Context: an optimization exercise on an open-source flow, tuned for small area. The choices shown serve that exercise and are no tape-out recipe. Only simulation tests tie the RTL to the original design; equivalence was not proved. Some runs may be left out. An edit can pass the tests and still lose a function that they never use. Power figures rest on the tool's default switching activity, not on a simulated workload.

===== design/flow/design.v =====
module CompUnit #(
    parameter value_width = 16
) (
    input wire clk,
    input wire [2:0] instr,
    input wire [value_width-1:0] A1,
    input wire [value_width-1:0] A2,
    input wire [value_width-1:0] W1,
    input wire [value_width-1:0] W2,
    output reg [value_width-1:0] out1
);
wire t1;
wire tc2;
wire s3;
wire c4;
wire s5;
wire c6;
wire s7;
wire c8;
wire s9;
wire c10;
wire s11;
wire c12;
wire s13;
wire c14;
wire s15;
wire c16;
wire s17;
wire c18;
wire s19;
wire c20;
wire s21;
wire c22;
wire s23;
wire c24;
wire s25;
wire c26;
wire s27;
wire c28;
wire t29;
wire tx30;
wire pa0_31;
wire qa0_32;
wire ra0_33;
wire za0_34;
wire na0_0_35;
wire na0_1_36;
wire na0_2_37;
wire na0_3_38;
wire na0_4_39;
wire na0_5_40;
wire na0_6_41;
wire na0_7_42;
wire na0_8_43;
wire na0_9_44;
wire na0_10_45;
wire na0_11_46;
wire na0_12_47;
wire na0_13_48;
wire na0_14_49;
wire na0_15_50;
wire pa1_51;
wire qa1_52;
wire ra1_53;
wire za1_54;
wire na1_0_55;
wire na1_1_56;
wire na1_2_57;
wire na1_3_58;
wire na1_4_59;
wire na1_5_60;
wire na1_6_61;
wire na1_7_62;
wire na1_8_63;
wire na1_9_64;
wire na1_10_65;
wire na1_11_66;
wire na1_12_67;
wire na1_13_68;
wire pa2_69;
wire qa2_70;
wire ra2_71;
wire za2_72;
wire na2_0_73;
wire na2_1_74;
wire na2_2_75;
wire na2_3_76;
wire na2_4_77;
wire na2_5_78;
wire na2_6_79;
wire na2_7_80;
wire na2_8_81;
wire na2_9_82;
wire na2_10_83;
wire na2_11_84;
wire pa3_85;
wire qa3_86;
wire ra3_87;
wire za3_88;
wire na3_0_89;
wire na3_1_90;
wire na3_2_91;
wire na3_3_92;
wire na3_4_93;
wire na3_5_94;
wire na3_6_95;
wire na3_7_96;
wire na3_8_97;
wire na3_9_98;
wire pa4_99;
wire qa4_100;
wire ra4_101;
wire za4_102;
wire na4_0_103;
wire na4_1_104;
wire na4_2_105;
wire na4_3_106;
wire na4_4_107;
wire na4_5_108;
wire na4_6_109;
wire na4_7_110;
wire pa5_111;
wire qa5_112;
wire ra5_113;
wire za5_114;
wire na5_0_115;
wire na5_1_116;
wire na5_2_117;
wire na5_3_118;
wire na5_4_119;
wire na5_5_120;
wire pa6_121;
wire qa6_122;
wire ra6_123;
wire za6_124;
wire na6_0_125;
wire na6_1_126;
wire na6_2_127;
wire na6_3_128;
wire na7_14_129;
wire na7_15_130;
wire na7_15_131;
wire t132;
wire tc133;
wire s134;
wire c135;
wire s136;
wire c137;
wire s138;
wire c139;
wire s140;
wire c141;
wire s142;
wire c143;
wire s144;
wire c145;
wire s146;
wire c147;
wire s148;
wire c149;
wire s150;
wire c151;
wire s152;
wire c153;
wire s154;
wire c155;
wire s156;
wire c157;
wire s158;
wire c159;
wire t160;
wire tx161;
wire pb0_162;
wire qb0_163;
wire rb0_164;
wire zb0_165;
wire nb0_0_166;
wire nb0_1_167;
wire nb0_2_168;
wire nb0_3_169;
wire nb0_4_170;
wire nb0_5_171;
wire nb0_6_172;
wire nb0_7_173;
wire nb0_8_174;
wire nb0_9_175;
wire nb0_10_176;
wire nb0_11_177;
wire nb0_12_178;
wire nb0_13_179;
wire nb0_14_180;
wire nb0_15_181;
wire pb1_182;
wire qb1_183;
wire rb1_184;
wire zb1_185;
wire nb1_0_186;
wire nb1_1_187;
wire nb1_2_188;
wire nb1_3_189;
wire nb1_4_190;
wire nb1_5_191;
wire nb1_6_192;
wire nb1_7_193;
wire nb1_8_194;
wire nb1_9_195;
wire nb1_10_196;
wire nb1_11_197;
wire nb1_12_198;
wire nb1_13_199;
wire pb2_200;
wire qb2_201;
wire rb2_202;
wire zb2_203;
wire nb2_0_204;
wire nb2_1_205;
wire nb2_2_206;
wire nb2_3_207;
wire nb2_4_208;
wire nb2_5_209;
wire nb2_6_210;
wire nb2_7_211;
wire nb2_8_212;
wire nb2_9_213;
wire nb2_10_214;
wire nb2_11_215;
wire pb3_216;
wire qb3_217;
wire rb3_218;
wire zb3_219;
wire nb3_0_220;
wire nb3_1_221;
wire nb3_2_222;
wire nb3_3_223;
wire nb3_4_224;
wire nb3_5_225;
wire nb3_6_226;
wire nb3_7_227;
wire nb3_8_228;
wire nb3_9_229;
wire pb4_230;
wire qb4_231;
wire rb4_232;
wire zb4_233;
wire nb4_0_234;
wire nb4_1_235;
wire nb4_2_236;
wire nb4_3_237;
wire nb4_4_238;
wire nb4_5_239;
wire nb4_6_240;
wire nb4_7_241;
wire pb5_242;
wire qb5_243;
wire rb5_244;
wire zb5_245;
wire nb5_0_246;
wire nb5_1_247;
wire nb5_2_248;
wire nb5_3_249;
wire nb5_4_250;
wire nb5_5_251;
wire pb6_252;
wire qb6_253;
wire rb6_254;
wire zb6_255;
wire nb6_0_256;
wire nb6_1_257;
wire nb6_2_258;
wire nb6_3_259;
wire nb7_14_260;
wire nb7_15_261;
wire nb7_15_262;
wire nacc0_263;
wire nacc1_264;
wire nacc2_265;
wire nacc3_266;
wire nacc4_267;
wire nacc5_268;
wire nacc6_269;
wire nacc7_270;
wire nacc8_271;
wire nacc9_272;
wire nacc10_273;
wire nacc11_274;
wire nacc12_275;
wire nacc13_276;
wire nacc14_277;
wire nacc15_278;
wire s279;
wire c280;
wire hs281;
wire hc282;
wire s283;
wire c284;
wire s285;
wire c286;
wire s287;
wire c288;
wire s289;
wire c290;
wire hs291;
wire hc292;
wire s293;
wire c294;
wire s295;
wire c296;
wire s297;
wire c298;
wire s299;
wire c300;
wire s301;
wire c302;
wire s303;
wire c304;
wire s305;
wire c306;
wire s307;
wire c308;
wire hs309;
wire hc310;
wire s311;
wire c312;
wire s313;
wire c314;
wire s315;
wire c316;
wire s317;
wire c318;
wire s319;
wire c320;
wire s321;
wire c322;
wire s323;
wire c324;
wire s325;
wire c326;
wire s327;
wire c328;
wire s329;
wire c330;
wire s331;
wire c332;
wire s333;
wire c334;
wire hs335;
wire hc336;
wire s337;
wire c338;
wire s339;
wire c340;
wire s341;
wire c342;
wire s343;
wire c344;
wire s345;
wire c346;
wire s347;
wire c348;
wire s349;
wire c350;
wire s351;
wire c352;
wire s353;
wire c354;
wire s355;
wire c356;
wire s357;
wire c358;
wire s359;
wire c360;
wire s361;
wire c362;
wire s363;
wire c364;
wire s365;
wire c366;
wire s367;
wire c368;
wire hs369;
wire hc370;
wire s371;
wire c372;
wire s373;
wire c374;
wire s375;
wire c376;
wire s377;
wire c378;
wire s379;
wire c380;
wire s381;
wire c382;
wire s383;
wire c384;
wire s385;
wire c386;
wire s387;
wire c388;
wire s389;
wire c390;
wire s391;
wire c392;
wire s393;
wire c394;
wire s395;
wire c396;
wire s397;
wire c398;
wire s399;
wire c400;
wire s401;
wire c402;
wire s403;
wire c404;
wire s405;
wire c406;
wire s407;
wire c408;
wire s409;
wire c410;
wire hs411;
wire hc412;
wire s413;
wire c414;
wire s415;
wire c416;
wire s417;
wire c418;
wire s419;
wire c420;
wire s421;
wire c422;
wire s423;
wire c424;
wire s425;
wire c426;
wire s427;
wire c428;
wire s429;
wire c430;
wire s431;
wire c432;
wire s433;
wire c434;
wire s435;
wire c436;
wire s437;
wire c438;
wire s439;
wire c440;
wire s441;
wire c442;
wire s443;
wire c444;
wire s445;
wire c446;
wire s447;
wire c448;
wire s449;
wire c450;
wire s451;
wire c452;
wire s453;
wire c454;
wire s455;
wire c456;
wire s457;
wire c458;
wire s459;
wire c460;
wire hs461;
wire hc462;
wire s463;
wire c464;
wire s465;
wire c466;
wire s467;
wire c468;
wire s469;
wire c470;
wire s471;
wire c472;
wire s473;
wire c474;
wire s475;
wire c476;
wire s477;
wire c478;
wire s479;
wire c480;
wire s481;
wire c482;
wire s483;
wire c484;
wire s485;
wire c486;
wire s487;
wire c488;
wire s489;
wire c490;
wire s491;
wire c492;
wire s493;
wire c494;
wire s495;
wire c496;
wire s497;
wire c498;
wire s499;
wire c500;
wire s501;
wire c502;
wire s503;
wire c504;
wire s505;
wire c506;
wire s507;
wire c508;
wire s509;
wire c510;
wire s511;
wire c512;
wire s513;
wire c514;
wire s515;
wire c516;
wire s517;
wire c518;
wire x519;
wire x520;
wire x521;
wire x522;
wire x523;
wire x524;
wire x525;
wire x526;
wire x527;
wire x528;
wire x529;
wire x530;
wire x531;
wire x532;
wire x533;
wire x534;
wire x535;
wire x536;
wire x537;
wire x538;
wire x539;
wire x540;
wire x541;
wire x542;
wire x543;
wire x544;
wire x545;
wire x546;
wire x547;
wire x548;
wire x549;
wire x550;
wire x551;
wire en1, en1_n, en2, en2_n, one, keep, dbl;
InstrDec udec (.instr(instr), .en1(en1), .en1_n(en1_n), .en2(en2), .en2_n(en2_n),
               .one(one), .keep(keep), .dbl(dbl));
HalfAdd ut1 (.a(W1[1]), .b(W1[0]), .s(t1), .co(tc2));
FullAdd us3 (.a(W1[1]), .b(W1[2]), .ci(tc2), .s(s3), .co(c4));
FullAdd us5 (.a(W1[2]), .b(W1[3]), .ci(c4), .s(s5), .co(c6));
FullAdd us7 (.a(W1[3]), .b(W1[4]), .ci(c6), .s(s7), .co(c8));
FullAdd us9 (.a(W1[4]), .b(W1[5]), .ci(c8), .s(s9), .co(c10));
FullAdd us11 (.a(W1[5]), .b(W1[6]), .ci(c10), .s(s11), .co(c12));
FullAdd us13 (.a(W1[6]), .b(W1[7]), .ci(c12), .s(s13), .co(c14));
FullAdd us15 (.a(W1[7]), .b(W1[8]), .ci(c14), .s(s15), .co(c16));
FullAdd us17 (.a(W1[8]), .b(W1[9]), .ci(c16), .s(s17), .co(c18));
FullAdd us19 (.a(W1[10]), .b(W1[9]), .ci(c18), .s(s19), .co(c20));
FullAdd us21 (.a(W1[10]), .b(W1[11]), .ci(c20), .s(s21), .co(c22));
FullAdd us23 (.a(W1[11]), .b(W1[12]), .ci(c22), .s(s23), .co(c24));
FullAdd us25 (.a(W1[12]), .b(W1[13]), .ci(c24), .s(s25), .co(c26));
FullAdd us27 (.a(W1[13]), .b(W1[14]), .ci(c26), .s(s27), .co(c28));
XorN utx30 (.a(W1[15]), .b(W1[14]), .y(tx30));
XorN ut29 (.a(tx30), .b(c28), .y(t29));
assign pa0_31 = (en1 & ~A1[1] & A1[0]) | one;
assign za0_34 = (en1 & A1[0]) | one;
AndB3 uqa0_32 (.a(en1), .b(A1[1]), .c_n(A1[0]), .y(qa0_32));
And3 ura0_33 (.a(en1), .b(A1[1]), .c(A1[0]), .y(ra0_33));
assign na0_0_35 = ~(W1[0] & za0_34);
SelN una0_1_36 (.s1(pa0_31), .a(W1[1]), .s2(qa0_32), .b(W1[0]), .s3(ra0_33), .c(t1), .y(na0_1_36));
SelN una0_2_37 (.s1(pa0_31), .a(W1[2]), .s2(qa0_32), .b(W1[1]), .s3(ra0_33), .c(s3), .y(na0_2_37));
SelN una0_3_38 (.s1(pa0_31), .a(W1[3]), .s2(qa0_32), .b(W1[2]), .s3(ra0_33), .c(s5), .y(na0_3_38));
SelN una0_4_39 (.s1(pa0_31), .a(W1[4]), .s2(qa0_32), .b(W1[3]), .s3(ra0_33), .c(s7), .y(na0_4_39));
SelN una0_5_40 (.s1(pa0_31), .a(W1[5]), .s2(qa0_32), .b(W1[4]), .s3(ra0_33), .c(s9), .y(na0_5_40));
SelN una0_6_41 (.s1(pa0_31), .a(W1[6]), .s2(qa0_32), .b(W1[5]), .s3(ra0_33), .c(s11), .y(na0_6_41));
SelN una0_7_42 (.s1(pa0_31), .a(W1[7]), .s2(qa0_32), .b(W1[6]), .s3(ra0_33), .c(s13), .y(na0_7_42));
SelN una0_8_43 (.s1(pa0_31), .a(W1[8]), .s2(qa0_32), .b(W1[7]), .s3(ra0_33), .c(s15), .y(na0_8_43));
SelN una0_9_44 (.s1(pa0_31), .a(W1[9]), .s2(qa0_32), .b(W1[8]), .s3(ra0_33), .c(s17), .y(na0_9_44));
SelN una0_10_45 (.s1(pa0_31), .a(W1[10]), .s2(qa0_32), .b(W1[9]), .s3(ra0_33), .c(s19), .y(na0_10_45));
SelN una0_11_46 (.s1(pa0_31), .a(W1[11]), .s2(qa0_32), .b(W1[10]), .s3(ra0_33), .c(s21), .y(na0_11_46));
SelN una0_12_47 (.s1(pa0_31), .a(W1[12]), .s2(qa0_32), .b(W1[11]), .s3(ra0_33), .c(s23), .y(na0_12_47));
SelN una0_13_48 (.s1(pa0_31), .a(W1[13]), .s2(qa0_32), .b(W1[12]), .s3(ra0_33), .c(s25), .y(na0_13_48));
SelN una0_14_49 (.s1(pa0_31), .a(W1[14]), .s2(qa0_32), .b(W1[13]), .s3(ra0_33), .c(s27), .y(na0_14_49));
SelN una0_15_50 (.s1(pa0_31), .a(W1[15]), .s2(qa0_32), .b(W1[14]), .s3(ra0_33), .c(t29), .y(na0_15_50));
AndB3 upa1_51 (.a(en1), .b(A1[2]), .c_n(A1[3]), .y(pa1_51));
AndB3 uqa1_52 (.a(en1), .b(A1[3]), .c_n(A1[2]), .y(qa1_52));
And3 ura1_53 (.a(en1), .b(A1[3]), .c(A1[2]), .y(ra1_53));
Nand3 una1_0_55 (.a(en1), .b(A1[2]), .c(W1[0]), .y(na1_0_55));
SelN una1_1_56 (.s1(pa1_51), .a(W1[1]), .s2(qa1_52), .b(W1[0]), .s3(ra1_53), .c(t1), .y(na1_1_56));
SelN una1_2_57 (.s1(pa1_51), .a(W1[2]), .s2(qa1_52), .b(W1[1]), .s3(ra1_53), .c(s3), .y(na1_2_57));
SelN una1_3_58 (.s1(pa1_51), .a(W1[3]), .s2(qa1_52), .b(W1[2]), .s3(ra1_53), .c(s5), .y(na1_3_58));
SelN una1_4_59 (.s1(pa1_51), .a(W1[4]), .s2(qa1_52), .b(W1[3]), .s3(ra1_53), .c(s7), .y(na1_4_59));
SelN una1_5_60 (.s1(pa1_51), .a(W1[5]), .s2(qa1_52), .b(W1[4]), .s3(ra1_53), .c(s9), .y(na1_5_60));
SelN una1_6_61 (.s1(pa1_51), .a(W1[6]), .s2(qa1_52), .b(W1[5]), .s3(ra1_53), .c(s11), .y(na1_6_61));
SelN una1_7_62 (.s1(pa1_51), .a(W1[7]), .s2(qa1_52), .b(W1[6]), .s3(ra1_53), .c(s13), .y(na1_7_62));
SelN una1_8_63 (.s1(pa1_51), .a(W1[8]), .s2(qa1_52), .b(W1[7]), .s3(ra1_53), .c(s15), .y(na1_8_63));
SelN una1_9_64 (.s1(pa1_51), .a(W1[9]), .s2(qa1_52), .b(W1[8]), .s3(ra1_53), .c(s17), .y(na1_9_64));
SelN una1_10_65 (.s1(pa1_51), .a(W1[10]), .s2(qa1_52), .b(W1[9]), .s3(ra1_53), .c(s19), .y(na1_10_65));
SelN una1_11_66 (.s1(pa1_51), .a(W1[11]), .s2(qa1_52), .b(W1[10]), .s3(ra1_53), .c(s21), .y(na1_11_66));
SelN una1_12_67 (.s1(pa1_51), .a(W1[12]), .s2(qa1_52), .b(W1[11]), .s3(ra1_53), .c(s23), .y(na1_12_67));
SelN una1_13_68 (.s1(pa1_51), .a(W1[13]), .s2(qa1_52), .b(W1[12]), .s3(ra1_53), .c(s25), .y(na1_13_68));
AndNN3 upa2_69 (.a_n(en1_n), .b_n(A1[5]), .c(A1[4]), .y(pa2_69));
AndNN3 uqa2_70 (.a_n(en1_n), .b_n(A1[4]), .c(A1[5]), .y(qa2_70));
And3 ura2_71 (.a(en1), .b(A1[5]), .c(A1[4]), .y(ra2_71));
Nand3 una2_0_73 (.a(en1), .b(A1[4]), .c(W1[0]), .y(na2_0_73));
SelN una2_1_74 (.s1(pa2_69), .a(W1[1]), .s2(qa2_70), .b(W1[0]), .s3(ra2_71), .c(t1), .y(na2_1_74));
SelN una2_2_75 (.s1(pa2_69), .a(W1[2]), .s2(qa2_70), .b(W1[1]), .s3(ra2_71), .c(s3), .y(na2_2_75));
SelN una2_3_76 (.s1(pa2_69), .a(W1[3]), .s2(qa2_70), .b(W1[2]), .s3(ra2_71), .c(s5), .y(na2_3_76));
SelN una2_4_77 (.s1(pa2_69), .a(W1[4]), .s2(qa2_70), .b(W1[3]), .s3(ra2_71), .c(s7), .y(na2_4_77));
SelN una2_5_78 (.s1(pa2_69), .a(W1[5]), .s2(qa2_70), .b(W1[4]), .s3(ra2_71), .c(s9), .y(na2_5_78));
SelN una2_6_79 (.s1(pa2_69), .a(W1[6]), .s2(qa2_70), .b(W1[5]), .s3(ra2_71), .c(s11), .y(na2_6_79));
SelN una2_7_80 (.s1(pa2_69), .a(W1[7]), .s2(qa2_70), .b(W1[6]), .s3(ra2_71), .c(s13), .y(na2_7_80));
SelN una2_8_81 (.s1(pa2_69), .a(W1[8]), .s2(qa2_70), .b(W1[7]), .s3(ra2_71), .c(s15), .y(na2_8_81));
SelN una2_9_82 (.s1(pa2_69), .a(W1[9]), .s2(qa2_70), .b(W1[8]), .s3(ra2_71), .c(s17), .y(na2_9_82));
SelN una2_10_83 (.s1(pa2_69), .a(W1[10]), .s2(qa2_70), .b(W1[9]), .s3(ra2_71), .c(s19), .y(na2_10_83));
SelN una2_11_84 (.s1(pa2_69), .a(W1[11]), .s2(qa2_70), .b(W1[10]), .s3(ra2_71), .c(s21), .y(na2_11_84));
AndNN3 upa3_85 (.a_n(en1_n), .b_n(A1[7]), .c(A1[6]), .y(pa3_85));
AndNN3 uqa3_86 (.a_n(en1_n), .b_n(A1[6]), .c(A1[7]), .y(qa3_86));
And3 ura3_87 (.a(en1), .b(A1[7]), .c(A1[6]), .y(ra3_87));
Nand3 una3_0_89 (.a(en1), .b(A1[6]), .c(W1[0]), .y(na3_0_89));
SelN una3_1_90 (.s1(pa3_85), .a(W1[1]), .s2(qa3_86), .b(W1[0]), .s3(ra3_87), .c(t1), .y(na3_1_90));
SelN una3_2_91 (.s1(pa3_85), .a(W1[2]), .s2(qa3_86), .b(W1[1]), .s3(ra3_87), .c(s3), .y(na3_2_91));
SelN una3_3_92 (.s1(pa3_85), .a(W1[3]), .s2(qa3_86), .b(W1[2]), .s3(ra3_87), .c(s5), .y(na3_3_92));
SelN una3_4_93 (.s1(pa3_85), .a(W1[4]), .s2(qa3_86), .b(W1[3]), .s3(ra3_87), .c(s7), .y(na3_4_93));
SelN una3_5_94 (.s1(pa3_85), .a(W1[5]), .s2(qa3_86), .b(W1[4]), .s3(ra3_87), .c(s9), .y(na3_5_94));
SelN una3_6_95 (.s1(pa3_85), .a(W1[6]), .s2(qa3_86), .b(W1[5]), .s3(ra3_87), .c(s11), .y(na3_6_95));
SelN una3_7_96 (.s1(pa3_85), .a(W1[7]), .s2(qa3_86), .b(W1[6]), .s3(ra3_87), .c(s13), .y(na3_7_96));
SelN una3_8_97 (.s1(pa3_85), .a(W1[8]), .s2(qa3_86), .b(W1[7]), .s3(ra3_87), .c(s15), .y(na3_8_97));
SelN una3_9_98 (.s1(pa3_85), .a(W1[9]), .s2(qa3_86), .b(W1[8]), .s3(ra3_87), .c(s17), .y(na3_9_98));
AndNN3 upa4_99 (.a_n(en1_n), .b_n(A1[9]), .c(A1[8]), .y(pa4_99));
AndNN3 uqa4_100 (.a_n(en1_n), .b_n(A1[8]), .c(A1[9]), .y(qa4_100));
And3 ura4_101 (.a(en1), .b(A1[9]), .c(A1[8]), .y(ra4_101));
Nand3 una4_0_103 (.a(en1), .b(A1[8]), .c(W1[0]), .y(na4_0_103));
SelN una4_1_104 (.s1(pa4_99), .a(W1[1]), .s2(qa4_100), .b(W1[0]), .s3(ra4_101), .c(t1), .y(na4_1_104));
SelN una4_2_105 (.s1(pa4_99), .a(W1[2]), .s2(qa4_100), .b(W1[1]), .s3(ra4_101), .c(s3), .y(na4_2_105));
SelN una4_3_106 (.s1(pa4_99), .a(W1[3]), .s2(qa4_100), .b(W1[2]), .s3(ra4_101), .c(s5), .y(na4_3_106));
SelN una4_4_107 (.s1(pa4_99), .a(W1[4]), .s2(qa4_100), .b(W1[3]), .s3(ra4_101), .c(s7), .y(na4_4_107));
SelN una4_5_108 (.s1(pa4_99), .a(W1[5]), .s2(qa4_100), .b(W1[4]), .s3(ra4_101), .c(s9), .y(na4_5_108));
SelN una4_6_109 (.s1(pa4_99), .a(W1[6]), .s2(qa4_100), .b(W1[5]), .s3(ra4_101), .c(s11), .y(na4_6_109));
SelN una4_7_110 (.s1(pa4_99), .a(W1[7]), .s2(qa4_100), .b(W1[6]), .s3(ra4_101), .c(s13), .y(na4_7_110));
AndNN3 upa5_111 (.a_n(en1_n), .b_n(A1[11]), .c(A1[10]), .y(pa5_111));
AndNN3 uqa5_112 (.a_n(en1_n), .b_n(A1[10]), .c(A1[11]), .y(qa5_112));
And3 ura5_113 (.a(en1), .b(A1[11]), .c(A1[10]), .y(ra5_113));
Nand3 una5_0_115 (.a(en1), .b(A1[10]), .c(W1[0]), .y(na5_0_115));
SelN una5_1_116 (.s1(pa5_111), .a(W1[1]), .s2(qa5_112), .b(W1[0]), .s3(ra5_113), .c(t1), .y(na5_1_116));
SelN una5_2_117 (.s1(pa5_111), .a(W1[2]), .s2(qa5_112), .b(W1[1]), .s3(ra5_113), .c(s3), .y(na5_2_117));
SelN una5_3_118 (.s1(pa5_111), .a(W1[3]), .s2(qa5_112), .b(W1[2]), .s3(ra5_113), .c(s5), .y(na5_3_118));
SelN una5_4_119 (.s1(pa5_111), .a(W1[4]), .s2(qa5_112), .b(W1[3]), .s3(ra5_113), .c(s7), .y(na5_4_119));
SelN una5_5_120 (.s1(pa5_111), .a(W1[5]), .s2(qa5_112), .b(W1[4]), .s3(ra5_113), .c(s9), .y(na5_5_120));
AndNN3 upa6_121 (.a_n(en1_n), .b_n(A1[13]), .c(A1[12]), .y(pa6_121));
AndNN3 uqa6_122 (.a_n(en1_n), .b_n(A1[12]), .c(A1[13]), .y(qa6_122));
And3 ura6_123 (.a(en1), .b(A1[13]), .c(A1[12]), .y(ra6_123));
Nand3 una6_0_125 (.a(en1), .b(A1[12]), .c(W1[0]), .y(na6_0_125));
SelN una6_1_126 (.s1(pa6_121), .a(W1[1]), .s2(qa6_122), .b(W1[0]), .s3(ra6_123), .c(t1), .y(na6_1_126));
SelN una6_2_127 (.s1(pa6_121), .a(W1[2]), .s2(qa6_122), .b(W1[1]), .s3(ra6_123), .c(s3), .y(na6_2_127));
SelN una6_3_128 (.s1(pa6_121), .a(W1[3]), .s2(qa6_122), .b(W1[2]), .s3(ra6_123), .c(s5), .y(na6_3_128));
Nand3 una7_14_129 (.a(en1), .b(A1[14]), .c(W1[0]), .y(na7_14_129));
Nand3 una7_15_130 (.a(en1), .b(A1[14]), .c(W1[1]), .y(na7_15_130));
Nand3 una7_15_131 (.a(en1), .b(A1[15]), .c(W1[0]), .y(na7_15_131));
HalfAdd ut132 (.a(W2[1]), .b(W2[0]), .s(t132), .co(tc133));
FullAdd us134 (.a(W2[1]), .b(W2[2]), .ci(tc133), .s(s134), .co(c135));
FullAdd us136 (.a(W2[2]), .b(W2[3]), .ci(c135), .s(s136), .co(c137));
FullAdd us138 (.a(W2[3]), .b(W2[4]), .ci(c137), .s(s138), .co(c139));
FullAdd us140 (.a(W2[4]), .b(W2[5]), .ci(c139), .s(s140), .co(c141));
FullAdd us142 (.a(W2[5]), .b(W2[6]), .ci(c141), .s(s142), .co(c143));
FullAdd us144 (.a(W2[6]), .b(W2[7]), .ci(c143), .s(s144), .co(c145));
FullAdd us146 (.a(W2[7]), .b(W2[8]), .ci(c145), .s(s146), .co(c147));
FullAdd us148 (.a(W2[8]), .b(W2[9]), .ci(c147), .s(s148), .co(c149));
FullAdd us150 (.a(W2[10]), .b(W2[9]), .ci(c149), .s(s150), .co(c151));
FullAdd us152 (.a(W2[10]), .b(W2[11]), .ci(c151), .s(s152), .co(c153));
FullAdd us154 (.a(W2[11]), .b(W2[12]), .ci(c153), .s(s154), .co(c155));
FullAdd us156 (.a(W2[12]), .b(W2[13]), .ci(c155), .s(s156), .co(c157));
FullAdd us158 (.a(W2[13]), .b(W2[14]), .ci(c157), .s(s158), .co(c159));
XorN utx161 (.a(W2[15]), .b(W2[14]), .y(tx161));
XorN ut160 (.a(tx161), .b(c159), .y(t160));
assign pb0_162 = (en2 & ~A2[1] & A2[0]) | one;
assign zb0_165 = (en2 & A2[0]) | one;
AndB3 uqb0_163 (.a(en2), .b(A2[1]), .c_n(A2[0]), .y(qb0_163));
And3 urb0_164 (.a(en2), .b(A2[1]), .c(A2[0]), .y(rb0_164));
assign nb0_0_166 = ~(W2[0] & zb0_165);
SelN unb0_1_167 (.s1(pb0_162), .a(W2[1]), .s2(qb0_163), .b(W2[0]), .s3(rb0_164), .c(t132), .y(nb0_1_167));
SelN unb0_2_168 (.s1(pb0_162), .a(W2[2]), .s2(qb0_163), .b(W2[1]), .s3(rb0_164), .c(s134), .y(nb0_2_168));
SelN unb0_3_169 (.s1(pb0_162), .a(W2[3]), .s2(qb0_163), .b(W2[2]), .s3(rb0_164), .c(s136), .y(nb0_3_169));
SelN unb0_4_170 (.s1(pb0_162), .a(W2[4]), .s2(qb0_163), .b(W2[3]), .s3(rb0_164), .c(s138), .y(nb0_4_170));
SelN unb0_5_171 (.s1(pb0_162), .a(W2[5]), .s2(qb0_163), .b(W2[4]), .s3(rb0_164), .c(s140), .y(nb0_5_171));
SelN unb0_6_172 (.s1(pb0_162), .a(W2[6]), .s2(qb0_163), .b(W2[5]), .s3(rb0_164), .c(s142), .y(nb0_6_172));
SelN unb0_7_173 (.s1(pb0_162), .a(W2[7]), .s2(qb0_163), .b(W2[6]), .s3(rb0_164), .c(s144), .y(nb0_7_173));
SelN unb0_8_174 (.s1(pb0_162), .a(W2[8]), .s2(qb0_163), .b(W2[7]), .s3(rb0_164), .c(s146), .y(nb0_8_174));
SelN unb0_9_175 (.s1(pb0_162), .a(W2[9]), .s2(qb0_163), .b(W2[8]), .s3(rb0_164), .c(s148), .y(nb0_9_175));
SelN unb0_10_176 (.s1(pb0_162), .a(W2[10]), .s2(qb0_163), .b(W2[9]), .s3(rb0_164), .c(s150), .y(nb0_10_176));
SelN unb0_11_177 (.s1(pb0_162), .a(W2[11]), .s2(qb0_163), .b(W2[10]), .s3(rb0_164), .c(s152), .y(nb0_11_177));
SelN unb0_12_178 (.s1(pb0_162), .a(W2[12]), .s2(qb0_163), .b(W2[11]), .s3(rb0_164), .c(s154), .y(nb0_12_178));
SelN unb0_13_179 (.s1(pb0_162), .a(W2[13]), .s2(qb0_163), .b(W2[12]), .s3(rb0_164), .c(s156), .y(nb0_13_179));
SelN unb0_14_180 (.s1(pb0_162), .a(W2[14]), .s2(qb0_163), .b(W2[13]), .s3(rb0_164), .c(s158), .y(nb0_14_180));
SelN unb0_15_181 (.s1(pb0_162), .a(W2[15]), .s2(qb0_163), .b(W2[14]), .s3(rb0_164), .c(t160), .y(nb0_15_181));
AndB3 upb1_182 (.a(en2), .b(A2[2]), .c_n(A2[3]), .y(pb1_182));
AndB3 uqb1_183 (.a(en2), .b(A2[3]), .c_n(A2[2]), .y(qb1_183));
And3 urb1_184 (.a(en2), .b(A2[3]), .c(A2[2]), .y(rb1_184));
Nand3 unb1_0_186 (.a(en2), .b(A2[2]), .c(W2[0]), .y(nb1_0_186));
SelN unb1_1_187 (.s1(pb1_182), .a(W2[1]), .s2(qb1_183), .b(W2[0]), .s3(rb1_184), .c(t132), .y(nb1_1_187));
SelN unb1_2_188 (.s1(pb1_182), .a(W2[2]), .s2(qb1_183), .b(W2[1]), .s3(rb1_184), .c(s134), .y(nb1_2_188));
SelN unb1_3_189 (.s1(pb1_182), .a(W2[3]), .s2(qb1_183), .b(W2[2]), .s3(rb1_184), .c(s136), .y(nb1_3_189));
SelN unb1_4_190 (.s1(pb1_182), .a(W2[4]), .s2(qb1_183), .b(W2[3]), .s3(rb1_184), .c(s138), .y(nb1_4_190));
SelN unb1_5_191 (.s1(pb1_182), .a(W2[5]), .s2(qb1_183), .b(W2[4]), .s3(rb1_184), .c(s140), .y(nb1_5_191));
SelN unb1_6_192 (.s1(pb1_182), .a(W2[6]), .s2(qb1_183), .b(W2[5]), .s3(rb1_184), .c(s142), .y(nb1_6_192));
SelN unb1_7_193 (.s1(pb1_182), .a(W2[7]), .s2(qb1_183), .b(W2[6]), .s3(rb1_184), .c(s144), .y(nb1_7_193));
SelN unb1_8_194 (.s1(pb1_182), .a(W2[8]), .s2(qb1_183), .b(W2[7]), .s3(rb1_184), .c(s146), .y(nb1_8_194));
SelN unb1_9_195 (.s1(pb1_182), .a(W2[9]), .s2(qb1_183), .b(W2[8]), .s3(rb1_184), .c(s148), .y(nb1_9_195));
SelN unb1_10_196 (.s1(pb1_182), .a(W2[10]), .s2(qb1_183), .b(W2[9]), .s3(rb1_184), .c(s150), .y(nb1_10_196));
SelN unb1_11_197 (.s1(pb1_182), .a(W2[11]), .s2(qb1_183), .b(W2[10]), .s3(rb1_184), .c(s152), .y(nb1_11_197));
SelN unb1_12_198 (.s1(pb1_182), .a(W2[12]), .s2(qb1_183), .b(W2[11]), .s3(rb1_184), .c(s154), .y(nb1_12_198));
SelN unb1_13_199 (.s1(pb1_182), .a(W2[13]), .s2(qb1_183), .b(W2[12]), .s3(rb1_184), .c(s156), .y(nb1_13_199));
AndNN3 upb2_200 (.a_n(en2_n), .b_n(A2[5]), .c(A2[4]), .y(pb2_200));
AndNN3 uqb2_201 (.a_n(en2_n), .b_n(A2[4]), .c(A2[5]), .y(qb2_201));
And3 urb2_202 (.a(en2), .b(A2[5]), .c(A2[4]), .y(rb2_202));
Nand3 unb2_0_204 (.a(en2), .b(A2[4]), .c(W2[0]), .y(nb2_0_204));
SelN unb2_1_205 (.s1(pb2_200), .a(W2[1]), .s2(qb2_201), .b(W2[0]), .s3(rb2_202), .c(t132), .y(nb2_1_205));
SelN unb2_2_206 (.s1(pb2_200), .a(W2[2]), .s2(qb2_201), .b(W2[1]), .s3(rb2_202), .c(s134), .y(nb2_2_206));
SelN unb2_3_207 (.s1(pb2_200), .a(W2[3]), .s2(qb2_201), .b(W2[2]), .s3(rb2_202), .c(s136), .y(nb2_3_207));
SelN unb2_4_208 (.s1(pb2_200), .a(W2[4]), .s2(qb2_201), .b(W2[3]), .s3(rb2_202), .c(s138), .y(nb2_4_208));
SelN unb2_5_209 (.s1(pb2_200), .a(W2[5]), .s2(qb2_201), .b(W2[4]), .s3(rb2_202), .c(s140), .y(nb2_5_209));
SelN unb2_6_210 (.s1(pb2_200), .a(W2[6]), .s2(qb2_201), .b(W2[5]), .s3(rb2_202), .c(s142), .y(nb2_6_210));
SelN unb2_7_211 (.s1(pb2_200), .a(W2[7]), .s2(qb2_201), .b(W2[6]), .s3(rb2_202), .c(s144), .y(nb2_7_211));
SelN unb2_8_212 (.s1(pb2_200), .a(W2[8]), .s2(qb2_201), .b(W2[7]), .s3(rb2_202), .c(s146), .y(nb2_8_212));
SelN unb2_9_213 (.s1(pb2_200), .a(W2[9]), .s2(qb2_201), .b(W2[8]), .s3(rb2_202), .c(s148), .y(nb2_9_213));
SelN unb2_10_214 (.s1(pb2_200), .a(W2[10]), .s2(qb2_201), .b(W2[9]), .s3(rb2_202), .c(s150), .y(nb2_10_214));
SelN unb2_11_215 (.s1(pb2_200), .a(W2[11]), .s2(qb2_201), .b(W2[10]), .s3(rb2_202), .c(s152), .y(nb2_11_215));
AndNN3 upb3_216 (.a_n(en2_n), .b_n(A2[7]), .c(A2[6]), .y(pb3_216));
AndNN3 uqb3_217 (.a_n(en2_n), .b_n(A2[6]), .c(A2[7]), .y(qb3_217));
And3 urb3_218 (.a(en2), .b(A2[7]), .c(A2[6]), .y(rb3_218));
Nand3 unb3_0_220 (.a(en2), .b(A2[6]), .c(W2[0]), .y(nb3_0_220));
SelN unb3_1_221 (.s1(pb3_216), .a(W2[1]), .s2(qb3_217), .b(W2[0]), .s3(rb3_218), .c(t132), .y(nb3_1_221));
SelN unb3_2_222 (.s1(pb3_216), .a(W2[2]), .s2(qb3_217), .b(W2[1]), .s3(rb3_218), .c(s134), .y(nb3_2_222));
SelN unb3_3_223 (.s1(pb3_216), .a(W2[3]), .s2(qb3_217), .b(W2[2]), .s3(rb3_218), .c(s136), .y(nb3_3_223));
SelN unb3_4_224 (.s1(pb3_216), .a(W2[4]), .s2(qb3_217), .b(W2[3]), .s3(rb3_218), .c(s138), .y(nb3_4_224));
SelN unb3_5_225 (.s1(pb3_216), .a(W2[5]), .s2(qb3_217), .b(W2[4]), .s3(rb3_218), .c(s140), .y(nb3_5_225));
SelN unb3_6_226 (.s1(pb3_216), .a(W2[6]), .s2(qb3_217), .b(W2[5]), .s3(rb3_218), .c(s142), .y(nb3_6_226));
SelN unb3_7_227 (.s1(pb3_216), .a(W2[7]), .s2(qb3_217), .b(W2[6]), .s3(rb3_218), .c(s144), .y(nb3_7_227));
SelN unb3_8_228 (.s1(pb3_216), .a(W2[8]), .s2(qb3_217), .b(W2[7]), .s3(rb3_218), .c(s146), .y(nb3_8_228));
SelN unb3_9_229 (.s1(pb3_216), .a(W2[9]), .s2(qb3_217), .b(W2[8]), .s3(rb3_218), .c(s148), .y(nb3_9_229));
AndNN3 upb4_230 (.a_n(en2_n), .b_n(A2[9]), .c(A2[8]), .y(pb4_230));
AndNN3 uqb4_231 (.a_n(en2_n), .b_n(A2[8]), .c(A2[9]), .y(qb4_231));
And3 urb4_232 (.a(en2), .b(A2[9]), .c(A2[8]), .y(rb4_232));
Nand3 unb4_0_234 (.a(en2), .b(A2[8]), .c(W2[0]), .y(nb4_0_234));
SelN unb4_1_235 (.s1(pb4_230), .a(W2[1]), .s2(qb4_231), .b(W2[0]), .s3(rb4_232), .c(t132), .y(nb4_1_235));
SelN unb4_2_236 (.s1(pb4_230), .a(W2[2]), .s2(qb4_231), .b(W2[1]), .s3(rb4_232), .c(s134), .y(nb4_2_236));
SelN unb4_3_237 (.s1(pb4_230), .a(W2[3]), .s2(qb4_231), .b(W2[2]), .s3(rb4_232), .c(s136), .y(nb4_3_237));
SelN unb4_4_238 (.s1(pb4_230), .a(W2[4]), .s2(qb4_231), .b(W2[3]), .s3(rb4_232), .c(s138), .y(nb4_4_238));
SelN unb4_5_239 (.s1(pb4_230), .a(W2[5]), .s2(qb4_231), .b(W2[4]), .s3(rb4_232), .c(s140), .y(nb4_5_239));
SelN unb4_6_240 (.s1(pb4_230), .a(W2[6]), .s2(qb4_231), .b(W2[5]), .s3(rb4_232), .c(s142), .y(nb4_6_240));
SelN unb4_7_241 (.s1(pb4_230), .a(W2[7]), .s2(qb4_231), .b(W2[6]), .s3(rb4_232), .c(s144), .y(nb4_7_241));
AndNN3 upb5_242 (.a_n(en2_n), .b_n(A2[11]), .c(A2[10]), .y(pb5_242));
AndNN3 uqb5_243 (.a_n(en2_n), .b_n(A2[10]), .c(A2[11]), .y(qb5_243));
And3 urb5_244 (.a(en2), .b(A2[11]), .c(A2[10]), .y(rb5_244));
Nand3 unb5_0_246 (.a(en2), .b(A2[10]), .c(W2[0]), .y(nb5_0_246));
SelN unb5_1_247 (.s1(pb5_242), .a(W2[1]), .s2(qb5_243), .b(W2[0]), .s3(rb5_244), .c(t132), .y(nb5_1_247));
SelN unb5_2_248 (.s1(pb5_242), .a(W2[2]), .s2(qb5_243), .b(W2[1]), .s3(rb5_244), .c(s134), .y(nb5_2_248));
SelN unb5_3_249 (.s1(pb5_242), .a(W2[3]), .s2(qb5_243), .b(W2[2]), .s3(rb5_244), .c(s136), .y(nb5_3_249));
SelN unb5_4_250 (.s1(pb5_242), .a(W2[4]), .s2(qb5_243), .b(W2[3]), .s3(rb5_244), .c(s138), .y(nb5_4_250));
SelN unb5_5_251 (.s1(pb5_242), .a(W2[5]), .s2(qb5_243), .b(W2[4]), .s3(rb5_244), .c(s140), .y(nb5_5_251));
AndNN3 upb6_252 (.a_n(en2_n), .b_n(A2[13]), .c(A2[12]), .y(pb6_252));
AndNN3 uqb6_253 (.a_n(en2_n), .b_n(A2[12]), .c(A2[13]), .y(qb6_253));
And3 urb6_254 (.a(en2), .b(A2[13]), .c(A2[12]), .y(rb6_254));
Nand3 unb6_0_256 (.a(en2), .b(A2[12]), .c(W2[0]), .y(nb6_0_256));
SelN unb6_1_257 (.s1(pb6_252), .a(W2[1]), .s2(qb6_253), .b(W2[0]), .s3(rb6_254), .c(t132), .y(nb6_1_257));
SelN unb6_2_258 (.s1(pb6_252), .a(W2[2]), .s2(qb6_253), .b(W2[1]), .s3(rb6_254), .c(s134), .y(nb6_2_258));
SelN unb6_3_259 (.s1(pb6_252), .a(W2[3]), .s2(qb6_253), .b(W2[2]), .s3(rb6_254), .c(s136), .y(nb6_3_259));
Nand3 unb7_14_260 (.a(en2), .b(A2[14]), .c(W2[0]), .y(nb7_14_260));
Nand3 unb7_15_261 (.a(en2), .b(A2[14]), .c(W2[1]), .y(nb7_15_261));
Nand3 unb7_15_262 (.a(en2), .b(A2[15]), .c(W2[0]), .y(nb7_15_262));
assign nacc0_263 = ~(keep & out1[0]);
AccSelN unacc1_264 (.k(keep), .a(out1[1]), .d(dbl), .b(out1[0]), .y(nacc1_264));
AccSelN unacc2_265 (.k(keep), .a(out1[2]), .d(dbl), .b(out1[1]), .y(nacc2_265));
AccSelN unacc3_266 (.k(keep), .a(out1[3]), .d(dbl), .b(out1[2]), .y(nacc3_266));
AccSelN unacc4_267 (.k(keep), .a(out1[4]), .d(dbl), .b(out1[3]), .y(nacc4_267));
AccSelN unacc5_268 (.k(keep), .a(out1[5]), .d(dbl), .b(out1[4]), .y(nacc5_268));
AccSelN unacc6_269 (.k(keep), .a(out1[6]), .d(dbl), .b(out1[5]), .y(nacc6_269));
AccSelN unacc7_270 (.k(keep), .a(out1[7]), .d(dbl), .b(out1[6]), .y(nacc7_270));
AccSelN unacc8_271 (.k(keep), .a(out1[8]), .d(dbl), .b(out1[7]), .y(nacc8_271));
AccSelN unacc9_272 (.k(keep), .a(out1[9]), .d(dbl), .b(out1[8]), .y(nacc9_272));
AccSelN unacc10_273 (.k(keep), .a(out1[10]), .d(dbl), .b(out1[9]), .y(nacc10_273));
AccSelN unacc11_274 (.k(keep), .a(out1[11]), .d(dbl), .b(out1[10]), .y(nacc11_274));
AccSelN unacc12_275 (.k(keep), .a(out1[12]), .d(dbl), .b(out1[11]), .y(nacc12_275));
AccSelN unacc13_276 (.k(keep), .a(out1[13]), .d(dbl), .b(out1[12]), .y(nacc13_276));
AccSelN unacc14_277 (.k(keep), .a(out1[14]), .d(dbl), .b(out1[13]), .y(nacc14_277));
AccSelN unacc15_278 (.k(keep), .a(out1[15]), .d(dbl), .b(out1[14]), .y(nacc15_278));
FullAdd us279 (.a(nacc0_263), .b(na0_0_35), .ci(nb0_0_166), .s(s279), .co(c280));
XnorN uhs281 (.a(nacc1_264), .b(na0_1_36), .y(hs281));
OrN uhc282 (.a(nacc1_264), .b(na0_1_36), .y(hc282));
FullAdd us283 (.a(nb0_1_167), .b(hs281), .ci(c280), .s(s283), .co(c284));
FullAdd us285 (.a(nacc2_265), .b(na1_0_55), .ci(nb1_0_186), .s(s285), .co(c286));
FullAdd us287 (.a(na0_2_37), .b(nb0_2_168), .ci(hc282), .s(s287), .co(c288));
FullAdd us289 (.a(s285), .b(s287), .ci(c284), .s(s289), .co(c290));
XnorN uhs291 (.a(nacc3_266), .b(na1_1_56), .y(hs291));
OrN uhc292 (.a(nacc3_266), .b(na1_1_56), .y(hc292));
FullAdd us293 (.a(nb1_1_187), .b(hs291), .ci(c286), .s(s293), .co(c294));
FullAdd us295 (.a(na0_3_38), .b(nb0_3_169), .ci(c288), .s(s295), .co(c296));
FullAdd us297 (.a(s293), .b(s295), .ci(c290), .s(s297), .co(c298));
FullAdd us299 (.a(nacc4_267), .b(na2_0_73), .ci(nb2_0_204), .s(s299), .co(c300));
FullAdd us301 (.a(na1_2_57), .b(nb1_2_188), .ci(hc292), .s(s301), .co(c302));
FullAdd us303 (.a(s299), .b(s301), .ci(c294), .s(s303), .co(c304));
FullAdd us305 (.a(na0_4_39), .b(nb0_4_170), .ci(c296), .s(s305), .co(c306));
FullAdd us307 (.a(s303), .b(s305), .ci(c298), .s(s307), .co(c308));
XnorN uhs309 (.a(nacc5_268), .b(na2_1_74), .y(hs309));
OrN uhc310 (.a(nacc5_268), .b(na2_1_74), .y(hc310));
FullAdd us311 (.a(nb2_1_205), .b(hs309), .ci(c300), .s(s311), .co(c312));
FullAdd us313 (.a(na1_3_58), .b(nb1_3_189), .ci(c302), .s(s313), .co(c314));
FullAdd us315 (.a(s311), .b(s313), .ci(c304), .s(s315), .co(c316));
FullAdd us317 (.a(na0_5_40), .b(nb0_5_171), .ci(c306), .s(s317), .co(c318));
FullAdd us319 (.a(s315), .b(s317), .ci(c308), .s(s319), .co(c320));
FullAdd us321 (.a(nacc6_269), .b(na3_0_89), .ci(nb3_0_220), .s(s321), .co(c322));
FullAdd us323 (.a(na2_2_75), .b(nb2_2_206), .ci(hc310), .s(s323), .co(c324));
FullAdd us325 (.a(s321), .b(s323), .ci(c312), .s(s325), .co(c326));
FullAdd us327 (.a(na1_4_59), .b(nb1_4_190), .ci(c314), .s(s327), .co(c328));
FullAdd us329 (.a(s325), .b(s327), .ci(c316), .s(s329), .co(c330));
FullAdd us331 (.a(na0_6_41), .b(nb0_6_172), .ci(c318), .s(s331), .co(c332));
FullAdd us333 (.a(s329), .b(s331), .ci(c320), .s(s333), .co(c334));
XnorN uhs335 (.a(nacc7_270), .b(na3_1_90), .y(hs335));
OrN uhc336 (.a(nacc7_270), .b(na3_1_90), .y(hc336));
FullAdd us337 (.a(nb3_1_221), .b(hs335), .ci(c322), .s(s337), .co(c338));
FullAdd us339 (.a(na2_3_76), .b(nb2_3_207), .ci(c324), .s(s339), .co(c340));
FullAdd us341 (.a(s337), .b(s339), .ci(c326), .s(s341), .co(c342));
FullAdd us343 (.a(na1_5_60), .b(nb1_5_191), .ci(c328), .s(s343), .co(c344));
FullAdd us345 (.a(s341), .b(s343), .ci(c330), .s(s345), .co(c346));
FullAdd us347 (.a(na0_7_42), .b(nb0_7_173), .ci(c332), .s(s347), .co(c348));
FullAdd us349 (.a(s345), .b(s347), .ci(c334), .s(s349), .co(c350));
FullAdd us351 (.a(nacc8_271), .b(na4_0_103), .ci(nb4_0_234), .s(s351), .co(c352));
FullAdd us353 (.a(na3_2_91), .b(nb3_2_222), .ci(hc336), .s(s353), .co(c354));
FullAdd us355 (.a(s351), .b(s353), .ci(c338), .s(s355), .co(c356));
FullAdd us357 (.a(na2_4_77), .b(nb2_4_208), .ci(c340), .s(s357), .co(c358));
FullAdd us359 (.a(s355), .b(s357), .ci(c342), .s(s359), .co(c360));
FullAdd us361 (.a(na1_6_61), .b(nb1_6_192), .ci(c344), .s(s361), .co(c362));
FullAdd us363 (.a(s359), .b(s361), .ci(c346), .s(s363), .co(c364));
FullAdd us365 (.a(na0_8_43), .b(nb0_8_174), .ci(c348), .s(s365), .co(c366));
FullAdd us367 (.a(s363), .b(s365), .ci(c350), .s(s367), .co(c368));
XnorN uhs369 (.a(nacc9_272), .b(na4_1_104), .y(hs369));
OrN uhc370 (.a(nacc9_272), .b(na4_1_104), .y(hc370));
FullAdd us371 (.a(nb4_1_235), .b(hs369), .ci(c352), .s(s371), .co(c372));
FullAdd us373 (.a(na3_3_92), .b(nb3_3_223), .ci(c354), .s(s373), .co(c374));
FullAdd us375 (.a(s371), .b(s373), .ci(c356), .s(s375), .co(c376));
FullAdd us377 (.a(na2_5_78), .b(nb2_5_209), .ci(c358), .s(s377), .co(c378));
FullAdd us379 (.a(s375), .b(s377), .ci(c360), .s(s379), .co(c380));
FullAdd us381 (.a(na1_7_62), .b(nb1_7_193), .ci(c362), .s(s381), .co(c382));
FullAdd us383 (.a(s379), .b(s381), .ci(c364), .s(s383), .co(c384));
FullAdd us385 (.a(na0_9_44), .b(nb0_9_175), .ci(c366), .s(s385), .co(c386));
FullAdd us387 (.a(s383), .b(s385), .ci(c368), .s(s387), .co(c388));
FullAdd us389 (.a(nacc10_273), .b(na5_0_115), .ci(nb5_0_246), .s(s389), .co(c390));
FullAdd us391 (.a(na4_2_105), .b(nb4_2_236), .ci(hc370), .s(s391), .co(c392));
FullAdd us393 (.a(s389), .b(s391), .ci(c372), .s(s393), .co(c394));
FullAdd us395 (.a(na3_4_93), .b(nb3_4_224), .ci(c374), .s(s395), .co(c396));
FullAdd us397 (.a(s393), .b(s395), .ci(c376), .s(s397), .co(c398));
FullAdd us399 (.a(na2_6_79), .b(nb2_6_210), .ci(c378), .s(s399), .co(c400));
FullAdd us401 (.a(s397), .b(s399), .ci(c380), .s(s401), .co(c402));
FullAdd us403 (.a(na1_8_63), .b(nb1_8_194), .ci(c382), .s(s403), .co(c404));
FullAdd us405 (.a(s401), .b(s403), .ci(c384), .s(s405), .co(c406));
FullAdd us407 (.a(na0_10_45), .b(nb0_10_176), .ci(c386), .s(s407), .co(c408));
FullAdd us409 (.a(s405), .b(s407), .ci(c388), .s(s409), .co(c410));
XnorN uhs411 (.a(nacc11_274), .b(na5_1_116), .y(hs411));
OrN uhc412 (.a(nacc11_274), .b(na5_1_116), .y(hc412));
FullAdd us413 (.a(nb5_1_247), .b(hs411), .ci(c390), .s(s413), .co(c414));
FullAdd us415 (.a(na4_3_106), .b(nb4_3_237), .ci(c392), .s(s415), .co(c416));
FullAdd us417 (.a(s413), .b(s415), .ci(c394), .s(s417), .co(c418));
FullAdd us419 (.a(na3_5_94), .b(nb3_5_225), .ci(c396), .s(s419), .co(c420));
FullAdd us421 (.a(s417), .b(s419), .ci(c398), .s(s421), .co(c422));
FullAdd us423 (.a(na2_7_80), .b(nb2_7_211), .ci(c400), .s(s423), .co(c424));
FullAdd us425 (.a(s421), .b(s423), .ci(c402), .s(s425), .co(c426));
FullAdd us427 (.a(na1_9_64), .b(nb1_9_195), .ci(c404), .s(s427), .co(c428));
FullAdd us429 (.a(s425), .b(s427), .ci(c406), .s(s429), .co(c430));
FullAdd us431 (.a(na0_11_46), .b(nb0_11_177), .ci(c408), .s(s431), .co(c432));
FullAdd us433 (.a(s429), .b(s431), .ci(c410), .s(s433), .co(c434));
FullAdd us435 (.a(nacc12_275), .b(na6_0_125), .ci(nb6_0_256), .s(s435), .co(c436));
FullAdd us437 (.a(na5_2_117), .b(nb5_2_248), .ci(hc412), .s(s437), .co(c438));
FullAdd us439 (.a(s435), .b(s437), .ci(c414), .s(s439), .co(c440));
FullAdd us441 (.a(na4_4_107), .b(nb4_4_238), .ci(c416), .s(s441), .co(c442));
FullAdd us443 (.a(s439), .b(s441), .ci(c418), .s(s443), .co(c444));
FullAdd us445 (.a(na3_6_95), .b(nb3_6_226), .ci(c420), .s(s445), .co(c446));
FullAdd us447 (.a(s443), .b(s445), .ci(c422), .s(s447), .co(c448));
FullAdd us449 (.a(na2_8_81), .b(nb2_8_212), .ci(c424), .s(s449), .co(c450));
FullAdd us451 (.a(s447), .b(s449), .ci(c426), .s(s451), .co(c452));
FullAdd us453 (.a(na1_10_65), .b(nb1_10_196), .ci(c428), .s(s453), .co(c454));
FullAdd us455 (.a(s451), .b(s453), .ci(c430), .s(s455), .co(c456));
FullAdd us457 (.a(na0_12_47), .b(nb0_12_178), .ci(c432), .s(s457), .co(c458));
FullAdd us459 (.a(s455), .b(s457), .ci(c434), .s(s459), .co(c460));
XnorN uhs461 (.a(nacc13_276), .b(na6_1_126), .y(hs461));
OrN uhc462 (.a(nacc13_276), .b(na6_1_126), .y(hc462));
FullAdd us463 (.a(nb6_1_257), .b(hs461), .ci(c436), .s(s463), .co(c464));
FullAdd us465 (.a(na5_3_118), .b(nb5_3_249), .ci(c438), .s(s465), .co(c466));
FullAdd us467 (.a(s463), .b(s465), .ci(c440), .s(s467), .co(c468));
FullAdd us469 (.a(na4_5_108), .b(nb4_5_239), .ci(c442), .s(s469), .co(c470));
FullAdd us471 (.a(s467), .b(s469), .ci(c444), .s(s471), .co(c472));
FullAdd us473 (.a(na3_7_96), .b(nb3_7_227), .ci(c446), .s(s473), .co(c474));
FullAdd us475 (.a(s471), .b(s473), .ci(c448), .s(s475), .co(c476));
FullAdd us477 (.a(na2_9_82), .b(nb2_9_213), .ci(c450), .s(s477), .co(c478));
FullAdd us479 (.a(s475), .b(s477), .ci(c452), .s(s479), .co(c480));
FullAdd us481 (.a(na1_11_66), .b(nb1_11_197), .ci(c454), .s(s481), .co(c482));
FullAdd us483 (.a(s479), .b(s481), .ci(c456), .s(s483), .co(c484));
FullAdd us485 (.a(na0_13_48), .b(nb0_13_179), .ci(c458), .s(s485), .co(c486));
FullAdd us487 (.a(s483), .b(s485), .ci(c460), .s(s487), .co(c488));
FullAdd us489 (.a(nacc14_277), .b(na7_14_129), .ci(nb7_14_260), .s(s489), .co(c490));
FullAdd us491 (.a(na6_2_127), .b(nb6_2_258), .ci(hc462), .s(s491), .co(c492));
FullAdd us493 (.a(s489), .b(s491), .ci(c464), .s(s493), .co(c494));
FullAdd us495 (.a(na5_4_119), .b(nb5_4_250), .ci(c466), .s(s495), .co(c496));
FullAdd us497 (.a(s493), .b(s495), .ci(c468), .s(s497), .co(c498));
FullAdd us499 (.a(na4_6_109), .b(nb4_6_240), .ci(c470), .s(s499), .co(c500));
FullAdd us501 (.a(s497), .b(s499), .ci(c472), .s(s501), .co(c502));
FullAdd us503 (.a(na3_8_97), .b(nb3_8_228), .ci(c474), .s(s503), .co(c504));
FullAdd us505 (.a(s501), .b(s503), .ci(c476), .s(s505), .co(c506));
FullAdd us507 (.a(na2_10_83), .b(nb2_10_214), .ci(c478), .s(s507), .co(c508));
FullAdd us509 (.a(s505), .b(s507), .ci(c480), .s(s509), .co(c510));
FullAdd us511 (.a(na1_12_67), .b(nb1_12_198), .ci(c482), .s(s511), .co(c512));
FullAdd us513 (.a(s509), .b(s511), .ci(c484), .s(s513), .co(c514));
FullAdd us515 (.a(na0_14_49), .b(nb0_14_180), .ci(c486), .s(s515), .co(c516));
FullAdd us517 (.a(s513), .b(s515), .ci(c488), .s(s517), .co(c518));
XorN ux519 (.a(nacc15_278), .b(na7_15_130), .y(x519));
XorN ux520 (.a(na7_15_131), .b(nb7_15_261), .y(x520));
XorN ux521 (.a(nb7_15_262), .b(x519), .y(x521));
XorN ux522 (.a(x520), .b(x521), .y(x522));
XorN ux523 (.a(c490), .b(na6_3_128), .y(x523));
XorN ux524 (.a(nb6_3_259), .b(c492), .y(x524));
XorN ux525 (.a(x522), .b(x523), .y(x525));
XorN ux526 (.a(x524), .b(x525), .y(x526));
XorN ux527 (.a(x526), .b(c494), .y(x527));
XorN ux528 (.a(na5_5_120), .b(nb5_5_251), .y(x528));
XorN ux529 (.a(c496), .b(x527), .y(x529));
XorN ux530 (.a(x528), .b(x529), .y(x530));
XorN ux531 (.a(x530), .b(c498), .y(x531));
XorN ux532 (.a(na4_7_110), .b(nb4_7_241), .y(x532));
XorN ux533 (.a(c500), .b(x531), .y(x533));
XorN ux534 (.a(x532), .b(x533), .y(x534));
XorN ux535 (.a(x534), .b(c502), .y(x535));
XorN ux536 (.a(na3_9_98), .b(nb3_9_229), .y(x536));
XorN ux537 (.a(c504), .b(x535), .y(x537));
XorN ux538 (.a(x536), .b(x537), .y(x538));
XorN ux539 (.a(x538), .b(c506), .y(x539));
XorN ux540 (.a(na2_11_84), .b(nb2_11_215), .y(x540));
XorN ux541 (.a(c508), .b(x539), .y(x541));
XorN ux542 (.a(x540), .b(x541), .y(x542));
XorN ux543 (.a(x542), .b(c510), .y(x543));
XorN ux544 (.a(na1_13_68), .b(nb1_13_199), .y(x544));
XorN ux545 (.a(c512), .b(x543), .y(x545));
XorN ux546 (.a(x544), .b(x545), .y(x546));
XorN ux547 (.a(na0_15_50), .b(nb0_15_181), .y(x547));
XorN ux548 (.a(x546), .b(c514), .y(x548));
XorN ux549 (.a(x547), .b(c516), .y(x549));
XorN ux550 (.a(x548), .b(x549), .y(x550));
XorN ux551 (.a(x550), .b(c518), .y(x551));
wire [15:0] nxt = {x551, ~s517, ~s487, ~s459, ~s433, ~s409, ~s387, ~s367, ~s349, ~s333, ~s319, ~s307, ~s297, ~s289, ~s283, ~s279};
always @(posedge clk) begin
    out1 <= nxt;
end
endmodule
module FullAdd (
    input wire a,
    input wire b,
    input wire ci,
    output wire s,
    output wire co
);
assign s = a ^ b ^ ci;
assign co = (a & b) | (ci & (a ^ b));
endmodule
module SelN (
    input wire s1,
    input wire a,
    input wire s2,
    input wire b,
    input wire s3,
    input wire c,
    output wire y
);
assign y = ~((s1 & a) | (s2 & b) | (s3 & c));
endmodule
module AccSelN (
    input wire k,
    input wire a,
    input wire d,
    input wire b,
    output wire y
);
assign y = ~((k & a) | (d & b));
endmodule
module InstrDec (
    input wire [2:0] instr,
    output wire en1,     
    output wire en1_n,
    output wire en2,     
    output wire en2_n,
    output wire one,     
    output wire keep,    
    output wire dbl      
);
assign en1 = instr[2] & instr[1] & instr[0];
assign en1_n = ~en1;
assign en2 = instr[2] & instr[1];
assign en2_n = ~en2;
assign one = instr[2] & ~instr[1] & instr[0];
assign keep = instr[1] | instr[0];
assign dbl = instr[2] & ~instr[1] & ~instr[0];
endmodule
module AndNN3 (
    input wire a_n,
    input wire b_n,
    input wire c,
    output wire y
);
assign y = ~a_n & ~b_n & c;
endmodule
module AndB3 (
    input wire a,
    input wire b,
    input wire c_n,
    output wire y
);
assign y = a & b & ~c_n;
endmodule
module And3 (
    input wire a,
    input wire b,
    input wire c,
    output wire y
);
assign y = a & b & c;
endmodule
module Nand3 (
    input wire a,
    input wire b,
    input wire c,
    output wire y
);
assign y = ~(a & b & c);
endmodule
module HalfAdd (
    input wire a,
    input wire b,
    output wire s,
    output wire co
);
assign s = a ^ b;
assign co = a & b;
endmodule
module XnorN (
    input wire a,
    input wire b,
    output wire y
);
assign y = ~(a ^ b);
endmodule
module XorN (
    input wire a,
    input wire b,
    output wire y
);
assign y = a ^ b;
endmodule
module OrN (
    input wire a,
    input wire b,
    output wire y
);
assign y = a | b;
endmodule

===== design/flow/flow/run.sh =====
#!/bin/bash
# The standard layout (standard.sh), with two changes:
#  - ABC sees a light load on each output of a module, so it keeps the
#    smallest drive strength instead of upsizing every module output;
#  - the port buffers are the smallest buffer cell.
# Each step's full output goes to its own log in this folder.
set -euo pipefail
export BUFFER_PORTS_ARGS="-buffer_cell sky130_fd_sc_hd__buf_1"
bash standard.sh ABC_LOAD_IN_FF=0.005 synth > synth.log 2>&1
bash standard.sh ABC_LOAD_IN_FF=0.005 finish > finish.log 2>&1

===== design/flow/standard.sh =====
#!/bin/bash
# synth_recipe.tcl (not shown) runs the flow's synth.tcl, then flattens the netlist and writes it again
# the make line also repeats each setting of config.mk as NAME=value (left out here)
make -C /OpenROAD-flow-scripts/flow DESIGN_CONFIG=/design/flow/config.mk WORK_HOME=/design/flow/orfs CLKGATE_MAP_FILE= SYNTH_SCRIPT=/design/flow/synth_recipe.tcl "${@:-finish}"

===== design/flow/config.mk =====
export PLATFORM = sky130hd
export DESIGN_NAME = CompUnit
export DESIGN_NICKNAME = CompUnit
export VERILOG_FILES = /design/flow/design.v
export SDC_FILE = /design/flow/constraint.sdc
export NUM_CORES = 4
export LEC_CHECK = 0
export ABC_CLOCK_PERIOD_IN_PS = 10000
export CAP_MARGIN = 0
export CORE_MARGIN = 2
export CORE_UTILIZATION = 40
export CTS_BUF_LIST = sky130_fd_sc_hd__clkbuf_4
export CTS_CLUSTER_SIZE = 20
export GPL_TIMING_DRIVEN = 0
export PLACE_DENSITY = 0.5
export SLEW_MARGIN = 0
export SYNTH_HIERARCHICAL = 1

===== design/flow/constraint.sdc =====
create_clock -name core_clock -period 10.0 [get_ports {clk}]
set_input_delay 2.0000 -clock core_clock [delete_from_list [all_inputs] [get_ports {clk}]]
set_output_delay 2.0000 -clock core_clock [all_outputs]
set_load 0.01 [all_outputs]

==> run_1/power_grid.png <==
Scale bar: 20 um. Pins as bars on the die edge.
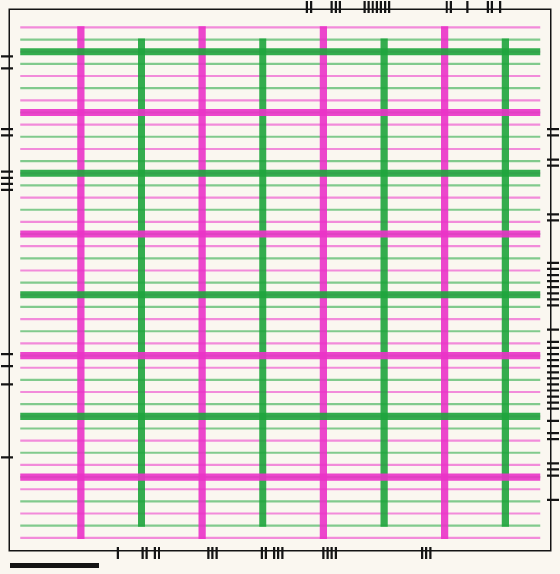
net	color
VSS	magenta
VDD	green
met5 straps	8
signal pins	84
met4 straps	8
rows	42
met1 rails	43

==> run_1/placement_by_type.png <==
Fill, decap, tap and diode cells in gray.
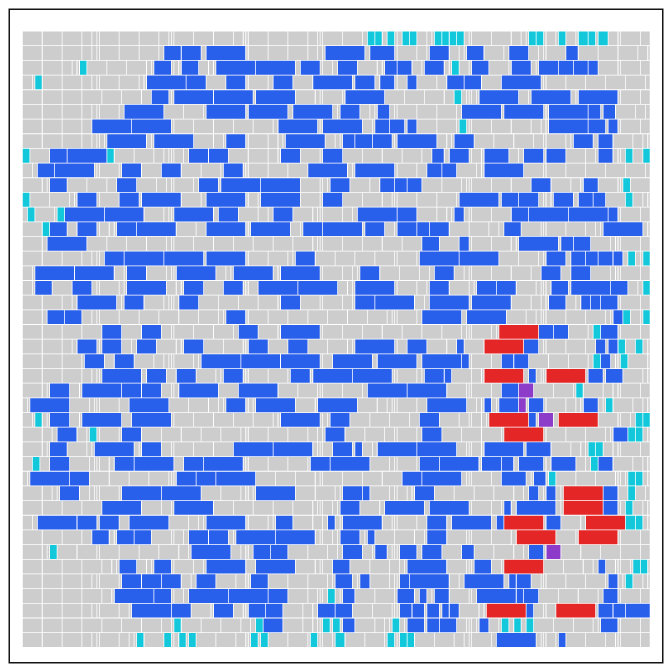
class	color	cells
remaining buffers and delay cells	cyan	83
sequential cells	red	16
clock drivers and dummy loads	purple	4
combinational and other logic	blue	422

==> run_1/clk_routes.png <==
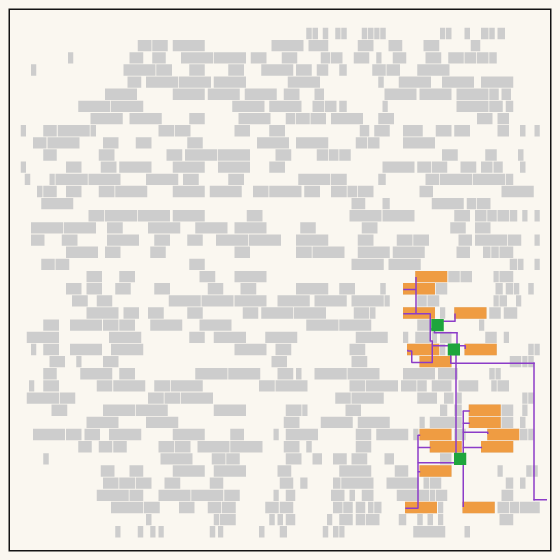
[clock wires] purple | length: 209 um
[flip-flops] orange | count: 16
[clock drivers] green | count: 3
routed clock nets	4

==> results_dict.tcl, run 1 <==
set metrics [dict create \
    status "timing/DRC/antenna clean" \
    comb_power_share 0.871 \
    cts_root_buf "clkbuf_4" \
    insertedDiodeCount 0 \
    wirelength_um 19700 \
    path_delay_family "adder cells" \
    yosys.area.top_type "fa_1" \
    p_seq_uw 143 \
    comb_power_mw 1.20 \
    switching_share 0.558 \
    clkPwrFrac 0.025 \
    gp_congestion 0.859 \
    cts_tree "built" \
    period_share 0.980 \
    cts_num_sinks 16 \
    ant_nets 0 \
    post_cts_resized 0 \
    cp.depth 20 \
    synth_cell_type_count 19 \
    worstMarginPinSlew_ns 1.39 \
    rr_worst_depth 17 \
    whs_path_depth 3 \
    placed_cells 697 \
    yosysWarnings 7 \
    area_growth_pct 10.8 \
    maxPowerGroup "combinational cells" \
    yosysMostFrequentCell "fa_1" \
    synthArstFlopShare 0 \
    p_seq_frac 0.104 \
    num-fill-cells 1293 \
    fp.coreArea_sq_um 13300 \
    viasPerCell 7.24 \
    fin_cells 701 \
    port_buffers 83 \
    largest_reg_flops 16 \
    initialDrtViolationCount 1088 \
    insertion_delay_ns 0.29 \
    total_power_mw 1.37 \
    seq_area_frac_synth 0.0586 \
    num_vias 5077 \
    required_ns 10.18 \
    stdcell_area_sq_um 6050 \
    crit_chain "buf_1 > and3_2 > and3_1 > a222oi_1 > or2_0 > fa_1 > fa_1 > fa_1 > fa_1 > fa_1 > fa_1 > fa_1 > fa_1 > fa_1 > fa_1 > fa_1 > fa_1 > fa_1 > fa_1 > xor2_1" \
    synth_common_cells "139 x fa_1, 126 x a222oi_1, 37 x xor2_1" \
    intPower_uw 608 \
    critPathSlowestCell "and3_1" \
]
==> run 1: cell type report <==
cell class | count | area share
inverter | 17 | 0.0105
clock inverter | 1 | 0.000620
sequential | 16 | 0.0529
multi-input combinational | 405 | 0.843
clock buffer | 3 | 0.00372
timing repair buffer | 83 | 0.0523
tap | 176 | 0.0364
==> run 1: logic make-up after synthesis <==
| group | synth area share |
|---|---|
| and+or+nand+nor | 0.0891 |
| AOI/OAI and AO/OA | 0.256 |
| xor gates and xnor gates | 0.0705 |
| DFF | 0.0586 |
| adders and majority gates | 0.514 |
| buffers and inverters | 0.0117 |
==> run 1: routing by layer <==
metal / global-route usage / share of wire / routed length [um]
met4: 0.0698 / 0.019 / 384
met5: 0 / 0 / 0
met1: 0.400 / 0.41 / 8030
met3: 0.0343 / 0.10 / 2020
met2: 0.433 / 0.47 / 9310
==> run 1: Yosys stat by module, one instance, submodules excluded, a selection <==
module / area [sq um] / cells inside
Nand3: 5.00 / 1
XorN: 8.76 / 1
And3: 6.26 / 1
OrN: 6.26 / 1
CompUnit: 425 / 40
AccSelN: 7.51 / 1
HalfAdd: 12.5 / 1
AndNN3: 7.51 / 1
FullAdd: 20.0 / 1
==> run_1/wires.png <==
Only two layers are drawn.
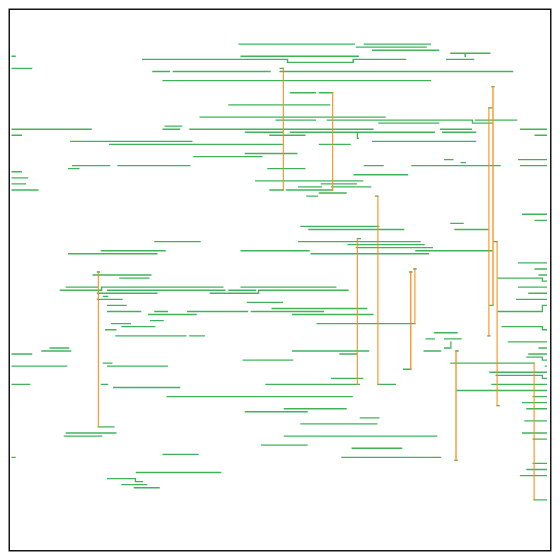

==> run 1 -> run 2 <==
--- a/design/flow/design.v
+++ b/design/flow/design.v
@@ -617,6 +617,6 @@
 SelN una1_12_67 (.s1(pa1_51), .a(W1[12]), .s2(qa1_52), .b(W1[11]), .s3(ra1_53), .c(s23), .y(na1_12_67));
 SelN una1_13_68 (.s1(pa1_51), .a(W1[13]), .s2(qa1_52), .b(W1[12]), .s3(ra1_53), .c(s25), .y(na1_13_68));
-AndNN3 upa2_69 (.a_n(en1_n), .b_n(A1[5]), .c(A1[4]), .y(pa2_69));
-AndNN3 uqa2_70 (.a_n(en1_n), .b_n(A1[4]), .c(A1[5]), .y(qa2_70));
+AndB3 upa2_69 (.a(en1), .b(A1[4]), .c_n(A1[5]), .y(pa2_69));
+AndB3 uqa2_70 (.a(en1), .b(A1[5]), .c_n(A1[4]), .y(qa2_70));
 And3 ura2_71 (.a(en1), .b(A1[5]), .c(A1[4]), .y(ra2_71));
 Nand3 una2_0_73 (.a(en1), .b(A1[4]), .c(W1[0]), .y(na2_0_73));
@@ -728,6 +728,6 @@
 SelN unb1_12_198 (.s1(pb1_182), .a(W2[12]), .s2(qb1_183), .b(W2[11]), .s3(rb1_184), .c(s154), .y(nb1_12_198));
 SelN unb1_13_199 (.s1(pb1_182), .a(W2[13]), .s2(qb1_183), .b(W2[12]), .s3(rb1_184), .c(s156), .y(nb1_13_199));
-AndNN3 upb2_200 (.a_n(en2_n), .b_n(A2[5]), .c(A2[4]), .y(pb2_200));
-AndNN3 uqb2_201 (.a_n(en2_n), .b_n(A2[4]), .c(A2[5]), .y(qb2_201));
+AndB3 upb2_200 (.a(en2), .b(A2[4]), .c_n(A2[5]), .y(pb2_200));
+AndB3 uqb2_201 (.a(en2), .b(A2[5]), .c_n(A2[4]), .y(qb2_201));
 And3 urb2_202 (.a(en2), .b(A2[5]), .c(A2[4]), .y(rb2_202));
 Nand3 unb2_0_204 (.a(en2), .b(A2[4]), .c(W2[0]), .y(nb2_0_204));
==> run_2/wires.png <==
Only two layers are drawn.
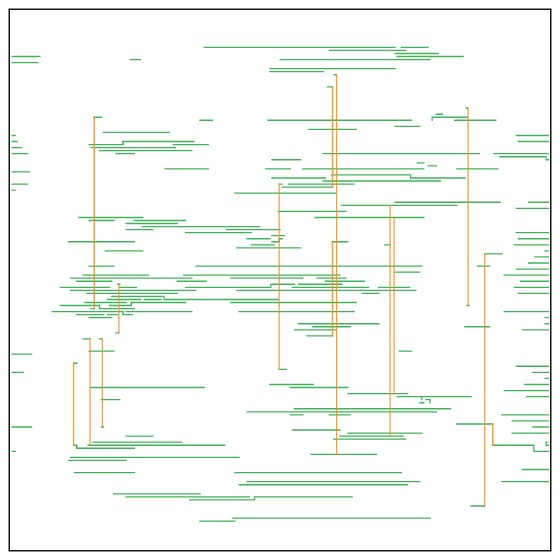
layer	color	wire length
metal 4	orange	482 um
metal 3	green	2300 um

==> run_2/clk_routes.png <==
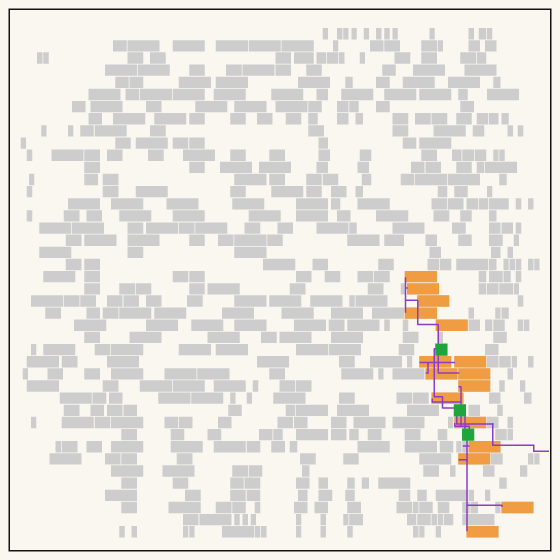
[clock wires] purple | length: 159 um
[clock drivers] green | count: 3
[flip-flops] orange | count: 16
routed clock nets	4

==> run_2/power_grid.png <==
Scale bar: 20 um. Pins as bars on the die edge.
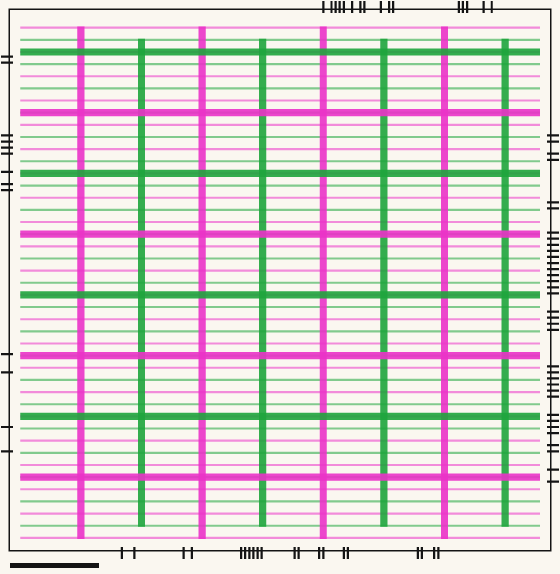
net	color
VDD	green
VSS	magenta
met1 rails	43
rows	42

==> run 2 against run 1 <==
Design area is 0.21% lower. Fmax hardly changed. Via count is 0.81% higher. Global-route usage is 0.20 points higher. Cell count stayed put. Combinational power hardly changed. Worst setup slack worse by 0.0010 ns. Critical endpoint unchanged. Still clean on timing, DRC and antenna. Synthesized area hardly changed. Power is 0.78% lower. Synthesized cell count stayed put.
==> results_dict.tcl, run 2 <==
set metrics [dict create \
    period_share 0.980 \
    seq_cells 16 \
    area_growth_pct 10.5 \
    n_all_buffers 83 \
    synthArstFlopShare 0 \
    comb_power_mw 1.19 \
    tap-cell-count 176 \
    num-nonclk-inverters 17 \
    yosysWarnings 7 \
    p_seq_uw 144 \
    synthSimpleGateAreaFrac 0.0899 \
    cp.depth 20 \
    fin_cells 701 \
    total_power_mw 1.36 \
    seq_area_frac_synth 0.0586 \
    initialDrtViolationCount 1181 \
    status "timing/DRC/antenna clean" \
    maxPowerGroup "combinational cells" \
    multi_input_area_share 0.843 \
    stdcell_area_sq_um 6040 \
    port_buffers 83 \
    gp_congestion 0.834 \
    p_seq_frac 0.106 \
    nClkBuffers 3 \
    sh_seq_area 0.0530 \
    synth_common_cells "139 x fa_1, 126 x a222oi_1, 37 x xor2_1" \
]
run 2: cell count changes in the layout (fill, tap and decap cells not counted), sizes merged:
cell / before / now
nor3b: 21 / 17
and3b: 7 / 11
run 2: per-module statistics from Yosys (local to each module, per instance):
| module | flip-flops and latches | copies in the design | cells inside | area [sq um] |
|---|---|---|---|---|
| CompUnit | 16 | 1 | 40 | 425 |
| InstrDec | 0 | 1 | 7 | 46.3 |
| FullAdd | 0 | 139 | 1 | 20.0 |
| HalfAdd | 0 | 2 | 1 | 12.5 |
| SelN | 0 | 126 | 1 | 10.0 |
| AndB3 | 0 | 10 | 1 | 8.76 |
| XnorN | 0 | 7 | 1 | 8.76 |
| XorN | 0 | 37 | 1 | 8.76 |
| AccSelN | 0 | 15 | 1 | 7.51 |
| AndNN3 | 0 | 16 | 1 | 7.51 |
| And3 | 0 | 14 | 1 | 6.26 |
| OrN | 0 | 7 | 1 | 6.26 |
| Nand3 | 0 | 18 | 1 | 5.00 |
run 2: metal layers:
layer	global-route usage	vias to the layer above	routed length [um]
met3	0.0367	30	2300
met1	0.404	2635	7810
li1	-	2081	-
met2	0.435	372	9300
met4	0.0676	0	482
met5	0	-	0
==> run 2 -> run 3 <==
--- a/design/flow/config.mk
+++ b/design/flow/config.mk
@@ -10,5 +10,5 @@
 export CORE_MARGIN = 2
 export CORE_UTILIZATION = 40
-export CTS_BUF_LIST = sky130_fd_sc_hd__clkbuf_4
+export CTS_BUF_LIST = sky130_fd_sc_hd__clkbuf_2 sky130_fd_sc_hd__clkbuf_4
 export CTS_CLUSTER_SIZE = 20
 export GPL_TIMING_DRIVEN = 0
==> run_3/clock_tree.png <==
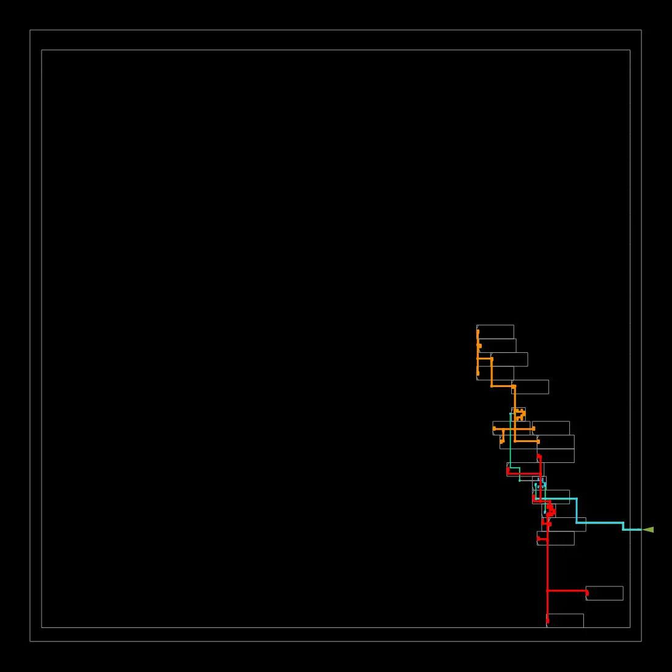
CTS Buf Count: 3
root buf cell: clkbuf_4

==> run_3/placement.png <==
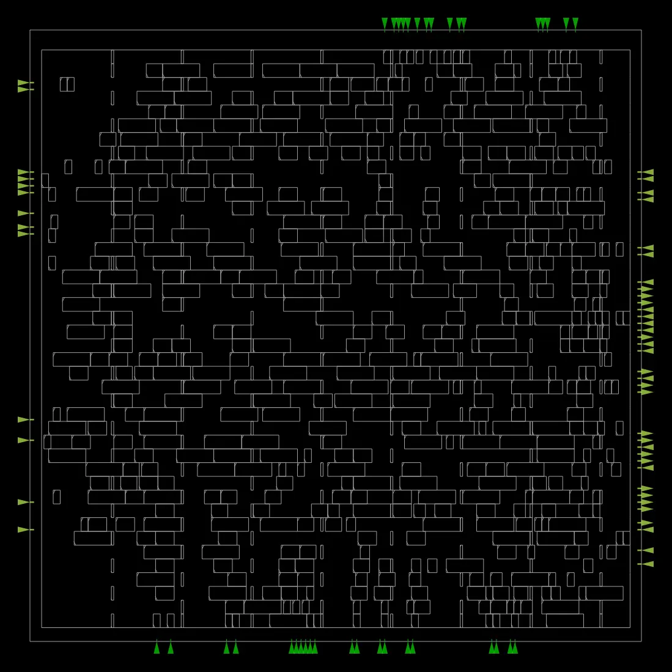
Final Core Density: 0.454
Tap Count: 176
core area: 13300 sq um
row count: 42

==> run_3/placement_by_type.png <==
Fill, decap, tap and diode cells in gray.
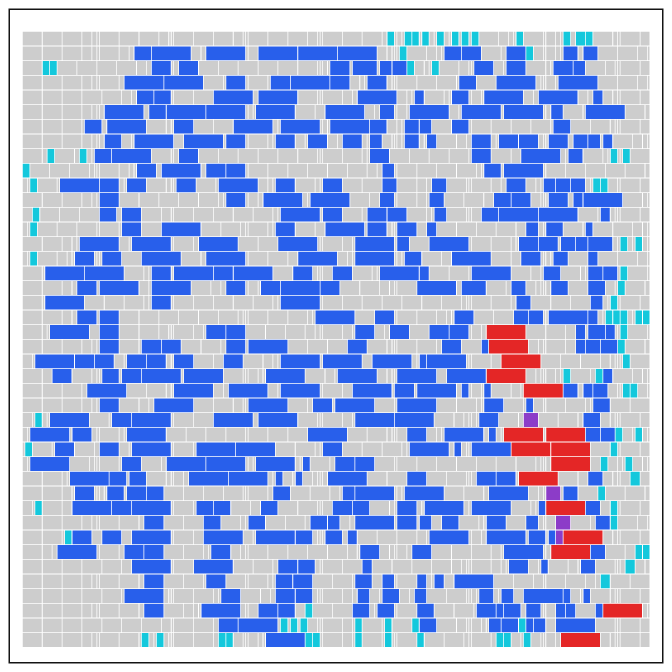
class	color	cells
sequential cells	red	16
remaining buffers and delay cells	cyan	83
clock drivers and dummy loads	purple	4
combinational and other logic	blue	422

==> run 3 against run 2 <==
Still clean. Clock skew did not move. Via count stayed put. Cell count unchanged. Synthesized cell count is the same. Global-route usage unchanged. First-iteration DRC count stayed put. Critical endpoint unchanged. Largest cell class unchanged. Highest routed layer unchanged.
==> results_dict.tcl, run 3 <==
set metrics [dict create \
    maxPowerGroup "combinational cells" \
    cts_tree "built" \
    p_seq_uw 144 \
    crit_chain "buf_1 > and2_2 > and2_1 > a21o_1 > a222oi_1 > fa_1 > fa_1 > fa_1 > fa_1 > fa_1 > fa_1 > fa_1 > fa_1 > fa_1 > fa_1 > fa_1 > fa_1 > fa_1 > fa_1 > xor2_1" \
    fin_cells 701 \
    yosysMostFrequentCell "fa_1" \
    period_share 0.980 \
    required_ns 10.17 \
    synthArstFlopShare 0 \
    synth_cell_type_count 19 \
    synthSimpleGateAreaFrac 0.0899 \
    status "timing/DRC/antenna clean" \
    path_delay_family "adder cells" \
    synth-compound-area-share 0.256 \
    wirelength_um 19900 \
    gp_congestion 0.834 \
    rr_worst_depth 17 \
    comb_power_mw 1.19 \
    yosysWarnings 7 \
    intPower_uw 606 \
    insertion_delay_ns 0.27 \
    synth_common_cells "139 x fa_1, 126 x a222oi_1, 37 x xor2_1" \
    clkPwrFrac 0.024 \
    critPathSlowestCell "a21o_1" \
    total_power_mw 1.36 \
    yosys.area.top_type "fa_1" \
    initialDrtViolationCount 1181 \
    cts_num_sinks 16 \
    viasPerCell 7.30 \
    synthMuxAreaShare 0 \
    cp.depth 20 \
    switching_share 0.556 \
    num-fill-cells 1283 \
]
-- run 3: per-layer routing --
layer,GRT usage,vias to the layer above,part of all wire
met5,0,-,0
met3,0.0367,30,0.12
met1,0.404,2635,0.39
li1,-,2081,-
met4,0.0676,0,0.024
met2,0.435,372,0.47
-- run 3: timing repair --
item | CTS | global route
endpoints found under the setup margin | 0 | 2
setup buffers | 0 | 0
hold buffers | 0 | 0
hold endpoints to repair | 0 | 0
gates resized for setup | 0 | 11
-- run 3: worst min path at each step --
stage	slack (ns)	start	endpoint
2_1_floorplan	0.65	out1[0]	out1[0]
3_3_place_gp	0.64	out1[0]	out1[0]
3_5_place_dp	0.66	out1[0]	out1[0]
4_1_cts	0.67	out1[0]	out1[0]
5_1_grt	0.72	out1[0]	out1[0]
6_report	0.66	out1[0]	out1[0]
-- run 3: area by class of cell --
| class | instances | area share |
|---|---|---|
| multi-input combinational | 405 | 0.843 |
| inverter | 17 | 0.0106 |
| timing repair buffer | 83 | 0.0524 |
| tap | 176 | 0.0365 |
| clock buffer | 3 | 0.00373 |
| clock inverter | 1 | 0.000622 |
| sequential | 16 | 0.0530 |

-- static timing again, ports no longer ideal --
In the flow no input, the clock included, has a driving cell. The finished layouts below were timed again as built, in two steps. Step 1 assumes that a clkbuf_16 drives the clock port and a buf_2 every other input. Step 2 also shifts input and output timing later by t, the mid clock arrival at the registers, as if the neighbouring blocks saw the same clock. Slacks: ideal / step 1 / step 2; pairs: ideal / step 1.
| run | t, ns | setup slack, ns | worst setup path at the end | clock arrival spread, ns | worst slew at a driven data input, ns |
|---|---|---|---|---|---|
| run 1 | 0.310 | 0.202 / 0.203 / -0.107 | input to register | 0.005 / 0.005 | 0.04 |
| run 2 | 0.291 | 0.201 / 0.193 / -0.098 | input to register | 0.002 / 0.003 | 0.04 |
| run 3 | 0.291 | 0.201 / 0.193 / -0.098 | input to register | 0.002 / 0.003 | 0.04 |
Met with ideal ports but missed after step 2: setup timing in every run listed. The setup slack of run 1, which loses most, moves by +0.001 ns with the drivers and by -0.309 ns with both steps.
